Source: an optimization exercise on an open RTL-to-GDS flow (aim: small area). Production flows keep margins and buffers that such runs may drop.
Function was checked by simulation only, so behaviour that the tests miss may differ from the original.
Some runs may be left out. An edit can pass the tests and still lose a function that they never use.
The clock cells of runs 7 to 13 come from the design's own scripts or RTL, not from TritonCTS.
No driver is modelled on the clock port, so clock power and skew are understated where the tree is cut down; a real chip needs a root buffer or a tree.
Power and IR drop assume default switching activity.

--- flow/design.v ---
`timescale 1ns / 1ps
module Buttons (
input wire clk,
input wire reset,
input left,
input right,
input up,
input down,
output reg [3:0] movement
);
    always@(posedge clk) begin
        if(reset) begin
            movement <= 4'b0000;  
        end
        else if(left == 1) begin 
            movement <= 4'b0001;  
        end 
        else if(right == 1) begin 
            movement <= 4'b0010;  
        end 
        else if(up == 1) begin 
            movement <= 4'b0100;  
        end 
        else if(down == 1) begin 
            movement <=4'b1000;  
        end 
        else begin 
            movement <= movement;  
        end 
    end
endmodule
module ClockDivider(
input wire clk,
input wire reset,
output reg VGA_clk
);
    localparam integer check = 3;
    integer a;
	always@(posedge clk)
    begin 
        if(reset) begin
            a <= 0;
            VGA_clk <= 0;
        end
        else if(a<check) begin
            a <= a + 1;
            VGA_clk <= 0;
        end
        else begin
            a <= 0;
            VGA_clk <= 1;
        end
	end
endmodule 
`timescale 1ns / 1ps
module SNAKECLOCK(
input wire clk,
input wire reset,
output reg update_clk
);
    localparam [21:0] LIMIT = 22'd100000;
    reg [21:0] check;
    always @ (posedge clk) begin
        if(reset) begin
            check <= 0;
            update_clk <= 0;
        end
        else if(check < LIMIT) begin
            check <= check + 1;
            update_clk <= 0;
        end
        else begin 
            check <= 0;
            update_clk <= 1;
        end
    end
endmodule              
`timescale 1ns/1ps
module RandomPoint(clk, reset, VGA_clk, randX, randY);
	input clk;
	input reset;
	input VGA_clk;
	output reg [9:0]randX;
	output reg [8:0]randY;
	reg [5:0]pointX, pointY;
	always @(posedge clk)
		if(reset)
			pointX <= 0;
		else if(VGA_clk)
			pointX <= pointX + 2;	
	always @(posedge clk)
		if(reset)
			pointY <= 10;
		else if(VGA_clk)
			pointY <= pointY + 1;
	always @(posedge clk)
	begin	
		if(reset)
			randX <= 0;
		else if(VGA_clk) begin
			if(pointX>62)
				randX <= 620;
			else if (pointX<2)
				randX <= 20;
			else
				randX <= (pointX * 10);
		end
	end
	always @(posedge clk)
	begin	
		if(reset)
			randY <= 0;
		else if(VGA_clk) begin
			if(pointY>469)
				randY <= 460;
			else if (pointY<2)
				randY <= 20;
			else
				randY <= (pointY * 10);
		end
	end
endmodule
`timescale 1ns / 1ps
	module VGA(
	input wire clk,
	input wire reset,
	input wire VGA_clk,
	output reg [9:0] CountxAxis, CountyAxis, 
	output reg displayArea,
    output VGA_hSync, VGA_vSync
    ); 
    reg p_hSync, p_vSync;
	localparam integer porchHF = 640;  
	localparam integer syncH = 656; 
	localparam integer porchHB = 752;  
	localparam integer maxH = 800;  
	localparam integer porchVF = 480;  
	localparam integer syncV = 490;  
	localparam integer porchVB = 492;  
	localparam integer maxV = 525;  
	always@(posedge clk)
    begin
		if(reset)
			CountxAxis <= 0;
		else if(VGA_clk) begin
			if(CountxAxis == maxH)
				CountxAxis <= 0;
			else
				CountxAxis <= CountxAxis + 1'b1;
		end
	end
	always@(posedge clk)
    begin
		if(reset)
			CountyAxis <= 0;
		else if(VGA_clk) begin
			if(CountxAxis == maxH)
			begin
				if(CountyAxis == maxV)
					CountyAxis <= 0;
				else
				CountyAxis <= CountyAxis + 1'b1;
			end
		end
	end
	always@(posedge clk)
    begin
		if(reset)
			displayArea <= 0;
		else if(VGA_clk)
			displayArea <= ((CountxAxis < porchHF) && (CountyAxis < porchVF)); 
	end
	always@(posedge clk)
    begin
		if(reset) begin
			p_hSync <= 0;
			p_vSync <= 0;
		end
		else if(VGA_clk) begin
			p_hSync <= ((CountxAxis >= syncH) && (CountxAxis < porchHB)); 
			p_vSync <= ((CountyAxis >= syncV) && (CountyAxis < porchVB)); 
		end
	end
	assign VGA_vSync = ~p_vSync; 
	assign VGA_hSync = ~p_hSync;
endmodule
  module Snake (
  input wire clk,
  input reset, left, right, up, down,
  output h_sync, v_sync,
  output reg [3:0] red, green, blue
  );
  wire VGA_clk;        
  wire update_clock;   
  wire[9:0] CountxAxis;
  wire[9:0] CountyAxis;
  wire[3:0] movement;
  wire[9:0] randX;
  reg[9:0] randomX;
  wire[8:0] randY;
  reg[8:0] randomY;
  wire displayArea;
  reg [9:0] appleX;
  reg [9:0] appleY;
  reg inX, inY;
  reg [9:0] snakeX[0:10];
  reg [8:0] snakeY[0:10];
  reg snake;
  reg gameOver;
  reg SnakeHead;
  reg apple;
  reg border;
  reg R, G, B;
  integer i;
  ClockDivider VGAclkDivider(clk, reset, VGA_clk);
  SNAKECLOCK UpdateSnakeMovementCLK(clk, reset, update_clock);
  VGA VGAoutput(clk, reset, VGA_clk, CountxAxis, CountyAxis, displayArea, h_sync, v_sync);
  RandomPoint randompointgen(clk, reset, VGA_clk, randX, randY);
  Buttons buttonInpu(clk,reset,left,right,up,down,movement);
  always @(*) begin 
  randomX = randX;
   randomY = randY;
   end
  always @(posedge clk) begin
      if(reset) begin
          inX <= 0;
          inY <= 0;
          apple <= 0;
      end
      else if(VGA_clk) begin
          inX <= (CountxAxis > appleX & CountxAxis < (appleX + 10));
          inY <= (CountyAxis > appleY & CountyAxis < (appleY + 10));
          apple <= inX & inY;
      end
  end
  always@(posedge clk) begin
      if(reset)
         border <= 0;
      else if(VGA_clk)
         border <= (((CountxAxis >= 0) & (CountxAxis < 15) | (CountxAxis >= 630) & (CountxAxis < 641)) | ((CountyAxis >= 0) & (CountyAxis < 15) | (CountyAxis >= 465) & (CountyAxis < 481)));
  end
  always@(posedge clk) begin    
      if(reset) begin
        appleX <= 350;
        appleY <= 300;
      end 
      else if(VGA_clk & apple & SnakeHead) begin 
        appleX <= randomX % 400;
        appleY <= randomY % 250;
      end                        
  end
  always@(posedge clk) begin
  if(reset) begin
     for(i = 0; i <= 10; i = i + 1) begin
        snakeX[i] <= 320;
        snakeY[i] <= 240;
     end
  end
  else if(update_clock) begin
  snakeX[10] <= snakeX[9];
  snakeY[10] <= snakeY[9];
  snakeX[9] <= snakeX[8];
  snakeY[9] <= snakeY[8];
  snakeX[8] <= snakeX[7];
  snakeY[8] <= snakeY[7];
  snakeX[7] <= snakeX[6];
  snakeY[7] <= snakeY[6];
  snakeX[6] <= snakeX[5];
  snakeY[6] <= snakeY[5];
  snakeX[5] <= snakeX[4];
  snakeY[5] <= snakeY[4];
  snakeX[4] <= snakeX[3];
  snakeY[4] <= snakeY[3];
  snakeX[3] <= snakeX[2];
  snakeY[3] <= snakeY[2];
  snakeX[2] <= snakeX[1];
  snakeY[2] <= snakeY[1];
  snakeX[1] <= snakeX[0];
  snakeY[1] <= snakeY[0];
  if(movement == 4'b0001) begin snakeX[0] <= snakeX[0] - 5; end  
     else if (movement == 4'b0010) begin snakeX[0] <= snakeX[0] + 5; end  
     else if (movement == 4'b0100) begin snakeY[0] <= snakeY[0] - 5; end  
     else if(movement == 4'b1000) begin snakeY[0] <= snakeY[0] + 5; end  
  end
  end
always@(posedge clk) begin
    if(reset)
        snake <= 0;
    else if(VGA_clk)
        snake <= ((CountxAxis > snakeX[1] & CountxAxis < snakeX[10]+10) & (CountyAxis > snakeY[1] & CountyAxis < snakeY[10]+10));
end   
always@(posedge clk) begin
    if(reset)
        SnakeHead <= 0;
    else if(VGA_clk)
        SnakeHead  <= (CountxAxis > snakeX[0] & CountxAxis < (snakeX[0]+10)) & (CountyAxis > snakeY[0] & CountyAxis < (snakeY[0]+10));
end
always @(posedge clk) begin
   if(reset) gameOver <= 1;
   else if(VGA_clk) begin
      if(border & (snake|SnakeHead)) gameOver<=1;
      else gameOver<=0;
   end
end
always @(*) begin        
R = (displayArea & (apple & ~gameOver));
G = (displayArea & (snake & ~gameOver));
B = (displayArea & (border | SnakeHead | gameOver));
end
always@(posedge clk) begin       
    if(reset) begin
       red <= 0;
       green <= 0;
       blue <= 0;
    end
    else if(VGA_clk) begin
       red <= {4{R}};
       green <= {4{G}};
       blue <= {4{B}};
    end
end          
endmodule 
--- flow/constraint.sdc ---
create_clock -name core_clock -period 10.0 [get_ports {clk}]
set_input_delay 2.0000 -clock core_clock [delete_from_list [all_inputs] [get_ports {clk}]]
set_output_delay 2.0000 -clock core_clock [all_outputs]
set_load 0.01 [all_outputs]
--- flow/run.sh ---
#!/bin/bash
# synth_recipe.tcl (not shown) runs the flow's synth.tcl, then flattens the netlist and writes it again
# the make line also repeats each setting of config.mk as NAME=value (left out here)
make -C /OpenROAD-flow-scripts/flow DESIGN_CONFIG=/design/flow/config.mk WORK_HOME=/design/flow/orfs CLKGATE_MAP_FILE= SYNTH_SCRIPT=/design/flow/synth_recipe.tcl finish
--- flow/config.mk ---
export PLATFORM = sky130hd
export DESIGN_NAME = Snake
export DESIGN_NICKNAME = Snake
export VERILOG_FILES = /design/flow/design.v
export SDC_FILE = /design/flow/constraint.sdc
export NUM_CORES = 4
export LEC_CHECK = 0
export CAP_MARGIN = 20
export CORE_MARGIN = 2
export CORE_UTILIZATION = 40
export SLEW_MARGIN = 20
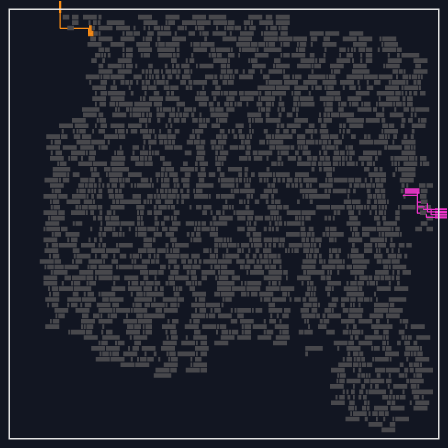
*I/O nets highlighted, run 1*
green -> magenta  # bits 4, direction output, end cells 1, buffers 4, wire 53.9 µm
down -> orange  # bits 1, direction input, end cells 3, buffers 1, wire 25.1 µm
Port Buffer Count: 19
io pins: 20

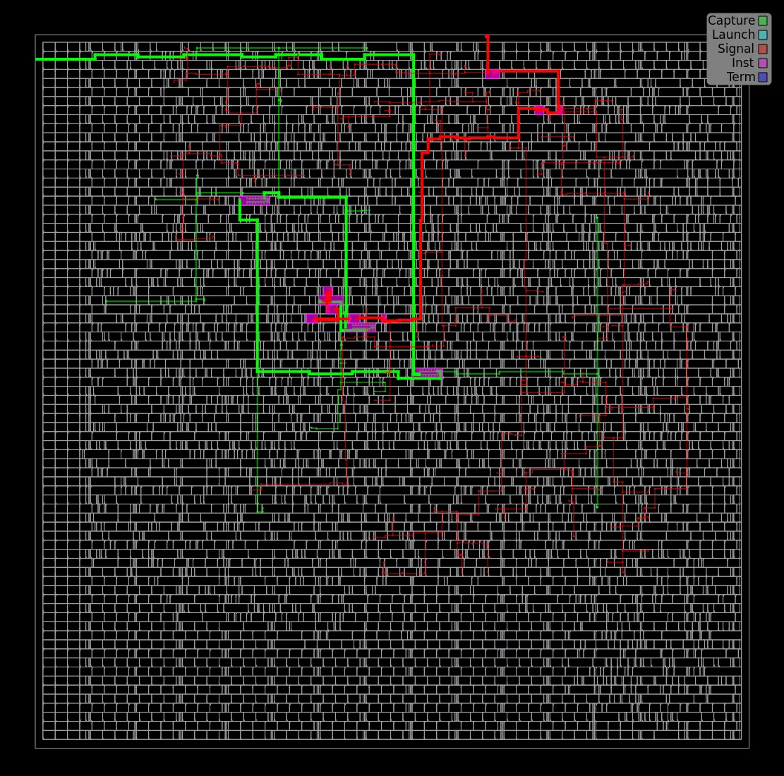
*Critical path on the layout, run 1*
Sum Neg Setup Slack: 0 ns
Final WS setup: 5.98 ns
Final Util: 44.9%
Tmin final: 4.02 ns
Non-Filler Instances: 2,573

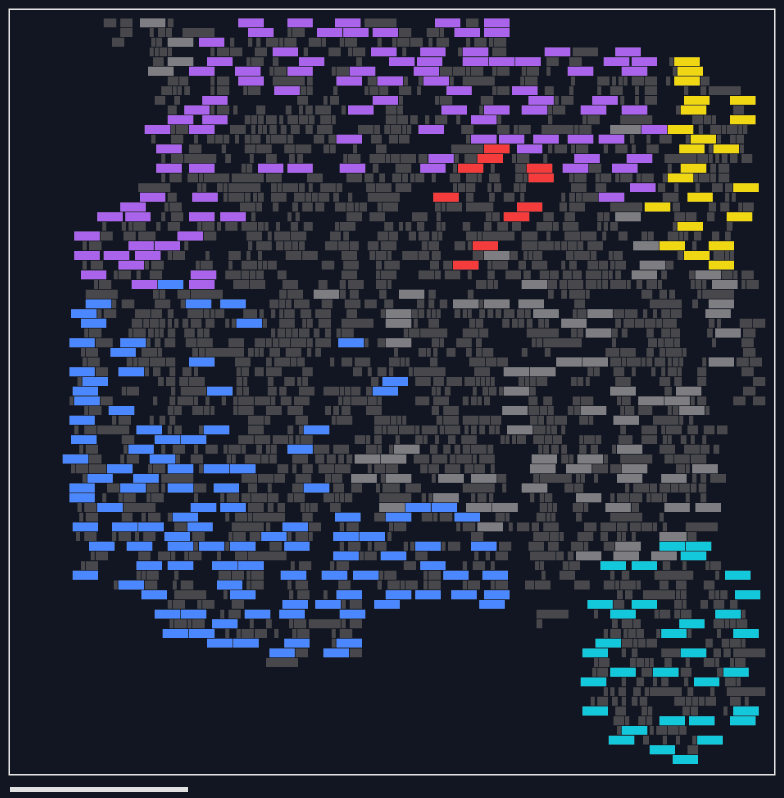
*Where the registers sit, run 1*
Scale bar: 50 µm.
snakeX -> blue  # placed flops 110
snakeY -> purple  # placed flops 99
VGAoutput.CountyAxis -> red  # placed flops 10
VGAclkDivider.a -> cyan  # placed flops 32, where lower right
UpdateSnakeMovementCLK.check -> yellow  # placed flops 22, where upper right
not colored = 74
Seq. pwr: 1430 µW
Seq area share: 35.3%
Register Area: 6950 µm²

==> metrics.md, run 1 <==
| Metric | Value |
|---|---|
| CP endpoint kind | register |
| Arrival @ worst endpoint | between 4 and 5 ns |
| Post-Syn Instances | roughly 2,000 |
| Synth top area cells | dfxtp_1 (39%), ha_1 (11%), mux2i_1 (11%) |
| Post-CTS Hold Buffers | 0 |
| Synth Area in Adders | 11.8% |
| Largest Register | snakeX |
| Main synth FF type | dfxtp_1 |
| Sequential area share after synthesis | between 30% and 40% |
| Worst r2r path cells | 10 |
| Critical path's largest stage delay | 0.57 ns |
| Met3 WL | 1480 µm |
| Status | no timing/DRC/antenna violations |
| Total gr overflow | 0 |
| Setup Fix Bufs, Post-CTS | 0 |
| Post-synthesis register bit count | roughly 350 |
| Die width | 214 µm |
| Antenna Nets Post-Route | 0 |
| Nets | 2,121 |
| Mux cell area share after synthesis | approximately 11% |
| Least-Margin Pin Slew | ~1.3 ns |
| Largest net degree at the start of global routing | between 150 and 200 |
| Final period utilization | approximately two fifths |
| Antenna diodes | 0 |
| Largest regs | snakeX: 110 flops, snakeY: 99 flops, VGAclkDivider.a: 32 flops |
| Seq cells | 347 |
| Mapped Area | 17,700 µm² |
| Unique masters post-synth | between 60 and 70 |
| GRT Util Overall | approximately 16% |
| Worst Path Buf+Inv | 3 |
| Critical-path cell list | buf_6 -> inv_2 -> buf_4 -> nand2_1 -> a211o_1 -> a311oi_1 -> a32oi_1 -> a211oi_1 |
| Setup Viol. Count Final | 0 |
| Final Hold Fails | 0 |
| Total placed cells including tap cells | approximately 2,500 |
| NonClk Buf Share | about 1.3% |
| VDD IR max | approximately 0.12 mV |
| Asr flop ratio synth | 0% |
| Sequential fraction of design power | a little under half |
| Pins Over Slew Limit | 0 |
| Synth top cells by count | dfxtp_1 (347), nor2_1 (300), mux2i_1 (194) |
| YS warnings | 8 |
| Metal-1 WL | ~18,000 µm |
| Fillers | 4,300 |
| Worst skew pair latency | approximately 0.56 ns |
| Worst R2R Start | buttonInpu.movement[1] |
| Clock Power Share | approximately 48% |
| Critical path required time | approximately 10 ns |
| Die Y | about 210 µm |
==> run 2: a larger rewrite; changed files in full <==
==> flow/design.v <==
module Snake (
  input wire clk,
  input reset, left, right, up, down,
  output h_sync, v_sync,
  output [3:0] red, green, blue
);
  function automatic [10:0] inc11(input [10:0] a);
    integer i; reg c;
    begin c = 1'b1; for (i = 0; i < 11; i = i + 1) begin inc11[i] = a[i] ^ c; c = c & a[i]; end end
  endfunction
  function automatic [10:0] add11(input [10:0] a, input [10:0] b);
    integer i; reg c;
    begin c = 1'b0; for (i = 0; i < 11; i = i + 1) begin add11[i] = a[i] ^ b[i] ^ c; c = (a[i] & b[i]) | (c & (a[i] ^ b[i])); end end
  endfunction
  function automatic [10:0] sub11(input [10:0] a, input [10:0] b);
    integer i; reg c;
    begin c = 1'b1; for (i = 0; i < 11; i = i + 1) begin sub11[i] = a[i] ^ ~b[i] ^ c; c = (a[i] & ~b[i]) | (c & (a[i] | ~b[i])); end end
  endfunction
  function automatic lt11(input [10:0] a, input [10:0] b);
    integer i; reg l;
    begin l = 1'b0; for (i = 0; i < 11; i = i + 1) l = (~a[i] & b[i]) | (~a[i] & l) | (b[i] & l); lt11 = l; end
  endfunction
  reg [1:0] ph;    
  reg       run;   
  always @(posedge clk) begin
    run <= ~reset;
    if (reset) ph <= 2'b00;
    else       ph <= {ph[0], ~ph[1]};
  end
  wire en = run & (ph == 2'b00);
  localparam [16:0] TERM = 17'h151ae;
  reg  [16:0] lf;
  wire upd = (lf == TERM);
  always @(posedge clk) begin
    if (reset | upd) lf <= {16'd0, ~reset};
    else             lf <= {lf[15:0], ~(lf[16] ^ lf[13])};
  end
  reg [9:0] cx, cy;
  wire cx_end = cx[9] & cx[8] & cx[5];             
  wire cy_end = cy[9] & cy[3] & cy[2] & cy[0];     
  always @(posedge clk) begin
    if (reset) begin
      cx <= 10'd0;
      cy <= 10'd0;
    end else if (en) begin
      if (cx_end) begin
        cx <= 10'd0;
        cy <= cy_end ? 10'd0 : inc11({1'b0, cy});
      end else
        cx <= inc11({1'b0, cx});
    end
  end
  wire cx0 = (cx == 10'd0);
  wire disp = ~cx0 & lt11({1'b0, cx}, 11'd641) & lt11({1'b0, cy}, 11'd480);
  wire hs_p = ~lt11({1'b0, cx}, 11'd657) & lt11({1'b0, cx}, 11'd753);
  wire vs_p = cx0 ? ((cy == 10'd491) | (cy == 10'd492)) : ((cy == 10'd490) | (cy == 10'd491));
  wire bx   = (~cx0 & lt11({1'b0, cx}, 11'd16)) | (~lt11({1'b0, cx}, 11'd631) & lt11({1'b0, cx}, 11'd642));
  wire by   = cx0 ? (((cy != 10'd0) & lt11({1'b0, cy}, 11'd16)) | (~lt11({1'b0, cy}, 11'd466) & lt11({1'b0, cy}, 11'd482)))
                  : (lt11({1'b0, cy}, 11'd15) | (~lt11({1'b0, cy}, 11'd465) & lt11({1'b0, cy}, 11'd481)));
  wire brd  = bx | by;
  assign h_sync = ~hs_p;
  assign v_sync = ~vs_p;
  reg [5:0] rc;    
  always @(posedge clk) begin
    if (reset)   rc <= 6'd63;
    else if (en) rc <= inc11({5'b0, rc});
  end
  reg [5:0] aidx;   
  reg       aset;   
  reg [8:0] tx, ty;
  always @(*) begin
    case (aidx[4:0])
      5'd0: tx = 9'd20;
      5'd1: tx = 9'd20;
      5'd2: tx = 9'd40;
      5'd3: tx = 9'd60;
      5'd4: tx = 9'd80;
      5'd5: tx = 9'd100;
      5'd6: tx = 9'd120;
      5'd7: tx = 9'd140;
      5'd8: tx = 9'd160;
      5'd9: tx = 9'd180;
      5'd10: tx = 9'd200;
      5'd11: tx = 9'd220;
      5'd12: tx = 9'd240;
      5'd13: tx = 9'd260;
      5'd14: tx = 9'd280;
      5'd15: tx = 9'd300;
      5'd16: tx = 9'd320;
      5'd17: tx = 9'd340;
      5'd18: tx = 9'd360;
      5'd19: tx = 9'd380;
      5'd20: tx = 9'd0;
      5'd21: tx = 9'd20;
      5'd22: tx = 9'd40;
      5'd23: tx = 9'd60;
      5'd24: tx = 9'd80;
      5'd25: tx = 9'd100;
      5'd26: tx = 9'd120;
      5'd27: tx = 9'd140;
      5'd28: tx = 9'd160;
      5'd29: tx = 9'd180;
      5'd30: tx = 9'd200;
      5'd31: tx = 9'd220;
      default: tx = 9'd0;
    endcase
    case (aidx)
      6'd0: ty = 9'd100;
      6'd1: ty = 9'd110;
      6'd2: ty = 9'd120;
      6'd3: ty = 9'd130;
      6'd4: ty = 9'd140;
      6'd5: ty = 9'd150;
      6'd6: ty = 9'd160;
      6'd7: ty = 9'd170;
      6'd8: ty = 9'd180;
      6'd9: ty = 9'd190;
      6'd10: ty = 9'd200;
      6'd11: ty = 9'd210;
      6'd12: ty = 9'd220;
      6'd13: ty = 9'd230;
      6'd14: ty = 9'd240;
      6'd15: ty = 9'd0;
      6'd16: ty = 9'd10;
      6'd17: ty = 9'd20;
      6'd18: ty = 9'd30;
      6'd19: ty = 9'd40;
      6'd20: ty = 9'd50;
      6'd21: ty = 9'd60;
      6'd22: ty = 9'd70;
      6'd23: ty = 9'd80;
      6'd24: ty = 9'd90;
      6'd25: ty = 9'd100;
      6'd26: ty = 9'd110;
      6'd27: ty = 9'd120;
      6'd28: ty = 9'd130;
      6'd29: ty = 9'd140;
      6'd30: ty = 9'd150;
      6'd31: ty = 9'd160;
      6'd32: ty = 9'd170;
      6'd33: ty = 9'd180;
      6'd34: ty = 9'd190;
      6'd35: ty = 9'd200;
      6'd36: ty = 9'd210;
      6'd37: ty = 9'd220;
      6'd38: ty = 9'd230;
      6'd39: ty = 9'd240;
      6'd40: ty = 9'd0;
      6'd41: ty = 9'd10;
      6'd42: ty = 9'd8;
      6'd43: ty = 9'd18;
      6'd44: ty = 9'd28;
      6'd45: ty = 9'd38;
      6'd46: ty = 9'd48;
      6'd47: ty = 9'd58;
      6'd48: ty = 9'd68;
      6'd49: ty = 9'd78;
      6'd50: ty = 9'd88;
      6'd51: ty = 9'd98;
      6'd52: ty = 9'd108;
      6'd53: ty = 9'd118;
      6'd54: ty = 9'd20;
      6'd55: ty = 9'd20;
      6'd56: ty = 9'd20;
      6'd57: ty = 9'd30;
      6'd58: ty = 9'd40;
      6'd59: ty = 9'd50;
      6'd60: ty = 9'd60;
      6'd61: ty = 9'd70;
      6'd62: ty = 9'd80;
      6'd63: ty = 9'd90;
      default: ty = 9'd0;
    endcase
  end
  wire [8:0] ax = aset ? tx : 9'd350;
  wire [8:0] ay = aset ? ty : 9'd300;
  reg       mv;      
  reg [1:0] mdir;    
  always @(posedge clk) begin
    if (reset) mv <= 1'b0;
    else if (left | right | up | down) mv <= 1'b1;
    if (left)       mdir <= 2'd0;
    else if (right) mdir <= 2'd1;
    else if (up)    mdir <= 2'd2;
    else if (down)  mdir <= 2'd3;
  end
  reg [9:0] s1x, s10x;
  reg [8:0] s1y, s10y;
  reg [1:0] hd0, hd1, hd2, hd3, hd4, hd5, hd6, hd7, hd8, hd9;
  reg [3:0] cnt;
  wire lv = (cnt != 4'd0);
  wire ov = (cnt == 4'd10);
  wire [9:0] dx_l = (lv & ~hd0[1]) ? (hd0[0] ? 10'd5 : -10'd5) : 10'd0;
  wire [8:0] dy_l = (lv &  hd0[1]) ? (hd0[0] ? 9'd5  : -9'd5)  : 9'd0;
  wire [9:0] dx_o = (ov & ~hd9[1]) ? (hd9[0] ? 10'd5 : -10'd5) : 10'd0;
  wire [8:0] dy_o = (ov &  hd9[1]) ? (hd9[0] ? 9'd5  : -9'd5)  : 9'd0;
  wire [10:0] s0xw = add11({1'b0, s1x}, {1'b0, dx_l});
  wire [10:0] s0yw = add11({2'b0, s1y}, {2'b0, dy_l});
  wire [10:0] s10xn = add11({1'b0, s10x}, {1'b0, dx_o});
  wire [10:0] s10yn = add11({2'b0, s10y}, {2'b0, dy_o});
  wire [9:0] s0x = s0xw[9:0];
  wire [8:0] s0y = s0yw[8:0];
  always @(posedge clk) begin
    if (reset) begin
      s1x <= 10'd320; s1y <= 9'd240;
      s10x <= 10'd320; s10y <= 9'd240;
      cnt <= 4'd0;
    end else if (upd) begin
      s1x <= s0x; s1y <= s0y;
      s10x <= s10xn[9:0]; s10y <= s10yn[8:0];
      if (mv & ~ov) cnt <= inc11({7'b0, cnt});
    end
  end
  always @(posedge clk) begin
    if (upd) begin
      hd9 <= hd8; hd8 <= hd7; hd7 <= hd6; hd6 <= hd5; hd5 <= hd4;
      hd4 <= hd3; hd3 <= hd2; hd2 <= hd1; hd1 <= hd0; hd0 <= mdir;
    end
  end
  reg pa, apl, snk, hd, go, R, G, B;
  function automatic in19(input [10:0] d);
    in19 = (d[10:4] == 7'd0) & (d[3:0] != 4'd0) & ~(d[3] & (d[2] | d[1]));
  endfunction
  wire [10:0] cxm = add11({1'b0, cx}, 11'd2038);
  wire [10:0] cym = add11({1'b0, cy}, 11'd2038);
  wire cxl = lt11({1'b0, cx}, 11'd10);
  wire cyl = lt11({1'b0, cy}, 11'd10);
  wire in_apple = in19(sub11({1'b0, cx}, {2'b0, ax})) & in19(sub11({1'b0, cy}, {2'b0, ay}));
  wire in_body  = lt11({1'b0, s1x}, {1'b0, cx}) & (cxl | lt11({1'b0, cxm[9:0]}, {1'b0, s10x})) &
                  lt11({2'b0, s1y}, {1'b0, cy}) & (cyl | lt11({1'b0, cym[9:0]}, {2'b0, s10y}));
  wire in_head  = in19(sub11({1'b0, cx}, {1'b0, s0x})) & in19(sub11({1'b0, cy}, {2'b0, s0y}));
  always @(posedge clk) begin
    if (reset) begin
      pa <= 1'b0; apl <= 1'b0; snk <= 1'b0; hd <= 1'b0; go <= 1'b1;
      R <= 1'b0; G <= 1'b0; B <= 1'b0;
      aset <= 1'b0;
    end else if (en) begin
      pa  <= in_apple;
      apl <= pa;
      snk <= in_body;
      hd  <= in_head;
      go  <= brd & (snk | hd);
      R   <= disp & apl & ~go;
      G   <= disp & snk & ~go;
      B   <= disp & (brd | hd | go);
      if (apl & hd) aset <= 1'b1;
    end
  end
  always @(posedge clk)
    if (en & apl & hd) aidx <= rc;
  assign red   = {4{R}};
  assign green = {4{G}};
  assign blue  = {4{B}};
endmodule
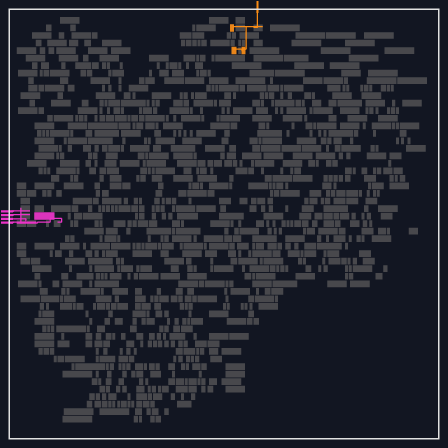
*I/O nets highlighted, run 2*
down -> orange  # bits 1, direction input, end cells 3, buffers 1, wire 31.8 µm
green -> magenta  # bits 4, direction output, end cells 1, buffers 4, wire 54.9 µm

==> metrics.md, run 2 <==
| Metric | Value |
|---|---|
| Status | no timing/DRC/antenna violations |
| Critical-path cell list | inv_1 -> ha_1 -> nor3b_1 -> nor3_1 -> inv_1 -> fa_1 -> fa_1 -> inv_1 -> fa_1 -> inv_1 -> fa_1 -> fa_1 -> fa_1 -> fa_1 -> fa_1 -> fa_1 -> inv_1 -> fa_1 -> nor4_1 -> nand4b_1 -> a2111oi_0 -> nand3_1 -> a21oi_1 |
| Pins Over Slew Limit | 0 (unchanged) |
| Final Hold Fails | 0 (unchanged) |
| Largest Register | lf |
| Non-Filler Instances | 1,281 (-50%) |
| NonClk Buf Share | 2.30% (+1.0 points) |
| Worst Path Buf+Inv | 5 (+2) |
| Peak Freq | between 150 and 200 MHz |
| Critical path required time | 10.35 ns (-0.12 ns) |
| Synth top area cells | dfxtp_1 (25%), fa_1 (13%), ha_1 (8.7%) |
| Critical path peak fanout | 6 |
| Crit-path leading delay family | adder cells |
| Antenna Nets Post-Route | 0 (unchanged) |
| Arrival @ worst endpoint | 6.81 ns (+2.32 ns) |
| Tmin final | 6.46 ns (+2.44 ns) |
| Seq. pwr | 589 µW (-59%) |
| Fillers | 2,146 (-50%) |
| Mux cell area share after synthesis | 1.07% (-10 points) |
| Post-Syn Instances | 994 (-49%) |
| Setup Fix Bufs, Post-CTS | 0 (unchanged) |
| Sequential fraction of design power | 46.1% (+0.3 points) |
| Total placed cells including tap cells | 1,249 (-50%) |
| Post-synthesis register bit count | 140 (-60%) |
| Worst R2R Start | cnt[0] |
| Post-CTS Hold Buffers | 0 (unchanged) |
| Total gr overflow | 0 (unchanged) |
| Sequential area share after synthesis | 33.7% (-5.5 points) |
| Unique masters post-synth | 81 (+17%) |
| Synth Area in Adders | 22.5% (+11 points) |
| Seq cells | 140 (-60%) |
| Clock Power Share | 50.6% (+2.7 points) |
| Worst skew pair latency | 0.43 ns (-0.13 ns) |
| Metal-1 WL | 10,800 µm (-39%) |
| CP endpoint kind | register |
| Final period utilization | 64.6% (+24 points) |
| Nets | 1,113 (-48%) |
| Critical path's largest stage delay | 0.54 ns (-0.03 ns) |
| Io pins | 20 (unchanged) |
| Antenna diodes | 0 (unchanged) |
| Final WS setup | 3.54 ns (-2.44 ns) |
| Die width | 155 µm (-28%) |
| Port Buffer Count | 19 (unchanged) |
| Die Y | 155 µm (-28%) |
| Asr flop ratio synth | 0% (unchanged) |
| GRT Util Overall | 18.9% (+3.1 points) |
| Final Util | 44.4% (-0.47 points) |
| Leak | around 0.004 µW |
| Met3 WL | 991 µm (-33%) |
| Main synth FF type | dfxtp_1 |
| Worst r2r path cells | 23 (+13) |
| YS warnings | 1 (-7) |
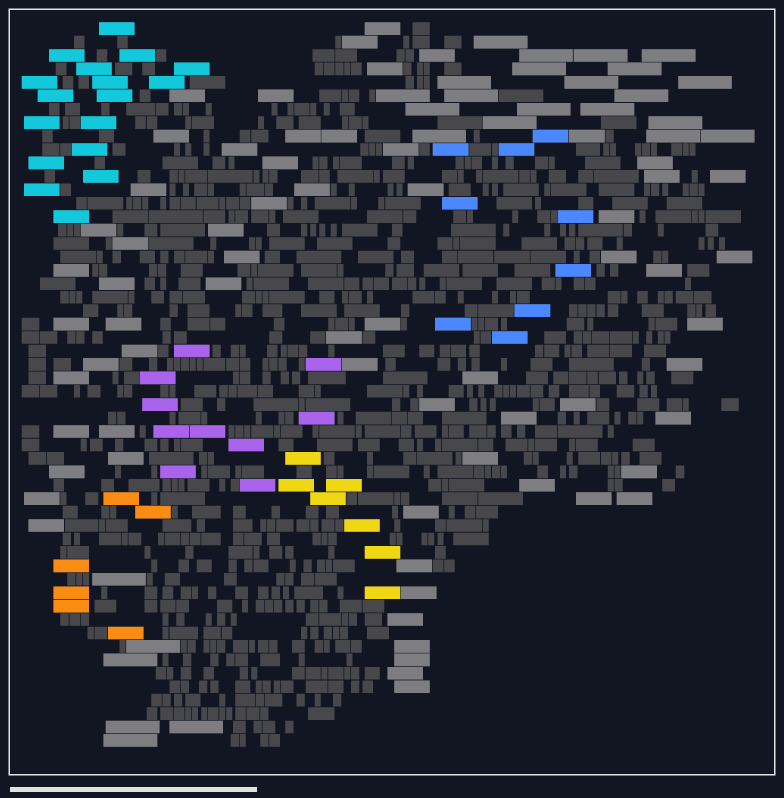
*Where the registers sit, run 2*
Scale bar: 50 µm.
s1y -> blue  # placed flops 9
lf -> cyan  # placed flops 17, where upper left
rc -> orange  # placed flops 6, where lower left
cx -> purple  # placed flops 10, where middle left
tx -> yellow  # placed flops 7
not colored = 91
Register Area: 3060 µm²
Seq area share: 30.7%

## Run 3: files that changed since run 2, shown whole
==> flow/design.v <==
module Snake (
  input wire clk,
  input reset, left, right, up, down,
  output h_sync, v_sync,
  output [3:0] red, green, blue
);
  function automatic [10:0] add11(input [10:0] a, input [10:0] b);
    integer i; reg c;
    begin c = 1'b0; for (i = 0; i < 11; i = i + 1) begin add11[i] = a[i] ^ b[i] ^ c; c = (a[i] & b[i]) | (c & (a[i] ^ b[i])); end end
  endfunction
  function automatic [10:0] inc11(input [10:0] a, input ci);
    integer i; reg c;
    begin c = ci; for (i = 0; i < 11; i = i + 1) begin inc11[i] = a[i] ^ c; c = c & a[i]; end end
  endfunction
  function automatic [10:0] sub11(input [10:0] a, input [10:0] b);
    integer i; reg c;
    begin c = 1'b1; for (i = 0; i < 11; i = i + 1) begin sub11[i] = a[i] ^ ~b[i] ^ c; c = (a[i] & ~b[i]) | (c & (a[i] | ~b[i])); end end
  endfunction
  function automatic lt11(input [10:0] a, input [10:0] b);
    integer i; reg l;
    begin l = 1'b0; for (i = 0; i < 11; i = i + 1) l = (~a[i] & b[i]) | (~a[i] & l) | (b[i] & l); lt11 = l; end
  endfunction
  function automatic in19(input [10:0] d);
    in19 = (d[10:4] == 7'd0) & (d[3:0] != 4'd0) & ~(d[3] & (d[2] | d[1]));
  endfunction
  reg [1:0] ph;    
  reg       run;   
  always @(posedge clk) begin
    run <= ~reset;
    if (reset) ph <= 2'b00;
    else       ph <= {ph[0], ~ph[1]};
  end
  wire en = run & (ph == 2'b00);
  localparam [16:0] TERM = 17'h151ae;
  reg  [16:0] lf;
  wire upd = (lf == TERM);
  always @(posedge clk) begin
    if (reset | upd) lf <= {16'd0, ~reset};
    else             lf <= {lf[15:0], ~(lf[16] ^ lf[13])};
  end
  reg [9:0] cx, cy;
  wire cx_end = cx[9] & cx[8] & cx[5];             
  wire cy_end = cy[9] & cy[3] & cy[2] & cy[0];     
  wire line_end = en & cx_end;
  wire [10:0] cxn = inc11({1'b0, cx}, en);
  wire [10:0] cyn = inc11({1'b0, cy}, line_end);
  always @(posedge clk) begin
    cx <= (reset | line_end) ? 10'd0 : cxn[9:0];
    cy <= (reset | (line_end & cy_end)) ? 10'd0 : cyn[9:0];
  end
  wire cx0 = (cx == 10'd0);
  wire disp = ~cx0 & lt11({1'b0, cx}, 11'd641) & lt11({1'b0, cy}, 11'd480);
  wire hs_p = ~lt11({1'b0, cx}, 11'd657) & lt11({1'b0, cx}, 11'd753);
  wire vs_p = cx0 ? ((cy == 10'd491) | (cy == 10'd492)) : ((cy == 10'd490) | (cy == 10'd491));
  wire bx   = (~cx0 & lt11({1'b0, cx}, 11'd16)) | (~lt11({1'b0, cx}, 11'd631) & lt11({1'b0, cx}, 11'd642));
  wire by   = cx0 ? (((cy != 10'd0) & lt11({1'b0, cy}, 11'd16)) | (~lt11({1'b0, cy}, 11'd466) & lt11({1'b0, cy}, 11'd482)))
                  : (lt11({1'b0, cy}, 11'd15) | (~lt11({1'b0, cy}, 11'd465) & lt11({1'b0, cy}, 11'd481)));
  wire brd  = bx | by;
  assign h_sync = ~hs_p;
  assign v_sync = ~vs_p;
  reg [5:0] rc;    
  wire [10:0] rcn = inc11({5'b0, rc}, en);
  always @(posedge clk)
    rc <= reset ? 6'd63 : rcn[5:0];
  reg [5:0] aidx;   
  reg       aset;   
  wire [8:0] tx, ty;
  assign tx[0] = 1'b0;
  assign tx[1] = 1'b0;
  assign tx[2] = (aidx[4:0] == 5'd0) | (aidx[4:0] == 5'd1) | (aidx[4:0] == 5'd3) | (aidx[4:0] == 5'd5) | (aidx[4:0] == 5'd7) | (aidx[4:0] == 5'd9) | (aidx[4:0] == 5'd11) | (aidx[4:0] == 5'd13) | (aidx[4:0] == 5'd15) | (aidx[4:0] == 5'd17) | (aidx[4:0] == 5'd19) | (aidx[4:0] == 5'd21) | (aidx[4:0] == 5'd23) | (aidx[4:0] == 5'd25) | (aidx[4:0] == 5'd27) | (aidx[4:0] == 5'd29) | (aidx[4:0] == 5'd31);
  assign tx[3] = (aidx[4:0] == 5'd2) | (aidx[4:0] == 5'd3) | (aidx[4:0] == 5'd6) | (aidx[4:0] == 5'd7) | (aidx[4:0] == 5'd10) | (aidx[4:0] == 5'd11) | (aidx[4:0] == 5'd14) | (aidx[4:0] == 5'd15) | (aidx[4:0] == 5'd18) | (aidx[4:0] == 5'd19) | (aidx[4:0] == 5'd22) | (aidx[4:0] == 5'd23) | (aidx[4:0] == 5'd26) | (aidx[4:0] == 5'd27) | (aidx[4:0] == 5'd30) | (aidx[4:0] == 5'd31);
  assign tx[4] = (aidx[4:0] == 5'd0) | (aidx[4:0] == 5'd1) | (aidx[4:0] == 5'd3) | (aidx[4:0] == 5'd4) | (aidx[4:0] == 5'd6) | (aidx[4:0] == 5'd9) | (aidx[4:0] == 5'd11) | (aidx[4:0] == 5'd12) | (aidx[4:0] == 5'd14) | (aidx[4:0] == 5'd17) | (aidx[4:0] == 5'd19) | (aidx[4:0] == 5'd21) | (aidx[4:0] == 5'd23) | (aidx[4:0] == 5'd24) | (aidx[4:0] == 5'd26) | (aidx[4:0] == 5'd29) | (aidx[4:0] == 5'd31);
  assign tx[5] = (aidx[4:0] == 5'd2) | (aidx[4:0] == 5'd3) | (aidx[4:0] == 5'd5) | (aidx[4:0] == 5'd6) | (aidx[4:0] == 5'd8) | (aidx[4:0] == 5'd9) | (aidx[4:0] == 5'd12) | (aidx[4:0] == 5'd15) | (aidx[4:0] == 5'd18) | (aidx[4:0] == 5'd19) | (aidx[4:0] == 5'd22) | (aidx[4:0] == 5'd23) | (aidx[4:0] == 5'd25) | (aidx[4:0] == 5'd26) | (aidx[4:0] == 5'd28) | (aidx[4:0] == 5'd29);
  assign tx[6] = (aidx[4:0] == 5'd4) | (aidx[4:0] == 5'd5) | (aidx[4:0] == 5'd6) | (aidx[4:0] == 5'd10) | (aidx[4:0] == 5'd11) | (aidx[4:0] == 5'd12) | (aidx[4:0] == 5'd16) | (aidx[4:0] == 5'd17) | (aidx[4:0] == 5'd18) | (aidx[4:0] == 5'd19) | (aidx[4:0] == 5'd24) | (aidx[4:0] == 5'd25) | (aidx[4:0] == 5'd26) | (aidx[4:0] == 5'd30) | (aidx[4:0] == 5'd31);
  assign tx[7] = (aidx[4:0] == 5'd7) | (aidx[4:0] == 5'd8) | (aidx[4:0] == 5'd9) | (aidx[4:0] == 5'd10) | (aidx[4:0] == 5'd11) | (aidx[4:0] == 5'd12) | (aidx[4:0] == 5'd27) | (aidx[4:0] == 5'd28) | (aidx[4:0] == 5'd29) | (aidx[4:0] == 5'd30) | (aidx[4:0] == 5'd31);
  assign tx[8] = (aidx[4:0] == 5'd13) | (aidx[4:0] == 5'd14) | (aidx[4:0] == 5'd15) | (aidx[4:0] == 5'd16) | (aidx[4:0] == 5'd17) | (aidx[4:0] == 5'd18) | (aidx[4:0] == 5'd19);
  wire [10:0] pyw = add11({5'b0, aidx}, 11'd10);
  wire [5:0] p = pyw[5:0];
  wire p01 = (p[5:1] == 5'd0);
  wire ge25 = ~lt11({5'b0, p}, 11'd25);
  wire ge50 = ~lt11({5'b0, p}, 11'd50);
  wire ge52 = ~lt11({5'b0, p}, 11'd52);
  wire [10:0] qq = sub11({5'b0, p}, ge52 ? 11'd52 : ge50 ? 11'd50 : ge25 ? 11'd25 : 11'd0);
  wire [4:0] q = qq[4:0];
  wire [10:0] t10b = add11({3'b0, q, 3'b000}, {5'b0, q, 1'b0});
  wire [10:0] t10c = add11(t10b, {7'b0, ge52, 3'b000});
  assign ty = p01 ? 9'd20 : t10c[8:0];
  wire [8:0] ax = aset ? tx : 9'd350;
  wire [8:0] ay = aset ? ty : 9'd300;
  reg       mv;      
  reg [1:0] mdir;    
  always @(posedge clk) begin
    if (reset) mv <= 1'b0;
    else if (left | right | up | down) mv <= 1'b1;
    if (left)       mdir <= 2'd0;
    else if (right) mdir <= 2'd1;
    else if (up)    mdir <= 2'd2;
    else if (down)  mdir <= 2'd3;
  end
  reg [1:0] last;    
  reg [1:0] rg0, rg1, rg2, rg3, rg4, rg5, rg6, rg7, rg8;
  always @(posedge clk) begin
    if (upd) last <= mdir;
    rg0 <= upd ? last : rg8;
    rg1 <= rg0; rg2 <= rg1; rg3 <= rg2; rg4 <= rg3;
    rg5 <= rg4; rg6 <= rg5; rg7 <= rg6; rg8 <= rg7;
  end
  wire [1:0] h0 = last;
  wire [1:0] h9 = rg8;
  reg [9:0] s1x, s10x;
  reg [8:0] s1y, s10y;
  reg [3:0] cnt;
  wire lv = (cnt != 4'd0);
  wire ov = (cnt == 4'd10);
  wire dzx = ~lv | h0[1];
  wire dpx = lv & ~h0[1] & h0[0];
  wire dnx = lv & ~h0[1] & ~h0[0];
  wire dzy = ~lv | ~h0[1];
  wire dpy = lv & h0[1] & h0[0];
  wire dny = lv & h0[1] & ~h0[0];
  wire ux = upd & lv & ~h0[1];
  wire uy = upd & lv &  h0[1];
  wire vx = upd & ov & ~h9[1];
  wire vy = upd & ov &  h9[1];
  wire [9:0] ax_l = ux ? (h0[0] ? 10'd5 : -10'd5) : 10'd0;
  wire [8:0] ay_l = uy ? (h0[0] ? 9'd5  : -9'd5)  : 9'd0;
  wire [9:0] ax_o = vx ? (h9[0] ? 10'd5 : -10'd5) : 10'd0;
  wire [8:0] ay_o = vy ? (h9[0] ? 9'd5  : -9'd5)  : 9'd0;
  wire [10:0] s1xn = add11({1'b0, s1x}, {1'b0, ax_l});
  wire [10:0] s1yn = add11({2'b0, s1y}, {2'b0, ay_l});
  wire [10:0] s10xn = add11({1'b0, s10x}, {1'b0, ax_o});
  wire [10:0] s10yn = add11({2'b0, s10y}, {2'b0, ay_o});
  wire [10:0] cntn = inc11({7'b0, cnt}, upd & mv & ~ov);
  always @(posedge clk) begin
    s1x  <= reset ? 10'd320 : s1xn[9:0];
    s1y  <= reset ? 9'd240  : s1yn[8:0];
    s10x <= reset ? 10'd320 : s10xn[9:0];
    s10y <= reset ? 9'd240  : s10yn[8:0];
    cnt  <= reset ? 4'd0    : cntn[3:0];
  end
  wire xwp = ~lt11({1'b0, s1x}, 11'd1019);    
  wire xwn = lt11({1'b0, s1x}, 11'd5);        
  wire ywp = ~lt11({2'b0, s1y}, 11'd507);
  wire ywn = lt11({2'b0, s1y}, 11'd5);
  reg pa, apl, snk, hd, go, R, G, B;
  wire [10:0] cxm = add11({1'b0, cx}, 11'd2038);
  wire [10:0] cym = add11({1'b0, cy}, 11'd2038);
  wire cxl = lt11({1'b0, cx}, 11'd10);
  wire cyl = lt11({1'b0, cy}, 11'd10);
  wire [10:0] d1x = sub11({1'b0, cx}, {1'b0, s1x});
  wire [10:0] d1y = sub11({1'b0, cy}, {2'b0, s1y});
  wire in_apple = in19(sub11({1'b0, cx}, {2'b0, ax})) & in19(sub11({1'b0, cy}, {2'b0, ay}));
  wire in_body  = ~d1x[10] & (d1x != 11'd0) & (cxl | lt11({1'b0, cxm[9:0]}, {1'b0, s10x})) &
                  ~d1y[10] & (d1y != 11'd0) & (cyl | lt11({1'b0, cym[9:0]}, {2'b0, s10y}));
  wire head_x = (dzx & (~lt11(d1x ^ 11'h400, 11'd1025) & lt11(d1x ^ 11'h400, 11'd1034))) |
                   (dpx & ~xwp & (~lt11(d1x ^ 11'h400, 11'd1030) & lt11(d1x ^ 11'h400, 11'd1039))) |
                   (dpx & xwp & (~lt11(d1x ^ 11'h400, 11'd6) & lt11(d1x ^ 11'h400, 11'd15))) |
                   (dnx & ~xwn & (~lt11(d1x ^ 11'h400, 11'd1020) & lt11(d1x ^ 11'h400, 11'd1029)));
  wire head_y = (dzy & (~lt11(d1y ^ 11'h400, 11'd1025) & lt11(d1y ^ 11'h400, 11'd1034))) |
                   (dpy & ~ywp & (~lt11(d1y ^ 11'h400, 11'd1030) & lt11(d1y ^ 11'h400, 11'd1039))) |
                   (dpy & ywp & (~lt11(d1y ^ 11'h400, 11'd518) & lt11(d1y ^ 11'h400, 11'd527))) |
                   (dny & ~ywn & (~lt11(d1y ^ 11'h400, 11'd1020) & lt11(d1y ^ 11'h400, 11'd1029))) |
                   (dny & ywn & (~lt11(d1y ^ 11'h400, 11'd1532) & lt11(d1y ^ 11'h400, 11'd1541)));
  wire in_head = head_x & head_y;
  always @(posedge clk) begin
    if (reset) begin
      pa <= 1'b0; apl <= 1'b0; snk <= 1'b0; hd <= 1'b0; go <= 1'b1;
      R <= 1'b0; G <= 1'b0; B <= 1'b0;
      aset <= 1'b0;
    end else if (en) begin
      pa  <= in_apple;
      apl <= pa;
      snk <= in_body;
      hd  <= in_head;
      go  <= brd & (snk | hd);
      R   <= disp & apl & ~go;
      G   <= disp & snk & ~go;
      B   <= disp & (brd | hd | go);
      if (apl & hd) aset <= 1'b1;
    end
  end
  always @(posedge clk)
    if (en & apl & hd) aidx <= rc;
  assign red   = {4{R}};
  assign green = {4{G}};
  assign blue  = {4{B}};
endmodule
==> flow/config.mk <==
export PLATFORM = sky130hd
export DESIGN_NAME = Snake
export DESIGN_NICKNAME = Snake
export VERILOG_FILES = /design/flow/design.v
export SDC_FILE = /design/flow/constraint.sdc
export NUM_CORES = 4
export LEC_CHECK = 0
export CAP_MARGIN = 20
export CORE_MARGIN = 2
export CORE_UTILIZATION = 40
export CTS_BUF_LIST = sky130_fd_sc_hd__clkbuf_8
export SLEW_MARGIN = 20
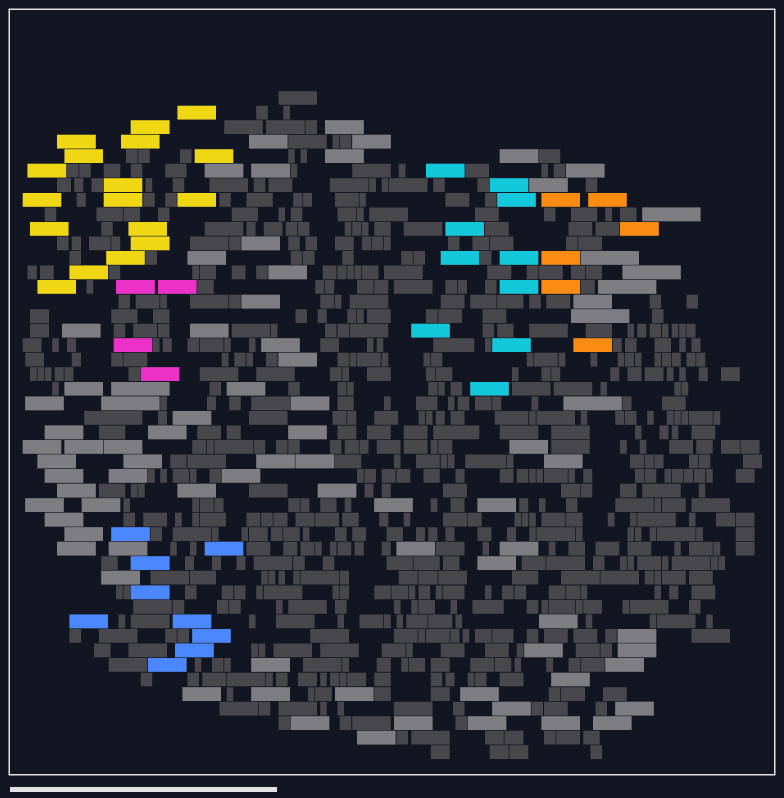
*Where the registers sit, run 3*
Scale bar: 50 µm.
rc -> orange  # placed flops 6
s1y -> blue  # placed flops 9, where lower left
cx -> cyan  # placed flops 10
cnt -> magenta  # placed flops 4, where middle left
lf -> yellow  # placed flops 17, where upper left

==> metrics.md, run 3 <==
| Metric | Value |
|---|---|
| Post-CTS Hold Buffers | 0 (unchanged) |
| Peak Freq | 142 MHz (-8.1%) |
| Main synth FF type | dfxtp_1 |
| Synth top area cells | dfxtp_1 (31%), fa_1 (17%), ha_1 (11%) |
| Total gr overflow | 0 (unchanged) |
| Asr flop ratio synth | 0% (unchanged) |
| Die width | 143 µm (-7.6%) |
| Total placed cells including tap cells | 1,020 (-18%) |
| GRT Util Overall | 15.9% (-3.0 points) |
| Critical path's largest stage delay | 0.54 ns (about the same) |
| Mux cell area share after synthesis | 0.648% (-0.43 points) |
| Post-Syn Instances | 766 (-23%) |
| Metal-1 WL | 7560 µm (-30%) |
| Final Hold Fails | 0 (unchanged) |
| YS warnings | 1 (unchanged) |
| Sequential fraction of design power | 53.4% (+7.3 points) |
| Synth Area in Adders | 28.7% (+6.2 points) |
| Die Y | 143 µm (-7.6%) |
| Final Util | 44.8% (+0.42 points) |
| Antenna Nets Post-Route | 0 (unchanged) |
| Critical path required time | 10.37 ns (+0.02 ns) |
| Seq. pwr | 518 µW (-12%) |
| Sequential area share after synthesis | 33.7% (about the same) |
| Critical path peak fanout | 12 (+6) |
| Leak | 0.00358 µW (-10%) |
| Final period utilization | 70.3% (+5.7 points) |
| Status | no timing/DRC/antenna violations |
| Seq area share | 30.8% (+0.18 points) |
| Worst Path Buf+Inv | 7 (+2) |
| Final WS setup | 2.97 ns (-0.566 ns) |
| NonClk Buf Share | 2.37% (+0.068 points) |
| Met3 WL | 333 µm (-66%) |
| Crit-path leading delay family | adder cells |
| Tmin final | 7.03 ns (+0.566 ns) |
| Port Buffer Count | 19 (unchanged) |
| Clock Power Share | 43.4% (-7.2 points) |
| Fillers | 1,819 (-15%) |
| Post-synthesis register bit count | 126 (-10%) |
| Largest Register | lf |
| Worst R2R Start | aidx[1] |
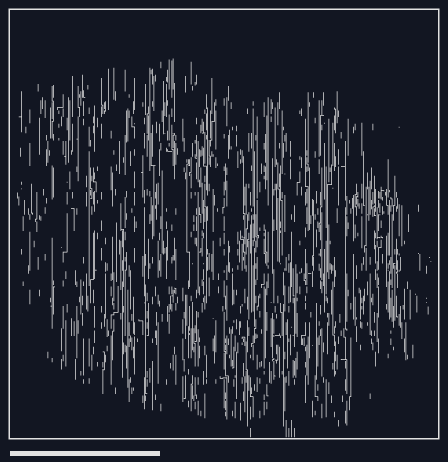
*The metal 2 layer, run 3*
Scale bar: 50 µm.
nets with wire on the layer = 733
share of all routed wire = 44%
M2 GR Usage: 24.5%
final WL: 14,700 µm
vias: 5,087

--- run 4 (diff from run 3) ---
--- a/flow/config.mk
+++ b/flow/config.mk
@@ -8,5 +8,4 @@
 export CAP_MARGIN = 20
 export CORE_MARGIN = 2
 export CORE_UTILIZATION = 40
-export CTS_BUF_LIST = sky130_fd_sc_hd__clkbuf_8
 export SLEW_MARGIN = 20
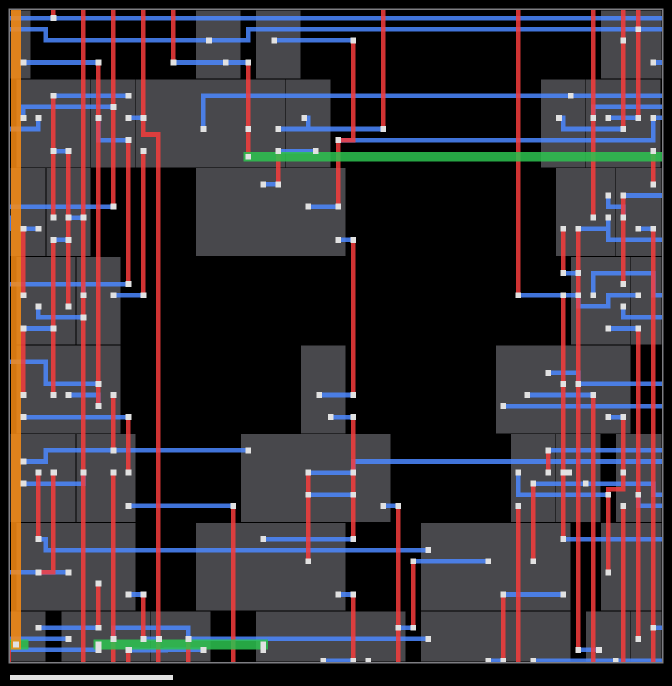
*Layout detail, run 4*
Scale bar: 5 µm. Region (61, 61) to (81, 81) µm. Cells in gray, sequential cells in the stronger gray; small squares are vias.
met4 -> orange
met2 -> red
met3 -> green
met1 -> blue
most frequent = inv_1 (7), ha_1 (7), nand2_1 (3)
cells with their middle in the window = 32
sequential cells in the window = 0

==> metrics.md, run 4 <==
| Metric | Value |
|---|---|
| Status | no timing/DRC/antenna violations |
| Final WS setup | 2.94 ns (-0.0286 ns) |
| Antenna Nets Post-Route | 0 (unchanged) |
| Critical path required time | 10.34 ns (-0.03 ns) |
| Vias | 5,060 (-0.53%) |
| Final Util | 45.8% (+1.0 points) |
| Fillers | 1,797 (-1.2%) |
| YS warnings | 1 (unchanged) |
| Clock Power Share | 51.5% (+8.1 points) |
| Post-CTS Hold Buffers | 0 (unchanged) |
| Sequential fraction of design power | 45.7% (-7.7 points) |
| Sequential area share after synthesis | 33.7% (unchanged) |
| Seq area share | 30.2% (-0.68 points) |
| Tmin final | 7.06 ns (+0.0286 ns) |
| NonClk Buf Share | 2.32% (-0.053 points) |
| Port Buffer Count | 19 (unchanged) |
| Asr flop ratio synth | 0% (unchanged) |
| Post-synthesis register bit count | 126 (unchanged) |
| Worst R2R Start | aidx[1] |
| Final Hold Fails | 0 (unchanged) |
| Met3 WL | 348 µm (+4.5%) |
| Total gr overflow | 0 (unchanged) |
| Peak Freq | 142 MHz (-0.41%) |
| Crit-path leading delay family | adder cells |
| Leak | 0.00367 µW (+2.4%) |
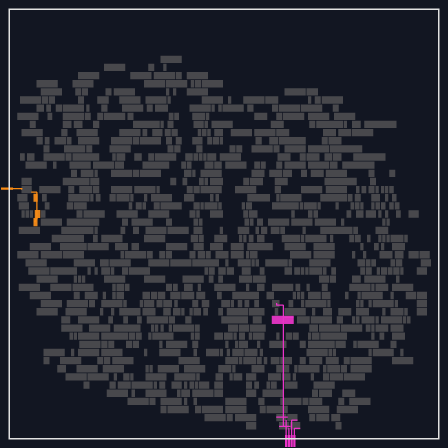
*I/O nets highlighted, run 4*
down -> orange  # bits 1, direction input, end cells 3, buffers 1, wire 16.2 µm
green -> magenta  # bits 4, direction output, end cells 1, buffers 4, wire 74.7 µm

--- run 5 (diff from run 4) ---
--- a/flow/config.mk
+++ b/flow/config.mk
@@ -8,4 +8,5 @@
 export CAP_MARGIN = 20
 export CORE_MARGIN = 2
 export CORE_UTILIZATION = 40
+export CTS_BUF_LIST = sky130_fd_sc_hd__clkbuf_2 sky130_fd_sc_hd__clkbuf_4 sky130_fd_sc_hd__clkbuf_8
 export SLEW_MARGIN = 20
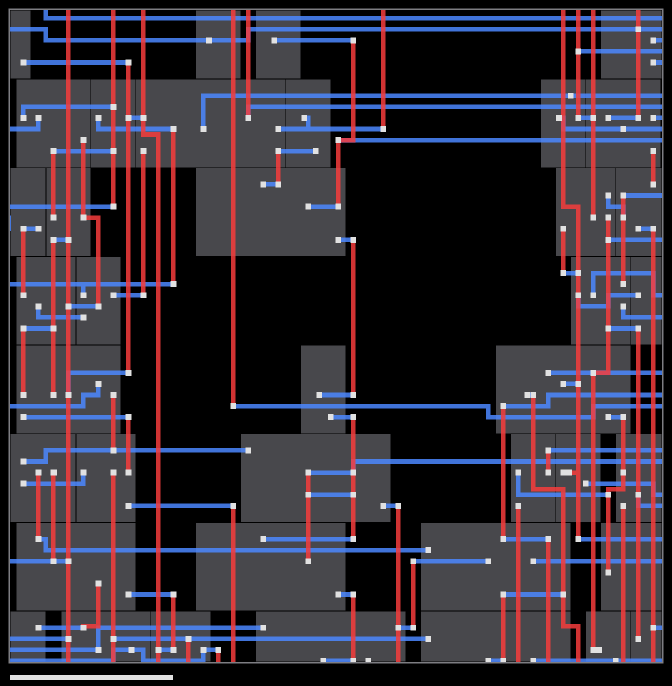
*Layout detail, run 5*
Scale bar: 5 µm. Region (61, 61) to (81, 81) µm. Cells in gray, sequential cells in the stronger gray; small squares are vias.
met2 -> red
met1 -> blue
most frequent = inv_1 (7), ha_1 (7), nand2_1 (3)
sequential cells in the window = 0
cells with their middle in the window = 32

==> metrics.md, run 5 <==
| Metric | Value |
|---|---|
| Final Hold Fails | 0 (unchanged) |
| Hold Path Class | reg2reg |
| Register Area | roughly 2600 µm² |
| YS warnings | 1 (unchanged) |
| Status | no timing/DRC/antenna violations |
| Switching Share | approximately 25% |
| Fillers | 1,819 (+1.2%) |
| Antenna diodes | 0 |
| Final Util | 44.8% (-1.0 points) |
| Worst Setup Path Type | reg2reg |
| R2R Path End | pa |
| Seq area share | 30.8% (+0.68 points) |
| Tmin final | 7.03 ns (-0.0286 ns) |
| Most frequent cell after synthesis | dfxtp_1 |
| Asr flop ratio synth | 0% (unchanged) |
| Post-synthesis register bit count | 126 (unchanged) |
| Largest Register | lf |
| Non-CTS inverters | slightly above 90 |
| Tap Count | 260 |
| Unique masters post-synth | 75 |
| Sequential fraction of design power | 53.4% (+7.7 points) |
| Io pins | 20 |
| Crit-path leading delay family | adder cells |
| Total gr overflow | 0 (unchanged) |
| Finished Cell Area | about 8400 µm² |
| NonClk Buf Share | 2.37% (+0.053 points) |
| Peak Freq | 142 MHz (+0.41%) |
| Vias | 5,087 (+0.53%) |
| Antenna Nets Post-Route | 0 (unchanged) |
| Hold Path Sink | rg8[1] |
| Max-cap violations | 0 |
| Leak | 0.00358 µW (-2.4%) |
| Clock Power Share | 43.4% (-8.1 points) |
| Sequential area share after synthesis | 33.7% (unchanged) |
| Critical path required time | 10.37 ns (+0.03 ns) |
| Switch Pwr | 244 µW |
| Seq. pwr | a little over 500 µW |
| Met3 WL | 333 µm (-4.3%) |
| Port Buffer Count | 19 (unchanged) |
| Busiest grt layer | met2 |
| Worst R2R Start | aidx[1] |
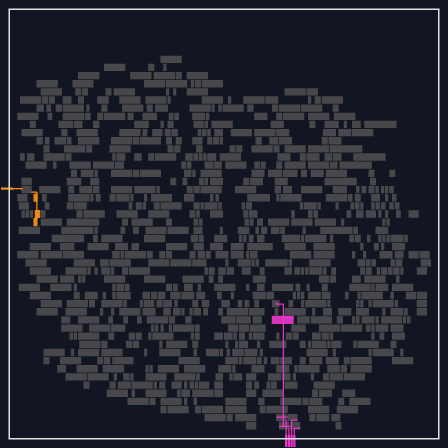
*I/O nets highlighted, run 5*
down -> orange  # bits 1, direction input, end cells 3, buffers 1, wire 16.2 µm
green -> magenta  # bits 4, direction output, end cells 1, buffers 4, wire 74.8 µm

--- run 6 (diff from run 5) ---
==> flow/flow/run.sh (new file) <==
#!/bin/bash
# The standard layout, with the smallest buffer on the ports and a clock
# tree of clkbuf_8 without dummy loads.
set -euo pipefail
export BUFFER_PORTS_ARGS="-buffer_cell sky130_fd_sc_hd__buf_1"
export CTS_ARGS="-sink_clustering_enable -repair_clock_nets -buf_list sky130_fd_sc_hd__clkbuf_8 -dont_use_dummy_load"
bash standard.sh > standard.log 2>&1
==> flow/standard.sh (new file) <==
#!/bin/bash
# synth_recipe.tcl (not shown) runs the flow's synth.tcl, then flattens the netlist and writes it again
# the make line also repeats each setting of config.mk as NAME=value (left out here)
make -C /OpenROAD-flow-scripts/flow DESIGN_CONFIG=/design/flow/config.mk WORK_HOME=/design/flow/orfs CLKGATE_MAP_FILE= SYNTH_SCRIPT=/design/flow/synth_recipe.tcl "${@:-finish}"
--- a/flow/config.mk
+++ b/flow/config.mk
@@ -8,5 +8,4 @@
 export CAP_MARGIN = 20
 export CORE_MARGIN = 2
 export CORE_UTILIZATION = 40
-export CTS_BUF_LIST = sky130_fd_sc_hd__clkbuf_2 sky130_fd_sc_hd__clkbuf_4 sky130_fd_sc_hd__clkbuf_8
 export SLEW_MARGIN = 20
removed: flow/run.sh
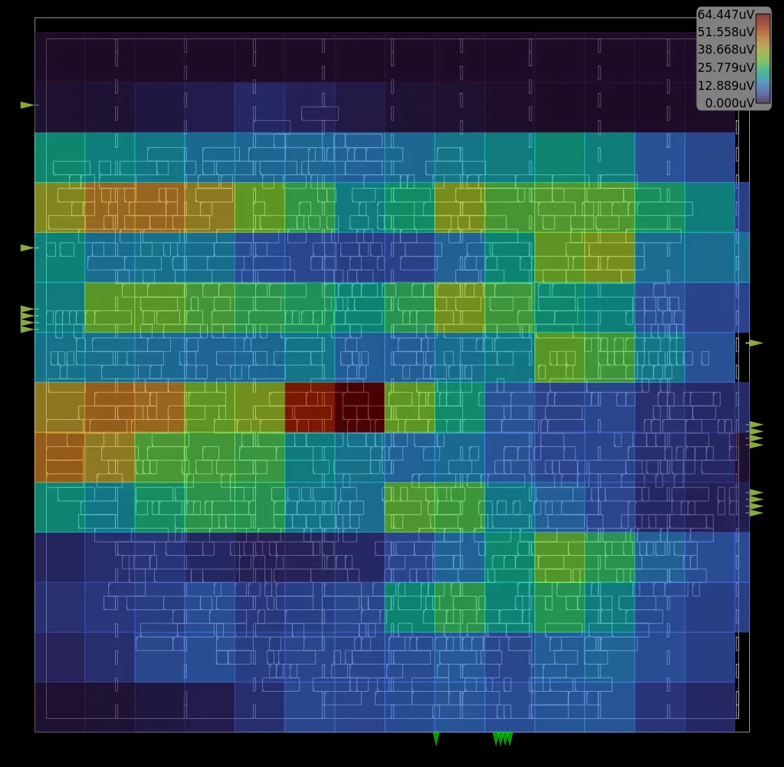
*IR drop over the die, run 6*
Total Power: 864 µW
Pint: 675 µW
Switch Pwr: 190 µW

==> metrics.md, run 6 <==
| Metric | Value |
|---|---|
| Status | no timing/DRC/antenna violations |
| Antenna diodes | 0 (unchanged) |
| Total gr overflow | 0 (unchanged) |
| Sequential fraction of design power | 60.0% (+6.6 points) |
| Post-Syn Instances | 766 |
| CP startpoint kind | register |
| Clock-net power | between 300 and 400 µW |
| Largest Register | lf |
| Asr flop ratio synth | 0% (unchanged) |
| Tap Count | 260 (unchanged) |
| Register Area | 2600 µm² (unchanged) |
| Seq area share | 31.8% (+0.95 points) |
| Largest net degree at the start of global routing | 70 |
| Metal-1 WL | approximately 7500 µm |
| YS warnings | 1 (unchanged) |
| Sequential area share after synthesis | 33.7% (unchanged) |
| Met3 WL | 449 µm (+35%) |
| Unique masters post-synth | 75 (unchanged) |
| Critical path's largest stage delay | around 0.53 ns |
| Hold Path Sink | rg5[1] |
| Fillers | 1,840 (+1.2%) |
| Top Layer Used | met4 |
| Routed len/inst | between 10 and 15 µm |
| Synth Area in Adders | about 29% |
| Antenna Nets Post-Route | 0 (unchanged) |
| NonClk Buf Share | 1.07% (-1.3 points) |
| Clock Power Share | 36.6% (-6.8 points) |
| Std-Cell Rows | 50 |
| Hold Path Class | reg2reg |
| Met1 usage | 22.4% |
| Final Hold Fails | 0 (unchanged) |
| Most frequent cell after synthesis | dfxtp_1 |
| Core area | between 15,000 and 20,000 µm² |
| Arrival @ worst endpoint | 7.38 ns |
| Hold Crit Start | rg4[1] |
| Post-synthesis register bit count | 126 (unchanged) |
| Busiest grt layer | met2 |
| DRC | 0 |
| Area after DPL | 7950 µm² |
| Critical path required time | 10.36 ns (about the same) |
| Crit-path leading delay family | adder cells |
| Combinational family with the most area after synthesis | adder cells |
| Tmin final | 7.02 ns (-0.00338 ns) |
| Worst R2R Start | aidx[1] |
| Peak Freq | 142 MHz (about the same) |
| Finished Cell Area | 8190 µm² (-3.0%) |
| Hold path depth | 0 |
| R2R Path End | pa |
| Final Util | 43.5% (-1.3 points) |
| Io pins | 20 (unchanged) |
| Pre-CTS WS | approximately 3 ns |
| Non-CTS inverters | 93 (unchanged) |
| Leak | 0.00348 µW (-2.9%) |
| Sum Neg Setup Slack | 0 ns |
| Port Buffer Count | 19 (unchanged) |
| Worst Setup Path Type | reg2reg |
| PwrDens | 106 nW/µm² |
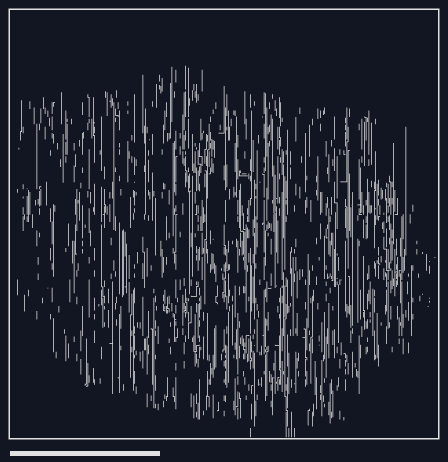
*The metal 2 layer, run 6*
Scale bar: 50 µm.
share of all routed wire = 44%
main direction = vertical
longest straight run = 42.8 µm
final WL: 14,400 µm
vias: 5,019
M2 GR Usage: 23.9%

--- run 7 (diff from run 6) ---
==> flow/flow/run.sh (replaced) <==
#!/bin/bash
# The standard layout (standard.sh), with two changes: the ports get the
# smallest buffer, and the clock tree is built by flow/cts_manual.tcl (the
# clock port drives one root buffer, which drives one buffer per spatial
# cluster of flip-flops) instead of TritonCTS.
set -euo pipefail
export BUFFER_PORTS_ARGS="-buffer_cell sky130_fd_sc_hd__buf_1"
export PRE_CTS_TCL="$PWD/flow/cts_manual.tcl"
export MCTS_NLEAF=8
export MCTS_ROOT=sky130_fd_sc_hd__clkbuf_8
export MCTS_BUF=sky130_fd_sc_hd__clkbuf_8
bash standard.sh > standard.log 2>&1
==> flow/flow/cts_manual.tcl (new file) <==
# Replaces TritonCTS with a one-level clock tree: the clock port drives NLEAF
# buffers, each driving one spatial cluster of the clock sinks.
proc clock_tree_synthesis { args } {
  set nleaf [expr { [info exists ::env(MCTS_NLEAF)] ? $::env(MCTS_NLEAF) : 4 }]
  set bufname [expr { [info exists ::env(MCTS_BUF)] ? $::env(MCTS_BUF) : "sky130_fd_sc_hd__clkbuf_8" }]
  set db [ord::get_db]
  set block [ord::get_db_block]
  set master [$db findMaster $bufname]
  set clk [$block findNet clk]
  set sinks {}
  foreach it [$clk getITerms] {
    set inst [$it getInst]
    set bb [$inst getBBox]
    lappend sinks [list $it [expr {([$bb xMin] + [$bb xMax]) / 2}] [expr {([$bb yMin] + [$bb yMax]) / 2}]]
  }
  set n [llength $sinks]
  puts "manual cts: $n sinks, $nleaf leaves of $bufname"
  # k-means clustering, initial centres spread along a sort by x then y
  set sorted [lsort -integer -index 1 $sinks]
  set cx {}; set cy {}
  for {set k 0} {$k < $nleaf} {incr k} {
    set s [lindex $sorted [expr {int(($k + 0.5) * $n / $nleaf)}]]
    lappend cx [lindex $s 1]; lappend cy [lindex $s 2]
  }
  for {set iter 0} {$iter < 50} {incr iter} {
    # capacity-limited assignment: sink-centre pairs in order of distance
    set cap [expr {int(ceil(double($n) / $nleaf))}]
    set pairs {}
    set i 0
    foreach s $sinks {
      for {set k 0} {$k < $nleaf} {incr k} {
        lappend pairs [list [expr {abs([lindex $s 1] - [lindex $cx $k]) + abs([lindex $s 2] - [lindex $cy $k])}] $i $k]
      }
      incr i
    }
    set pairs [lsort -real -index 0 $pairs]
    set asg [lrepeat $n -1]
    set used [lrepeat $nleaf 0]
    foreach p $pairs {
      lassign $p d i k
      if {[lindex $asg $i] >= 0} continue
      if {[lindex $used $k] >= $cap} continue
      lset asg $i $k
      lset used $k [expr {[lindex $used $k] + 1}]
    }
    set assign $asg
    # balance: cap cluster size
    set ncx {}; set ncy {}
    for {set k 0} {$k < $nleaf} {incr k} {
      set sx 0; set sy 0; set c 0
      foreach s $sinks a $assign { if {$a == $k} { set sx [expr {$sx + [lindex $s 1]}]; set sy [expr {$sy + [lindex $s 2]}]; incr c } }
      if {$c > 0} { lappend ncx [expr {$sx / $c}]; lappend ncy [expr {$sy / $c}] } else { lappend ncx [lindex $cx $k]; lappend ncy [lindex $cy $k] }
    }
    set cx $ncx; set cy $ncy
  }
  set src $clk
  if {[info exists ::env(MCTS_ROOT)] && $::env(MCTS_ROOT) ne ""} {
    set rinst [odb::dbInst_create $block [$db findMaster $::env(MCTS_ROOT)] "mcts_root"]
    set rnet [odb::dbNet_create $block "mcts_clknet_root"]
    $rnet setSigType CLOCK
    # move the port's sinks onto the root net
    [$rinst findITerm A] connect $clk
    [$rinst findITerm X] connect $rnet
    set sx 0; set sy 0
    foreach v $cx { set sx [expr {$sx + $v}] }
    foreach v $cy { set sy [expr {$sy + $v}] }
    $rinst setLocation [expr {int($sx / $nleaf)}] [expr {int($sy / $nleaf)}]
    $rinst setPlacementStatus PLACED
    set src $rnet
  }
  for {set k 0} {$k < $nleaf} {incr k} {
    set inst [odb::dbInst_create $block $master "mcts_leaf_$k"]
    set net [odb::dbNet_create $block "mcts_clknet_$k"]
    $net setSigType CLOCK
    [$inst findITerm A] connect $src
    [$inst findITerm X] connect $net
    $inst setLocation [expr {int([lindex $cx $k])}] [expr {int([lindex $cy $k])}]
    $inst setPlacementStatus PLACED
    set c 0
    foreach s $sinks a $assign {
      if {$a == $k} {
        set it [lindex $s 0]
        $it disconnect
        $it connect $net
        incr c
      }
    }
    puts "manual cts: leaf $k at ([lindex $cx $k], [lindex $cy $k]) drives $c sinks"
  }
  global_connect
}
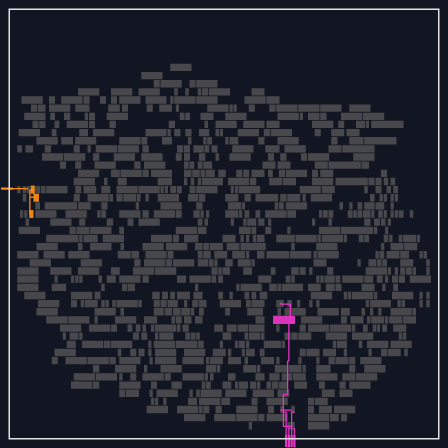
*I/O nets highlighted, run 7*
down -> orange  # bits 1, direction input, end cells 3, buffers 1, wire 17.2 µm
green -> magenta  # bits 4, direction output, end cells 1, buffers 4, wire 79.7 µm

==> metrics.md, run 7 <==
| Metric | Value |
|---|---|
| Status | no timing/DRC/antenna violations |
| Critical path's largest stage delay | 0.55 ns (+0.02 ns) |
| Tmin final | 7.03 ns (+0.00847 ns) |
| Tap Count | 260 (unchanged) |
| Crit-path leading delay family | adder cells |
| R2R Path End | pa |
| DRC | 0 (unchanged) |
| Antenna diodes | 0 (unchanged) |
| Clock-net power | 233 µW (-26%) |
| Seq area share | 32.2% (+0.43 points) |
| Sequential fraction of design power | 66.4% (+6.4 points) |
| Leak | 0.00342 µW (-1.7%) |
| CP startpoint kind | register |
| Total gr overflow | 0 (unchanged) |
| Peak Freq | 142 MHz (-0.12%) |
| Final WL | 14,300 µm (-1.1%) |
| Final Hold Fails | 0 (unchanged) |
| Hold Path Class | reg2reg |
| Arrival @ worst endpoint | 7.37 ns (about the same) |
| Fillers | 1,846 (+0.33%) |
| M2 GR Usage | 23.9% (-0.076 points) |
| Met3 WL | 525 µm (+17%) |
| Post-Syn Instances | 766 (unchanged) |
| Total Power | 780 µW (-9.8%) |
| Port Buffer Count | 19 (unchanged) |
| Top Layer Used | met4 |
| Io pins | 20 (unchanged) |
| Synth Area in Adders | 28.7% (unchanged) |
| Final Util | 42.9% (-0.58 points) |
| Largest net degree at the start of global routing | 70 (unchanged) |
| Core area | 18,800 µm² (unchanged) |
| Most frequent cell after synthesis | dfxtp_1 |
| Combinational family with the most area after synthesis | adder cells |
| Met1 usage | 22.1% (-0.22 points) |
| Clock Power Share | 29.8% (-6.8 points) |
| Largest Register | lf |
| Routed len/inst | 13.9 µm (-0.29%) |
| Non-CTS inverters | 93 (unchanged) |
| Critical path required time | 10.33 ns (-0.03 ns) |
| Pre-CTS WS | 2.96 ns (unchanged) |
| Busiest grt layer | met2 |
| Post-synthesis register bit count | 126 (unchanged) |
| Std-Cell Rows | 50 (unchanged) |
| Unique masters post-synth | 75 (unchanged) |
| Sequential area share after synthesis | 33.7% (unchanged) |
| Sum Neg Setup Slack | 0 ns (unchanged) |
| Hold Path Sink | rg5[0] |
| Hold path depth | 0 (unchanged) |
| Area after DPL | 7950 µm² (unchanged) |
| Worst Setup Path Type | reg2reg |
| YS warnings | 1 (unchanged) |
| Pins Over Slew Limit | 0 |
| Finished Cell Area | 8080 µm² (-1.3%) |
| Hold Crit Start | rg4[0] |
| Worst R2R Start | aidx[1] |
| Asr flop ratio synth | 0% (unchanged) |
| Register Area | 2600 µm² (unchanged) |
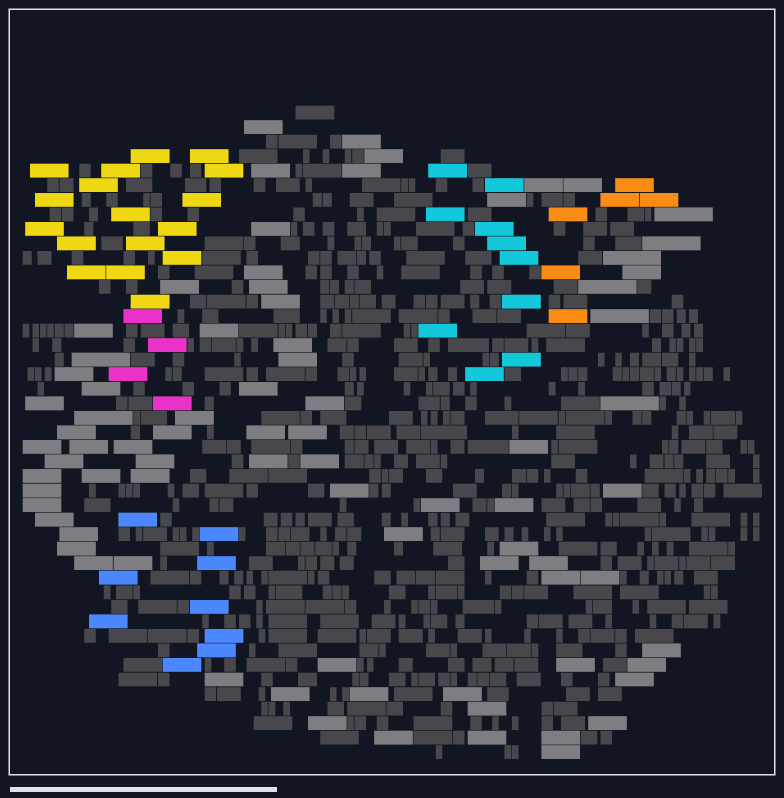
*Where the registers sit, run 7*
Scale bar: 50 µm.
s1y -> blue  # placed flops 9, where lower left
rc -> orange  # placed flops 6, where upper right
cnt -> magenta  # placed flops 4, where middle left
cx -> cyan  # placed flops 10
lf -> yellow  # placed flops 17, where upper left
not colored = 80

--- run 8 (diff from run 7) ---
--- a/flow/flow/run.sh
+++ b/flow/flow/run.sh
@@ -6,7 +6,7 @@
 set -euo pipefail
 export BUFFER_PORTS_ARGS="-buffer_cell sky130_fd_sc_hd__buf_1"
 export PRE_CTS_TCL="$PWD/flow/cts_manual.tcl"
-export MCTS_NLEAF=8
-export MCTS_ROOT=sky130_fd_sc_hd__clkbuf_8
-export MCTS_BUF=sky130_fd_sc_hd__clkbuf_8
+export MCTS_NLEAF=4
+export MCTS_ROOT=
+export MCTS_BUF=sky130_fd_sc_hd__clkbuf_16
 bash standard.sh > standard.log 2>&1
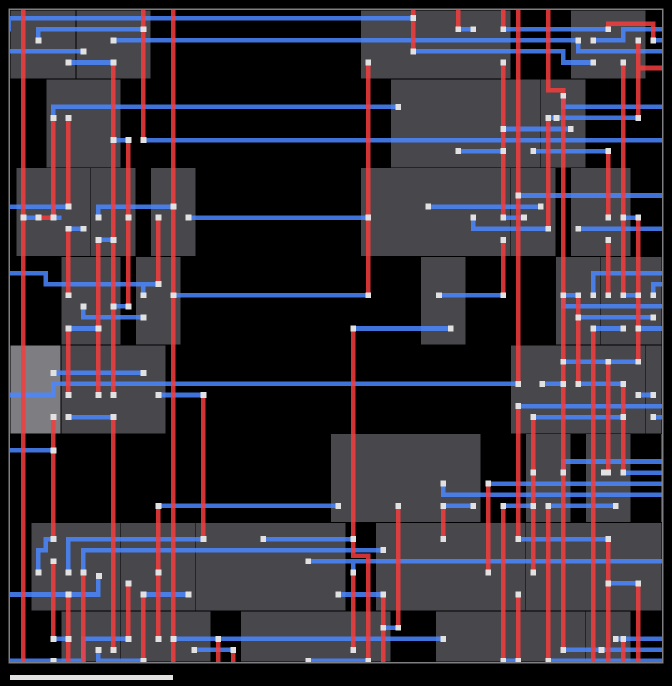
*Layout detail, run 8*
Scale bar: 5 µm. Region (61, 61) to (81, 81) µm. Cells in gray, sequential cells in the stronger gray; small squares are vias.
met2 -> red
met1 -> blue
cells with their middle in the window = 32
sequential cells in the window = 0
most frequent = ha_1 (8), inv_1 (5), nand2_1 (3)

==> metrics.md, run 8 <==
| Metric | Value |
|---|---|
| Clock-net power | 200 µW (-14%) |
| Hold Path Sink | rg8[0] |
| Post-synthesis register bit count | 126 (unchanged) |
| Sequential area share after synthesis | 33.7% (unchanged) |
| Largest Register | lf |
| Status | no timing/DRC/antenna violations |
| Routed len/inst | 13.8 µm (-0.44%) |
| Port Buffer Count | 19 (unchanged) |
| Worst R2R Start | aidx[1] |
| Area after DPL | 7950 µm² (unchanged) |
| Worst Setup Path Type | reg2reg |
| R2R Path End | pa |
| Hold Crit Start | rg7[0] |
| Met3 WL | 412 µm (-22%) |
| Synth Area in Adders | 28.7% (unchanged) |
| Peak Freq | 142 MHz (-0.18%) |
| Final Hold Fails | 0 (unchanged) |
| Final Util | 42.8% (-0.13 points) |
| Top Layer Used | met4 |
| Non-CTS inverters | 93 (unchanged) |
| Std-Cell Rows | 50 (unchanged) |
| Final WL | 14,100 µm (-0.93%) |
| Total gr overflow | 0 (unchanged) |
| Fillers | 1,842 (-0.22%) |
| Combinational family with the most area after synthesis | adder cells |
| YS warnings | 1 (unchanged) |
| Unique masters post-synth | 75 (unchanged) |
| Core area | 18,800 µm² (unchanged) |
| Register Area | 2600 µm² (unchanged) |
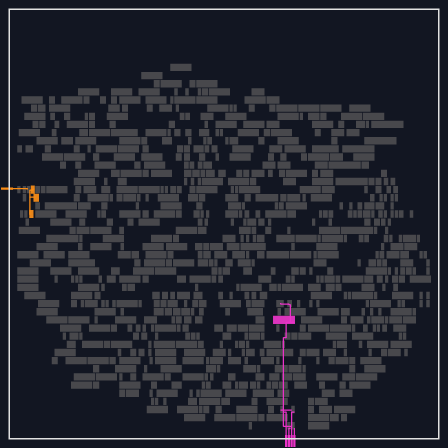
*I/O nets highlighted, run 8*
green -> magenta  # bits 4, direction output, end cells 1, buffers 4, wire 79.2 µm
down -> orange  # bits 1, direction input, end cells 3, buffers 1, wire 17.2 µm

--- run 9 (diff from run 8) ---
--- a/flow/config.mk
+++ b/flow/config.mk
@@ -7,5 +7,5 @@
 export LEC_CHECK = 0
 export CAP_MARGIN = 20
 export CORE_MARGIN = 2
-export CORE_UTILIZATION = 40
+export CORE_UTILIZATION = 70
 export SLEW_MARGIN = 20
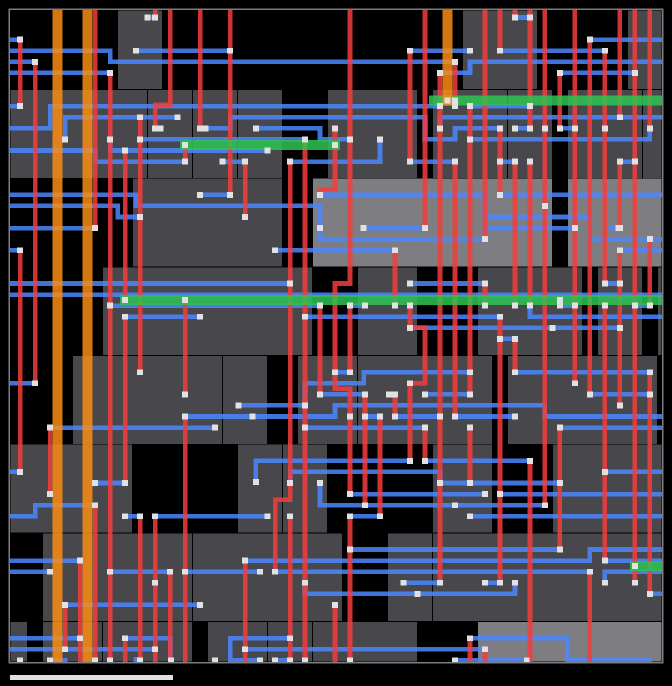
*Layout detail, run 9*
Scale bar: 5 µm. Region (45, 45) to (65, 65) µm. Cells in gray, sequential cells in the stronger gray; small squares are vias.
met4 -> orange
met3 -> green
met1 -> blue
met2 -> red
most frequent = inv_1 (7), ha_1 (7)
sequential cells in the window = 1
cells with their middle in the window = 29
netlist names of flops here include = cx (1)

==> metrics.md, run 9 <==
| Metric | Value |
|---|---|
| Status | no timing/DRC/antenna violations |
| Switching Share | between 10% and 20% |
| Clock Power Share | 26.7% |
| Sequential area share after synthesis | 33.7% (unchanged) |
| Seq. pwr | a little over 500 µW |
| Synthesized-area fraction occupied by xor and xnor cells | between 1.5 and 2% |
| Vias in the first global route | 5,281 |
| Met3 WL | 578 µm (+40%) |
| YS warnings | 1 (unchanged) |
| Combinational family with the most area after synthesis | adder cells |
| DRC | 0 |
| Unique masters post-synth | 75 (unchanged) |
| Total gr overflow | 0 (unchanged) |
| Top Layer Used | met4 |
| Hold Crit Start | rg4[1] |
| Core area | 10,800 µm² (-43%) |
| Area growth syn-to-layout | 2.33% |
| Peak Freq | 138 MHz (-2.6%) |
| Largest Register | lf |
| Worst r2r path cells | 29 |
| Clock-net power | 200 µW (about the same) |
| R2R Path End | pa |
| Synth Area in Adders | 28.7% (unchanged) |
| Routed len/inst | 16.5 µm (+20%) |
| Final WL | 14,900 µm (+5.7%) |
| Finished Cell Area | about 7900 µm² |
| Avg Cell Area, Syn | approximately 10 µm² |
| P_comb | just over 30 µW |
| Hold Path Sink | rg5[1] |
| Non-CTS inverters | 93 (unchanged) |
| Crit-path leading delay family | adder cells |
| Fillers | 798 (-57%) |
| Post-synthesis register bit count | 126 (unchanged) |
| Worst R2R Start | aidx[1] |
| Unrepaired setup endpoints after global routing | false |
| Count of multi-input gates | 520 |
| Std-Cell Rows | 38 (-24%) |
| Final Util | 73.2% (+30 points) |
| Port Buffer Count | 19 (unchanged) |
| Worst Setup Path Type | reg2reg |
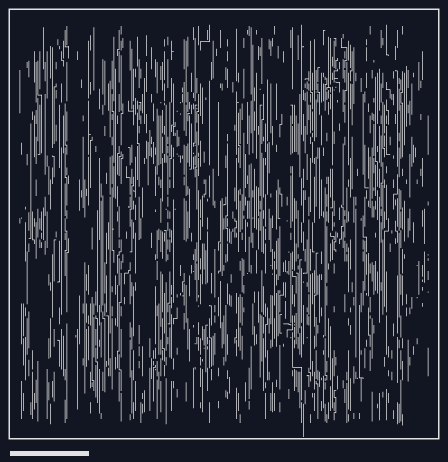
*The metal 2 layer, run 9*
Scale bar: 20 µm.
share of all routed wire = 49%
longest straight run = 42.5 µm
main direction = vertical
wire length on this layer = 7,360 µm

--- run 10 (diff from run 9) ---
--- a/flow/design.v
+++ b/flow/design.v
@@ -11,6 +11,10 @@
   function automatic [10:0] inc11(input [10:0] a, input ci);
     integer i; reg c;
     begin c = ci; for (i = 0; i < 11; i = i + 1) begin inc11[i] = a[i] ^ c; c = c & a[i]; end end
+  endfunction
+  function automatic [10:0] addc11(input [10:0] a, input [10:0] b, input ci);
+    integer i; reg c;
+    begin c = ci; for (i = 0; i < 11; i = i + 1) begin addc11[i] = a[i] ^ b[i] ^ c; c = (a[i] & b[i]) | (c & (a[i] ^ b[i])); end end
   endfunction
   function automatic [10:0] sub11(input [10:0] a, input [10:0] b);
     integer i; reg c;
@@ -107,8 +111,8 @@
   end
   wire [1:0] h0 = last;
   wire [1:0] h9 = rg8;
-  reg [9:0] s1x, s10x;
-  reg [8:0] s1y, s10y;
+  reg [9:0] n1x, n10x;
+  reg [8:0] n1y, n10y;
   reg [3:0] cnt;
   wire lv = (cnt != 4'd0);
   wire ov = (cnt == 4'd10);
@@ -122,36 +126,38 @@
   wire uy = upd & lv &  h0[1];
   wire vx = upd & ov & ~h9[1];
   wire vy = upd & ov &  h9[1];
-  wire [9:0] ax_l = ux ? (h0[0] ? 10'd5 : -10'd5) : 10'd0;
-  wire [8:0] ay_l = uy ? (h0[0] ? 9'd5  : -9'd5)  : 9'd0;
-  wire [9:0] ax_o = vx ? (h9[0] ? 10'd5 : -10'd5) : 10'd0;
-  wire [8:0] ay_o = vy ? (h9[0] ? 9'd5  : -9'd5)  : 9'd0;
-  wire [10:0] s1xn = add11({1'b0, s1x}, {1'b0, ax_l});
-  wire [10:0] s1yn = add11({2'b0, s1y}, {2'b0, ay_l});
-  wire [10:0] s10xn = add11({1'b0, s10x}, {1'b0, ax_o});
-  wire [10:0] s10yn = add11({2'b0, s10y}, {2'b0, ay_o});
+  wire [9:0] ax_l = ux ? (h0[0] ? -10'd5 : 10'd5) : 10'd0;    
+  wire [8:0] ay_l = uy ? (h0[0] ? -9'd5  : 9'd5)  : 9'd0;
+  wire [9:0] ax_o = vx ? (h9[0] ? -10'd5 : 10'd5) : 10'd0;    
+  wire [8:0] ay_o = vy ? (h9[0] ? -9'd5  : 9'd5)  : 9'd0;
+  wire [10:0] n1xn = add11({1'b0, n1x}, {1'b0, ax_l});
+  wire [10:0] n1yn = add11({2'b0, n1y}, {2'b0, ay_l});
+  wire [10:0] n10xn = add11({1'b0, n10x}, {1'b0, ax_o});
+  wire [10:0] n10yn = add11({2'b0, n10y}, {2'b0, ay_o});
   wire [10:0] cntn = inc11({7'b0, cnt}, upd & mv & ~ov);
   always @(posedge clk) begin
-    s1x  <= reset ? 10'd320 : s1xn[9:0];
-    s1y  <= reset ? 9'd240  : s1yn[8:0];
-    s10x <= reset ? 10'd320 : s10xn[9:0];
-    s10y <= reset ? 9'd240  : s10yn[8:0];
+    n1x  <= reset ? ~10'd320 : n1xn[9:0];
+    n1y  <= reset ? ~9'd240  : n1yn[8:0];
+    n10x <= reset ? ~10'd320 : n10xn[9:0];
+    n10y <= reset ? ~9'd240  : n10yn[8:0];
     cnt  <= reset ? 4'd0    : cntn[3:0];
   end
-  wire xwp = ~lt11({1'b0, s1x}, 11'd1019);    
-  wire xwn = lt11({1'b0, s1x}, 11'd5);        
-  wire ywp = ~lt11({2'b0, s1y}, 11'd507);
-  wire ywn = lt11({2'b0, s1y}, 11'd5);
+  wire xwp = lt11({1'b0, n1x}, 11'd5);      
+  wire xwn = ~lt11({1'b0, n1x}, 11'd1019);  
+  wire ywp = lt11({2'b0, n1y}, 11'd5);      
+  wire ywn = ~lt11({2'b0, n1y}, 11'd507);   
   reg pa, apl, snk, hd, go, R, G, B;
   wire [10:0] cxm = add11({1'b0, cx}, 11'd2038);
   wire [10:0] cym = add11({1'b0, cy}, 11'd2038);
   wire cxl = lt11({1'b0, cx}, 11'd10);
   wire cyl = lt11({1'b0, cy}, 11'd10);
-  wire [10:0] d1x = sub11({1'b0, cx}, {1'b0, s1x});
-  wire [10:0] d1y = sub11({1'b0, cy}, {2'b0, s1y});
+  wire [10:0] d1x = addc11({1'b0, cx}, {1'b1, n1x}, 1'b1);
+  wire [10:0] d1y = addc11({1'b0, cy}, {2'b11, n1y}, 1'b1);
   wire in_apple = in19(sub11({1'b0, cx}, {2'b0, ax})) & in19(sub11({1'b0, cy}, {2'b0, ay}));
-  wire in_body  = ~d1x[10] & (d1x != 11'd0) & (cxl | lt11({1'b0, cxm[9:0]}, {1'b0, s10x})) &
-                  ~d1y[10] & (d1y != 11'd0) & (cyl | lt11({1'b0, cym[9:0]}, {2'b0, s10y}));
+  wire [10:0] ex = addc11({1'b0, cx}, {1'b1, n10x}, 1'b1);
+  wire [10:0] ey = addc11({1'b0, cy}, {2'b11, n10y}, 1'b1);
+  wire in_body  = ~d1x[10] & (d1x != 11'd0) & (ex[10] | (ex[9:4] == 6'd0 & ~(ex[3] & (ex[2] | ex[1])))) &
+                  ~d1y[10] & (d1y != 11'd0) & (ey[10] | (ey[9:4] == 6'd0 & ~(ey[3] & (ey[2] | ey[1]))));
   wire head_x = (dzx & (~lt11(d1x ^ 11'h400, 11'd1025) & lt11(d1x ^ 11'h400, 11'd1034))) |
                    (dpx & ~xwp & (~lt11(d1x ^ 11'h400, 11'd1030) & lt11(d1x ^ 11'h400, 11'd1039))) |
                    (dpx & xwp & (~lt11(d1x ^ 11'h400, 11'd6) & lt11(d1x ^ 11'h400, 11'd15))) |
--- a/flow/flow/run.sh
+++ b/flow/flow/run.sh
@@ -6,7 +6,8 @@
 set -euo pipefail
 export BUFFER_PORTS_ARGS="-buffer_cell sky130_fd_sc_hd__buf_1"
 export PRE_CTS_TCL="$PWD/flow/cts_manual.tcl"
-export MCTS_NLEAF=4
-export MCTS_ROOT=
-export MCTS_BUF=sky130_fd_sc_hd__clkbuf_16
+export MCTS_NLEAF=8
+export MCTS_MODE=bisect
+export MCTS_ROOT=sky130_fd_sc_hd__clkbuf_16
+export MCTS_BUF=sky130_fd_sc_hd__clkbuf_8
 bash standard.sh > standard.log 2>&1
--- a/flow/flow/cts_manual.tcl
+++ b/flow/flow/cts_manual.tcl
@@ -1,3 +1,36 @@
+# Recursive bisection of the sinks into nleaf groups (nleaf a power of two):
+# split at the median of the longer side of the group's bounding box.
+proc mcts_bisect_rec { idx sinks nleaf base } {
+  if {$nleaf <= 1} {
+    set r {}
+    foreach i $idx { lappend r $i $base }
+    return $r
+  }
+  set xs {}; set ys {}
+  foreach i $idx { lappend xs [lindex $sinks $i 1]; lappend ys [lindex $sinks $i 2] }
+  set xs [lsort -integer $xs]; set ys [lsort -integer $ys]
+  set w [expr {[lindex $xs end] - [lindex $xs 0]}]
+  set h [expr {[lindex $ys end] - [lindex $ys 0]}]
+  set col [expr {$w >= $h ? 1 : 2}]
+  set pairs {}
+  foreach i $idx { lappend pairs [list $i [lindex $sinks $i $col]] }
+  set pairs [lsort -integer -index 1 $pairs]
+  set half [expr {[llength $pairs] / 2}]
+  set a {}; set b {}
+  set k 0
+  foreach p $pairs { if {$k < $half} { lappend a [lindex $p 0] } else { lappend b [lindex $p 0] }; incr k }
+  set n2 [expr {$nleaf / 2}]
+  return [concat [mcts_bisect_rec $a $sinks $n2 $base] [mcts_bisect_rec $b $sinks $n2 [expr {$base + $n2}]]]
+}
+proc mcts_bisect { sinks nleaf } {
+  set idx {}
+  for {set i 0} {$i < [llength $sinks]} {incr i} { lappend idx $i }
+  set r [mcts_bisect_rec $idx $sinks $nleaf 0]
+  set asg [lrepeat [llength $sinks] 0]
+  foreach {i k} $r { lset asg $i $k }
+  return $asg
+}
+
 # Replaces TritonCTS with a one-level clock tree: the clock port drives NLEAF
 # buffers, each driving one spatial cluster of the clock sinks.
 proc clock_tree_synthesis { args } {
@@ -44,7 +77,7 @@
       lset used $k [expr {[lindex $used $k] + 1}]
     }
     set assign $asg
-    # balance: cap cluster size
+    if {[info exists ::env(MCTS_MODE)] && $::env(MCTS_MODE) eq "bisect"} { set assign [mcts_bisect $sinks $nleaf] }
     set ncx {}; set ncy {}
     for {set k 0} {$k < $nleaf} {incr k} {
       set sx 0; set sy 0; set c 0
--- a/flow/config.mk
+++ b/flow/config.mk
@@ -7,5 +7,5 @@
 export LEC_CHECK = 0
 export CAP_MARGIN = 20
 export CORE_MARGIN = 2
-export CORE_UTILIZATION = 70
+export CORE_UTILIZATION = 40
 export SLEW_MARGIN = 20
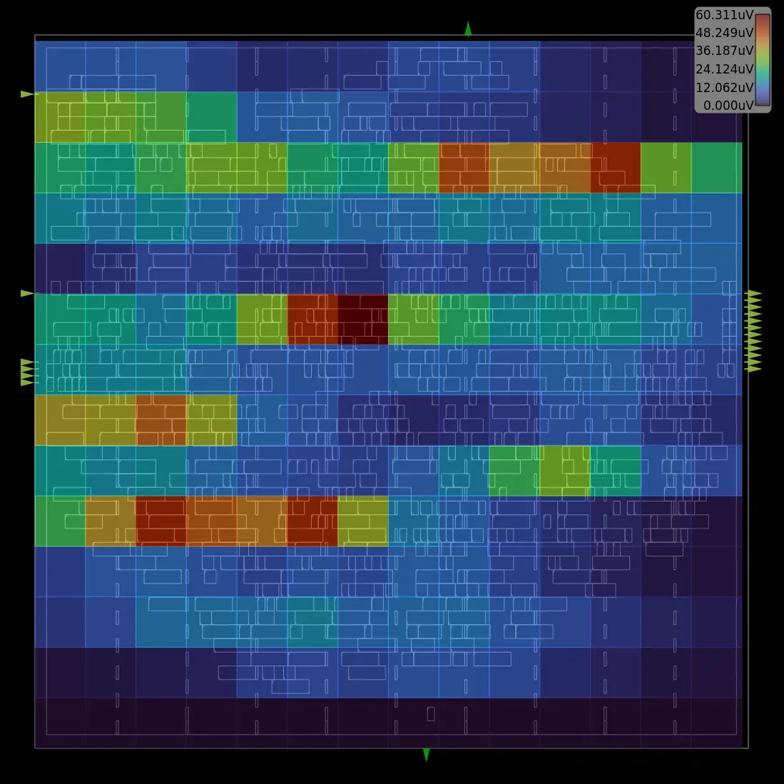
*IR drop over the die, run 10*
PwrDens: 99.9 nW/µm²
Switch Pwr: 175 µW
Pint: 614 µW

==> metrics.md, run 10 <==
| Metric | Value |
|---|---|
| Met3 WL | 501 µm (-13%) |
| CP Depth | 32 |
| Avg Cell Area, Syn | 10.2 µm² (+1.4%) |
| Core area | 18,600 µm² (+72%) |
| P_comb | 27.2 µW (-12%) |
| Synth Area in Adders | 30.4% (+1.7 points) |
| Largest Register | lf |
| Register Area | approximately 2600 µm² |
| R2R Path End | pa |
| Crit-path leading delay family | adder cells |
| CP startpoint kind | register |
| Total gr overflow | 0 (unchanged) |
| Port Buffer Count | 19 (unchanged) |
| Setup crit start | aidx[1] |
| Cts repair resizes | 0 |
| Synthesized-area fraction occupied by xor and xnor cells | 1.98% (+0.047 points) |
| Fillers | 1,806 (+130%) |
| Die Y | about 140 µm |
| Sequential area share after synthesis | 34.5% (+0.83 points) |
| Post-synthesis register bit count | 126 (unchanged) |
| Leak | roughly 0.0034 µW |
| YS warnings | 1 (unchanged) |
| Worst R2R Start | aidx[1] |
| Main synth FF type | dfxtp_1 |
| Total Power | a little under 800 µW |
| Worst Setup Path Type | reg2reg |
| Metal-1 WL | about 7000 µm |
| Max-cap violations | 0 |
| Seq. pwr | 518 µW (about the same) |
| Combinational family with the most area after synthesis | adder cells |
| Finished Cell Area | 7900 µm² (unchanged) |
| Top Layer Used | met4 |
| Status | no timing/DRC/antenna violations |
| Hold Crit Start | rg6[0] |
| Switching Share | 22.2% (+2.3 points) |
| Hold Path Sink | rg7[0] |
| Seq cells | 126 |
| Routed len/inst | 14.6 µm (-12%) |
| Non-CTS inverters | 106 (+14%) |
| Vias in the first global route | 4,682 (-11%) |
| Std-Cell Rows | 50 (+32%) |
| Worst r2r path cells | 32 (+10%) |
| Setup Fix Bufs, Post-CTS | 0 |
| Area growth syn-to-layout | 4.85% |
| Clock-net power | 245 µW (+22%) |
| Routed vias/inst | 4.93 |
| Peak Freq | 141 MHz (+2.2%) |
| Most frequent CP cell | fa_1 |
| Count of multi-input gates | 480 (-7.7%) |
| Unrepaired setup endpoints after global routing | false |
| Final WL | 14,200 µm (-4.7%) |
| Clock Power Share | 31.0% (+4.3 points) |
| Unique masters post-synth | 57 (-24%) |
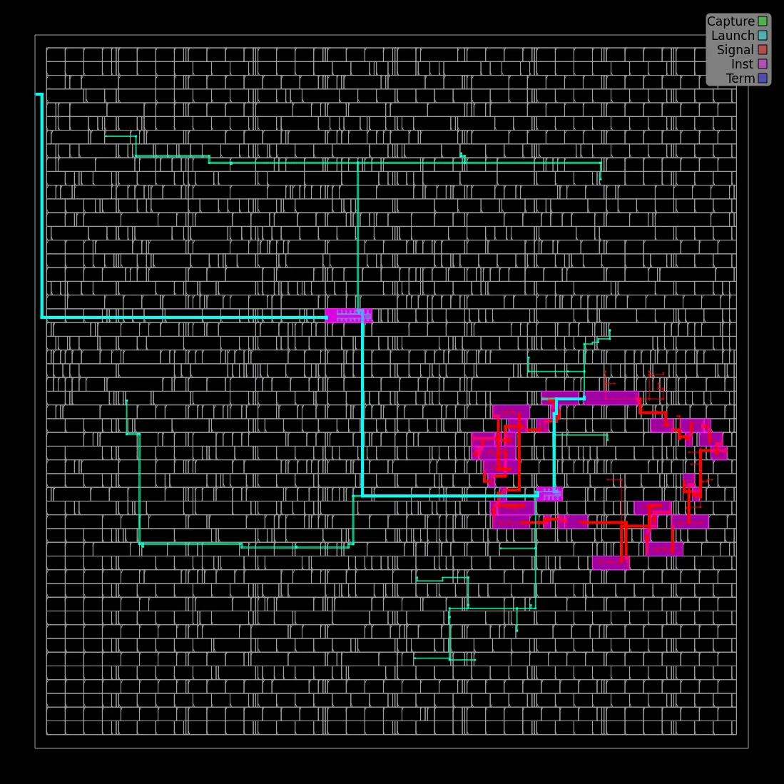
*Critical path on the layout, run 10*
Final Util: 42.5%
Final WS setup: 2.92 ns
Non-Filler Instances: 975
Tmin final: 7.08 ns

--- run 11 (diff from run 10) ---
==> flow/flow/run.sh (replaced) <==
#!/bin/bash
# The standard layout (standard.sh, standard synthesis unchanged), with two
# changes: the ports get the smallest buffer (buf_1), and the clock tree is
# built by flow/cts_manual.tcl instead of TritonCTS: the clock port drives one
# root buffer, which drives eight leaf buffers, each driving one of eight
# groups of flip-flops made by recursive bisection of their placement.
set -euo pipefail
export BUFFER_PORTS_ARGS="-buffer_cell sky130_fd_sc_hd__buf_1"
export PRE_CTS_TCL="$PWD/flow/cts_manual.tcl"
export MCTS_NLEAF=8
export MCTS_MODE=bisect
export MCTS_ROOT=sky130_fd_sc_hd__clkbuf_16
export MCTS_BUF=sky130_fd_sc_hd__clkbuf_8
bash standard.sh > standard.log 2>&1
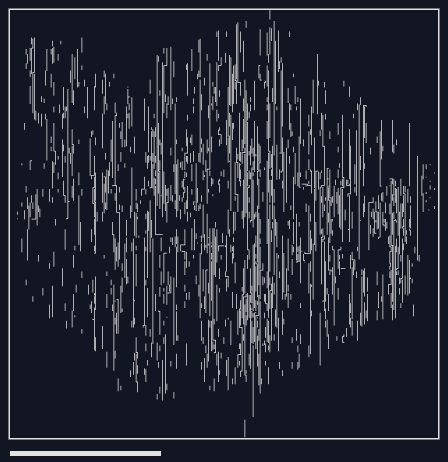
*The metal 2 layer, run 11*
Scale bar: 50 µm.
wire length on this layer = 6,470 µm
main direction = vertical
share of all routed wire = 45%
longest straight run = 51.0 µm
nets with wire on the layer = 710

==> metrics.md, run 11 <==
| Metric | Value |
|---|---|
| Hold Crit Start | rg6[0] |
| R2R Path End | pa |
| Count of multi-input gates | 480 (unchanged) |
| Clock Power Share | 31.0% (about the same) |
| Total gr overflow | 0 (unchanged) |
| Switching Share | 22.2% (unchanged) |
| Worst Setup Path Type | reg2reg |
| Post-synthesis register bit count | 126 (unchanged) |
| Unique masters post-synth | 57 (unchanged) |
| Status | no timing/DRC/antenna violations |
| Fillers | 1,806 (unchanged) |
| Clock-net power | 245 µW (about the same) |
| Area growth syn-to-layout | 4.85% (unchanged) |
| Metal-1 WL | 7040 µm (unchanged) |
| CP startpoint kind | register |
| P_comb | 27.2 µW (about the same) |
| Non-CTS inverters | 106 (unchanged) |
| Setup crit start | aidx[1] |
| Final WS setup | 2.92 ns (unchanged) |
| Unrepaired setup endpoints after global routing | false |
| Crit-path leading delay family | adder cells |
| Seq cells | 126 (unchanged) |
| Core area | 18,600 µm² (unchanged) |
| YS warnings | 1 (unchanged) |
| Main synth FF type | dfxtp_1 |
| Combinational family with the most area after synthesis | adder cells |
| Vias in the first global route | 4,682 (unchanged) |
| Synthesized-area fraction occupied by xor and xnor cells | 1.98% (unchanged) |
| Final WL | 14,200 µm (unchanged) |
| Leak | 0.00340 µW (unchanged) |
| Largest Register | lf |
| Worst r2r path cells | 32 (unchanged) |
| Peak Freq | 141 MHz (unchanged) |
| Routed len/inst | 14.6 µm (unchanged) |
| Avg Cell Area, Syn | 10.2 µm² (unchanged) |
| Hold Path Sink | rg7[0] |
| Non-Filler Instances | 975 (unchanged) |
| Sequential area share after synthesis | 34.5% (unchanged) |
| Die Y | 141 µm (unchanged) |
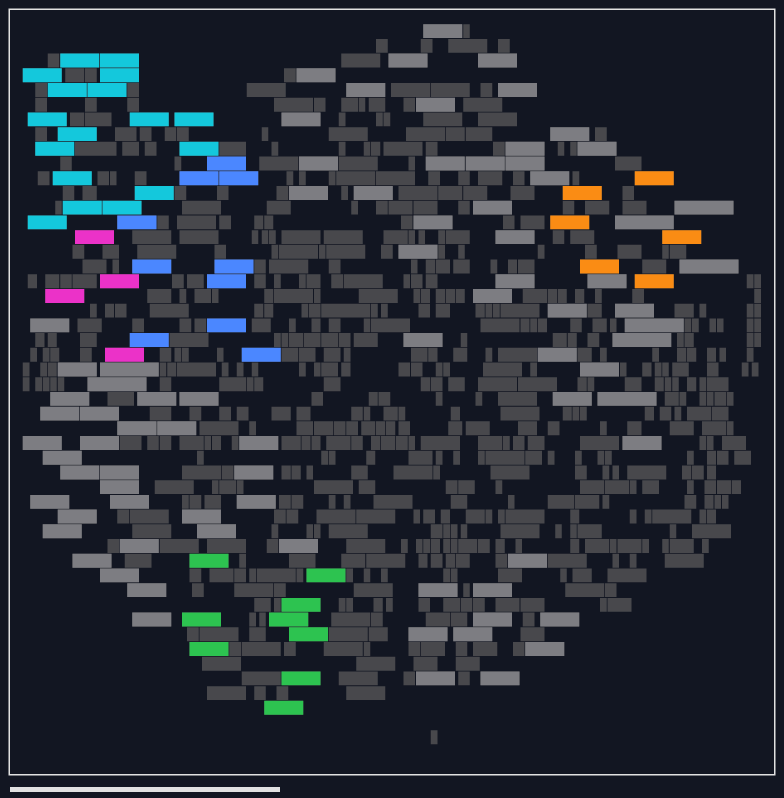
*Where the registers sit, run 11*
Scale bar: 50 µm.
n1x -> blue  # placed flops 10
cnt -> magenta  # placed flops 4
rc -> orange  # placed flops 6
lf -> cyan  # placed flops 17, where upper left
n10y -> green  # placed flops 9
not colored = 80
Seq. pwr: 518 µW
Register Area: 2600 µm²
Seq area share: 32.9%

--- run 12 (diff from run 11) ---
--- a/flow/design.v
+++ b/flow/design.v
@@ -153,7 +153,9 @@
   wire cyl = lt11({1'b0, cy}, 11'd10);
   wire [10:0] d1x = addc11({1'b0, cx}, {1'b1, n1x}, 1'b1);
   wire [10:0] d1y = addc11({1'b0, cy}, {2'b11, n1y}, 1'b1);
-  wire in_apple = in19(sub11({1'b0, cx}, {2'b0, ax})) & in19(sub11({1'b0, cy}, {2'b0, ay}));
+  wire [10:0] ey2 = sub11({2'b0, cy[9:1]}, {3'b0, ay[8:1]});
+  wire iny = (ey2[10:3] == 8'd0) & ((ey2[2:0] == 3'd0 & cy[0]) | (ey2[2:0] != 3'd0 & ~(ey2[2] & (ey2[1] | ey2[0]))));
+  wire in_apple = in19(sub11({1'b0, cx}, {2'b0, ax})) & iny;
   wire [10:0] ex = addc11({1'b0, cx}, {1'b1, n10x}, 1'b1);
   wire [10:0] ey = addc11({1'b0, cy}, {2'b11, n10y}, 1'b1);
   wire in_body  = ~d1x[10] & (d1x != 11'd0) & (ex[10] | (ex[9:4] == 6'd0 & ~(ex[3] & (ex[2] | ex[1])))) &
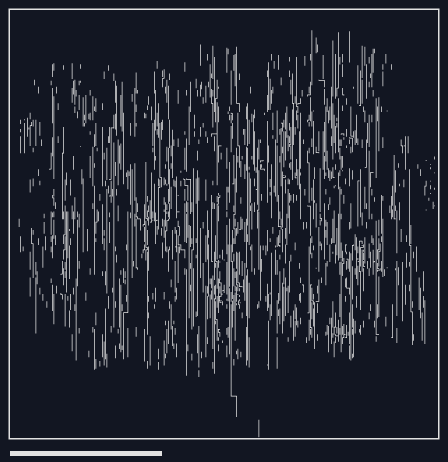
*The metal 2 layer, run 12*
Scale bar: 50 µm.
share of all routed wire = 44%
nets with wire on the layer = 706
main direction = vertical
wire length on this layer = 6,410 µm
longest straight run = 60.9 µm
M2 GR Usage: 24.3%
vias: 4,828
final WL: 14,500 µm

==> metrics.md, run 12 <==
| Metric | Value |
|---|---|
| Sequential area share after synthesis | 34.6% (about the same) |
| Seq cells | 126 (unchanged) |
| Seq. pwr | 518 µW (about the same) |
| Setup crit start | aidx[1] |
| Hold Crit Start | rg5[1] |
| Clock-net power | 248 µW (about the same) |
| Largest Register | lf |
| Main synth FF type | dfxtp_1 |
| Metal-1 WL | 7220 µm (+2.6%) |
| R2R Path End | pa |
| YS warnings | 1 (unchanged) |
| Non-CTS inverters | 102 (-3.8%) |
| P_comb | 27.1 µW (about the same) |
| Hold Path Sink | rg6[1] |
| Avg Cell Area, Syn | 10.3 µm² (+0.45%) |
| Post-synthesis register bit count | 126 (unchanged) |
| Vias in the first global route | 4,820 (+2.9%) |
| Fillers | 1,790 (-0.89%) |
| Worst Setup Path Type | reg2reg |
| Final WS setup | 2.69 ns (-0.234 ns) |
| Unrepaired setup endpoints after global routing | false |
| Core area | 18,600 µm² (unchanged) |
| Register Area | 2600 µm² (unchanged) |
| Peak Freq | 137 MHz (-3.2%) |
| Status | no timing/DRC/antenna violations |
| Leak | 0.00340 µW (about the same) |
| Non-Filler Instances | 971 (-0.41%) |
| Seq area share | 32.9% (about the same) |
| Crit-path leading delay family | adder cells |
| Combinational family with the most area after synthesis | adder cells |
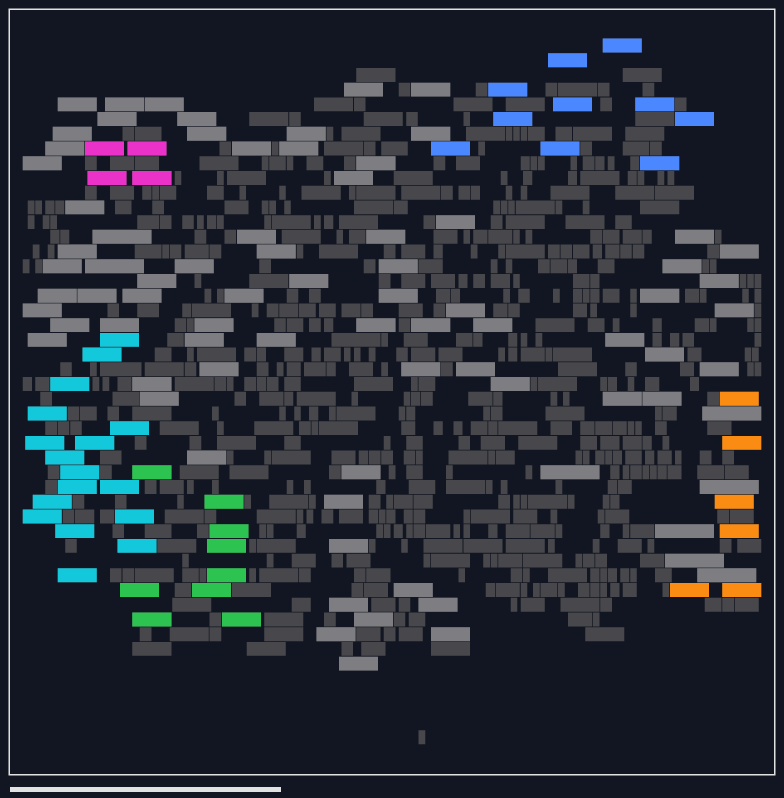
*Where the registers sit, run 12*
Scale bar: 50 µm.
rc -> orange  # placed flops 6
lf -> cyan  # placed flops 17, where middle left
n10y -> green  # placed flops 9, where lower left
n1x -> blue  # placed flops 10, where upper right
cnt -> magenta  # placed flops 4, where upper left
not colored = 80

--- run 13 (diff from run 12) ---
--- a/flow/flow/run.sh
+++ b/flow/flow/run.sh
@@ -9,6 +9,6 @@
 export PRE_CTS_TCL="$PWD/flow/cts_manual.tcl"
 export MCTS_NLEAF=8
 export MCTS_MODE=bisect
-export MCTS_ROOT=sky130_fd_sc_hd__clkbuf_16
+export MCTS_ROOT=sky130_fd_sc_hd__clkbuf_8
 export MCTS_BUF=sky130_fd_sc_hd__clkbuf_8
 bash standard.sh > standard.log 2>&1
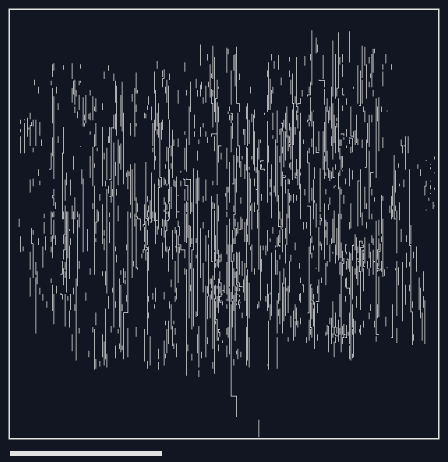
*The metal 2 layer, run 13*
Scale bar: 50 µm.
share of all routed wire = 44%
longest straight run = 60.9 µm
vias: 4,831
final WL: 14,500 µm

==> metrics.md, run 13 <==
| Metric | Value |
|---|---|
| Status | no timing/DRC/antenna violations |
| Clock Power Share | between 30% and 40% |
| Setup crit start | aidx[1] |
| Seq area share | 33.0% (+0.047 points) |
| Io pins | 20 |
| Seq. pwr | 518 µW (about the same) |
| 1st-iter DRT viols | 227 |
| Largest Register | lf |
| Hold Path Sink | rg6[1] |
| Area growth syn-to-layout | 4.75% |
| Switching Share | ~23% |
| Synth Area in Adders | between 30% and 40% |
| Finished Cell Area | about 8000 µm² |
| Metal-1 WL | 7240 µm (+0.15%) |
| Avg Cell Area, Syn | 10.3 µm² (unchanged) |
| Unrepaired setup endpoints after global routing | false |
| Synth top area cells | dfxtp_1 (31%), fa_1 (22%), ha_1 (8.1%) |
| Seq cells | 126 (unchanged) |
| Crit-path leading delay family | adder cells |
| Hold Crit Start | rg5[1] |
| Fillers | 1,792 (+0.11%) |
| Register Area | 2600 µm² (unchanged) |
| Top Layer Used | met4 |
| Clock-net power | 238 µW (-4%) |
| Leak | 0.00339 µW (-0.15%) |
| M2 GR Usage | 24.3% (unchanged) |
| Worst Setup Path Type | reg2reg |
| Main synth FF type | dfxtp_1 |
| YS warnings | 1 (unchanged) |
| Vias in the first global route | 4,820 (unchanged) |
| Non-CTS inverters | 102 (unchanged) |
| R2R Path End | pa |
| Core area | 18,600 µm² (unchanged) |
| Area after DPL | roughly 7800 µm² |
| Peak Freq | 137 MHz (about the same) |
| Post-synthesis register bit count | 126 (unchanged) |
| Sequential area share after synthesis | 34.6% (unchanged) |
| P_comb | 27.1 µW (about the same) |
| VDD IR max | 0.0997 mV |
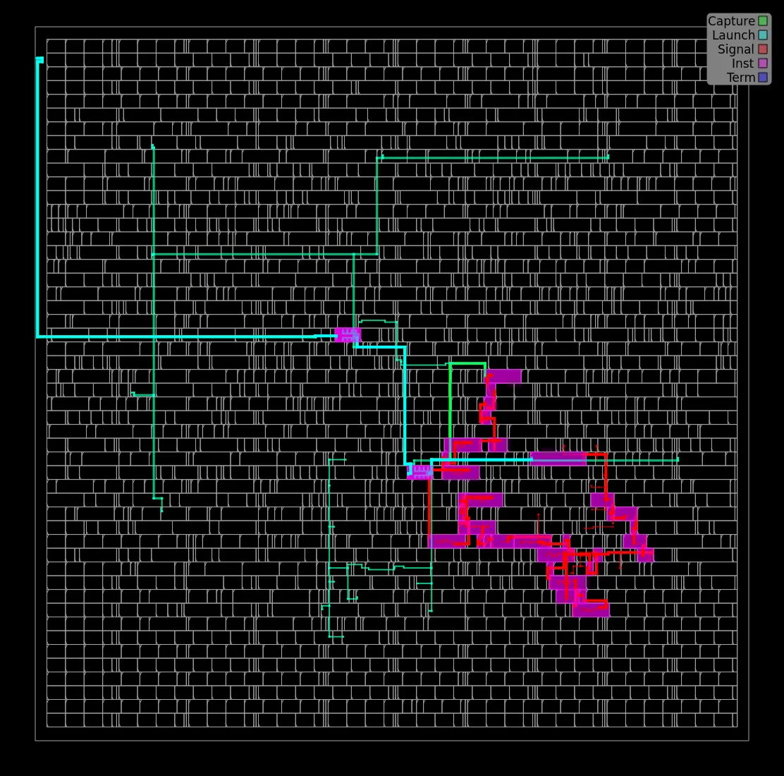
*Critical path on the layout, run 13*
Final WS setup: 2.69 ns
Tmin final: 7.31 ns
Non-Filler Instances: 971
Final Util: 42.5%

[separate check: timing with driven ports]
How much do the figures lean on ideal ports? The routed layouts below were timed once more, with nothing changed but the port constraints. Step 1 assumes that a clkbuf_16 drives the clock port and a buf_2 every other input. Step 2 adds t to the input delays and takes it off the output delays; t is the mean of the earliest and latest rising clock arrival at the registers after step 1. Input paths then give back, and output paths get back, about the clock's delay inside the block. Slacks: ideal / step 1 / step 2; pairs: ideal / step 1.
run | shift t [ns] | setup slack, ns | hold WS [ns] | worst setup path at the end | latest minus earliest clock arrival (ns)
run 1 | 0.605 | 5.976 / 6.002 / 5.397 | 0.442 / 0.442 / 0.442 | input to register | 0.020 / 0.020
run 2 | 0.475 | 3.538 / 3.538 / 3.538 | 0.416 / 0.416 / 0.416 | register to register | 0.019 / 0.019
run 3 | 0.478 | 2.972 / 2.972 / 2.972 | 0.324 / 0.324 / 0.324 | register to register | 0.008 / 0.009
run 4 | 0.458 | 2.943 / 2.943 / 2.943 | 0.322 / 0.322 / 0.322 | register to register | 0.007 / 0.007
run 5 | 0.478 | 2.972 / 2.972 / 2.972 | 0.324 / 0.324 / 0.324 | register to register | 0.008 / 0.009
run 6 | 0.475 | 2.975 / 2.975 / 2.975 | 0.315 / 0.315 / 0.315 | register to register | 0.032 / 0.032
run 7 | 0.430 | 2.967 / 2.967 / 2.967 | 0.333 / 0.333 / 0.333 | register to register | 0.021 / 0.021
run 8 | 0.262 | 2.954 / 2.954 / 2.954 | 0.338 / 0.338 / 0.338 | register to register | 0.015 / 0.014
run 9 | 0.259 | 2.762 / 2.762 / 2.762 | 0.341 / 0.341 / 0.341 | register to register | 0.021 / 0.021
run 10 | 0.381 | 2.920 / 2.920 / 2.920 | 0.333 / 0.333 / 0.333 | register to register | 0.020 / 0.019
run 11 | 0.381 | 2.920 / 2.920 / 2.920 | 0.333 / 0.333 / 0.333 | register to register | 0.020 / 0.019
run 12 | 0.387 | 2.686 / 2.686 / 2.686 | 0.334 / 0.334 / 0.334 | register to register | 0.017 / 0.018
run 13 | 0.433 | 2.686 / 2.686 / 2.686 | 0.335 / 0.335 / 0.335 | register to register | 0.018 / 0.017
After both steps every run listed still meets setup and hold. For run 1, which loses most, drivers alone change the setup slack by +0.026 ns; drivers and shift together by -0.579 ns.
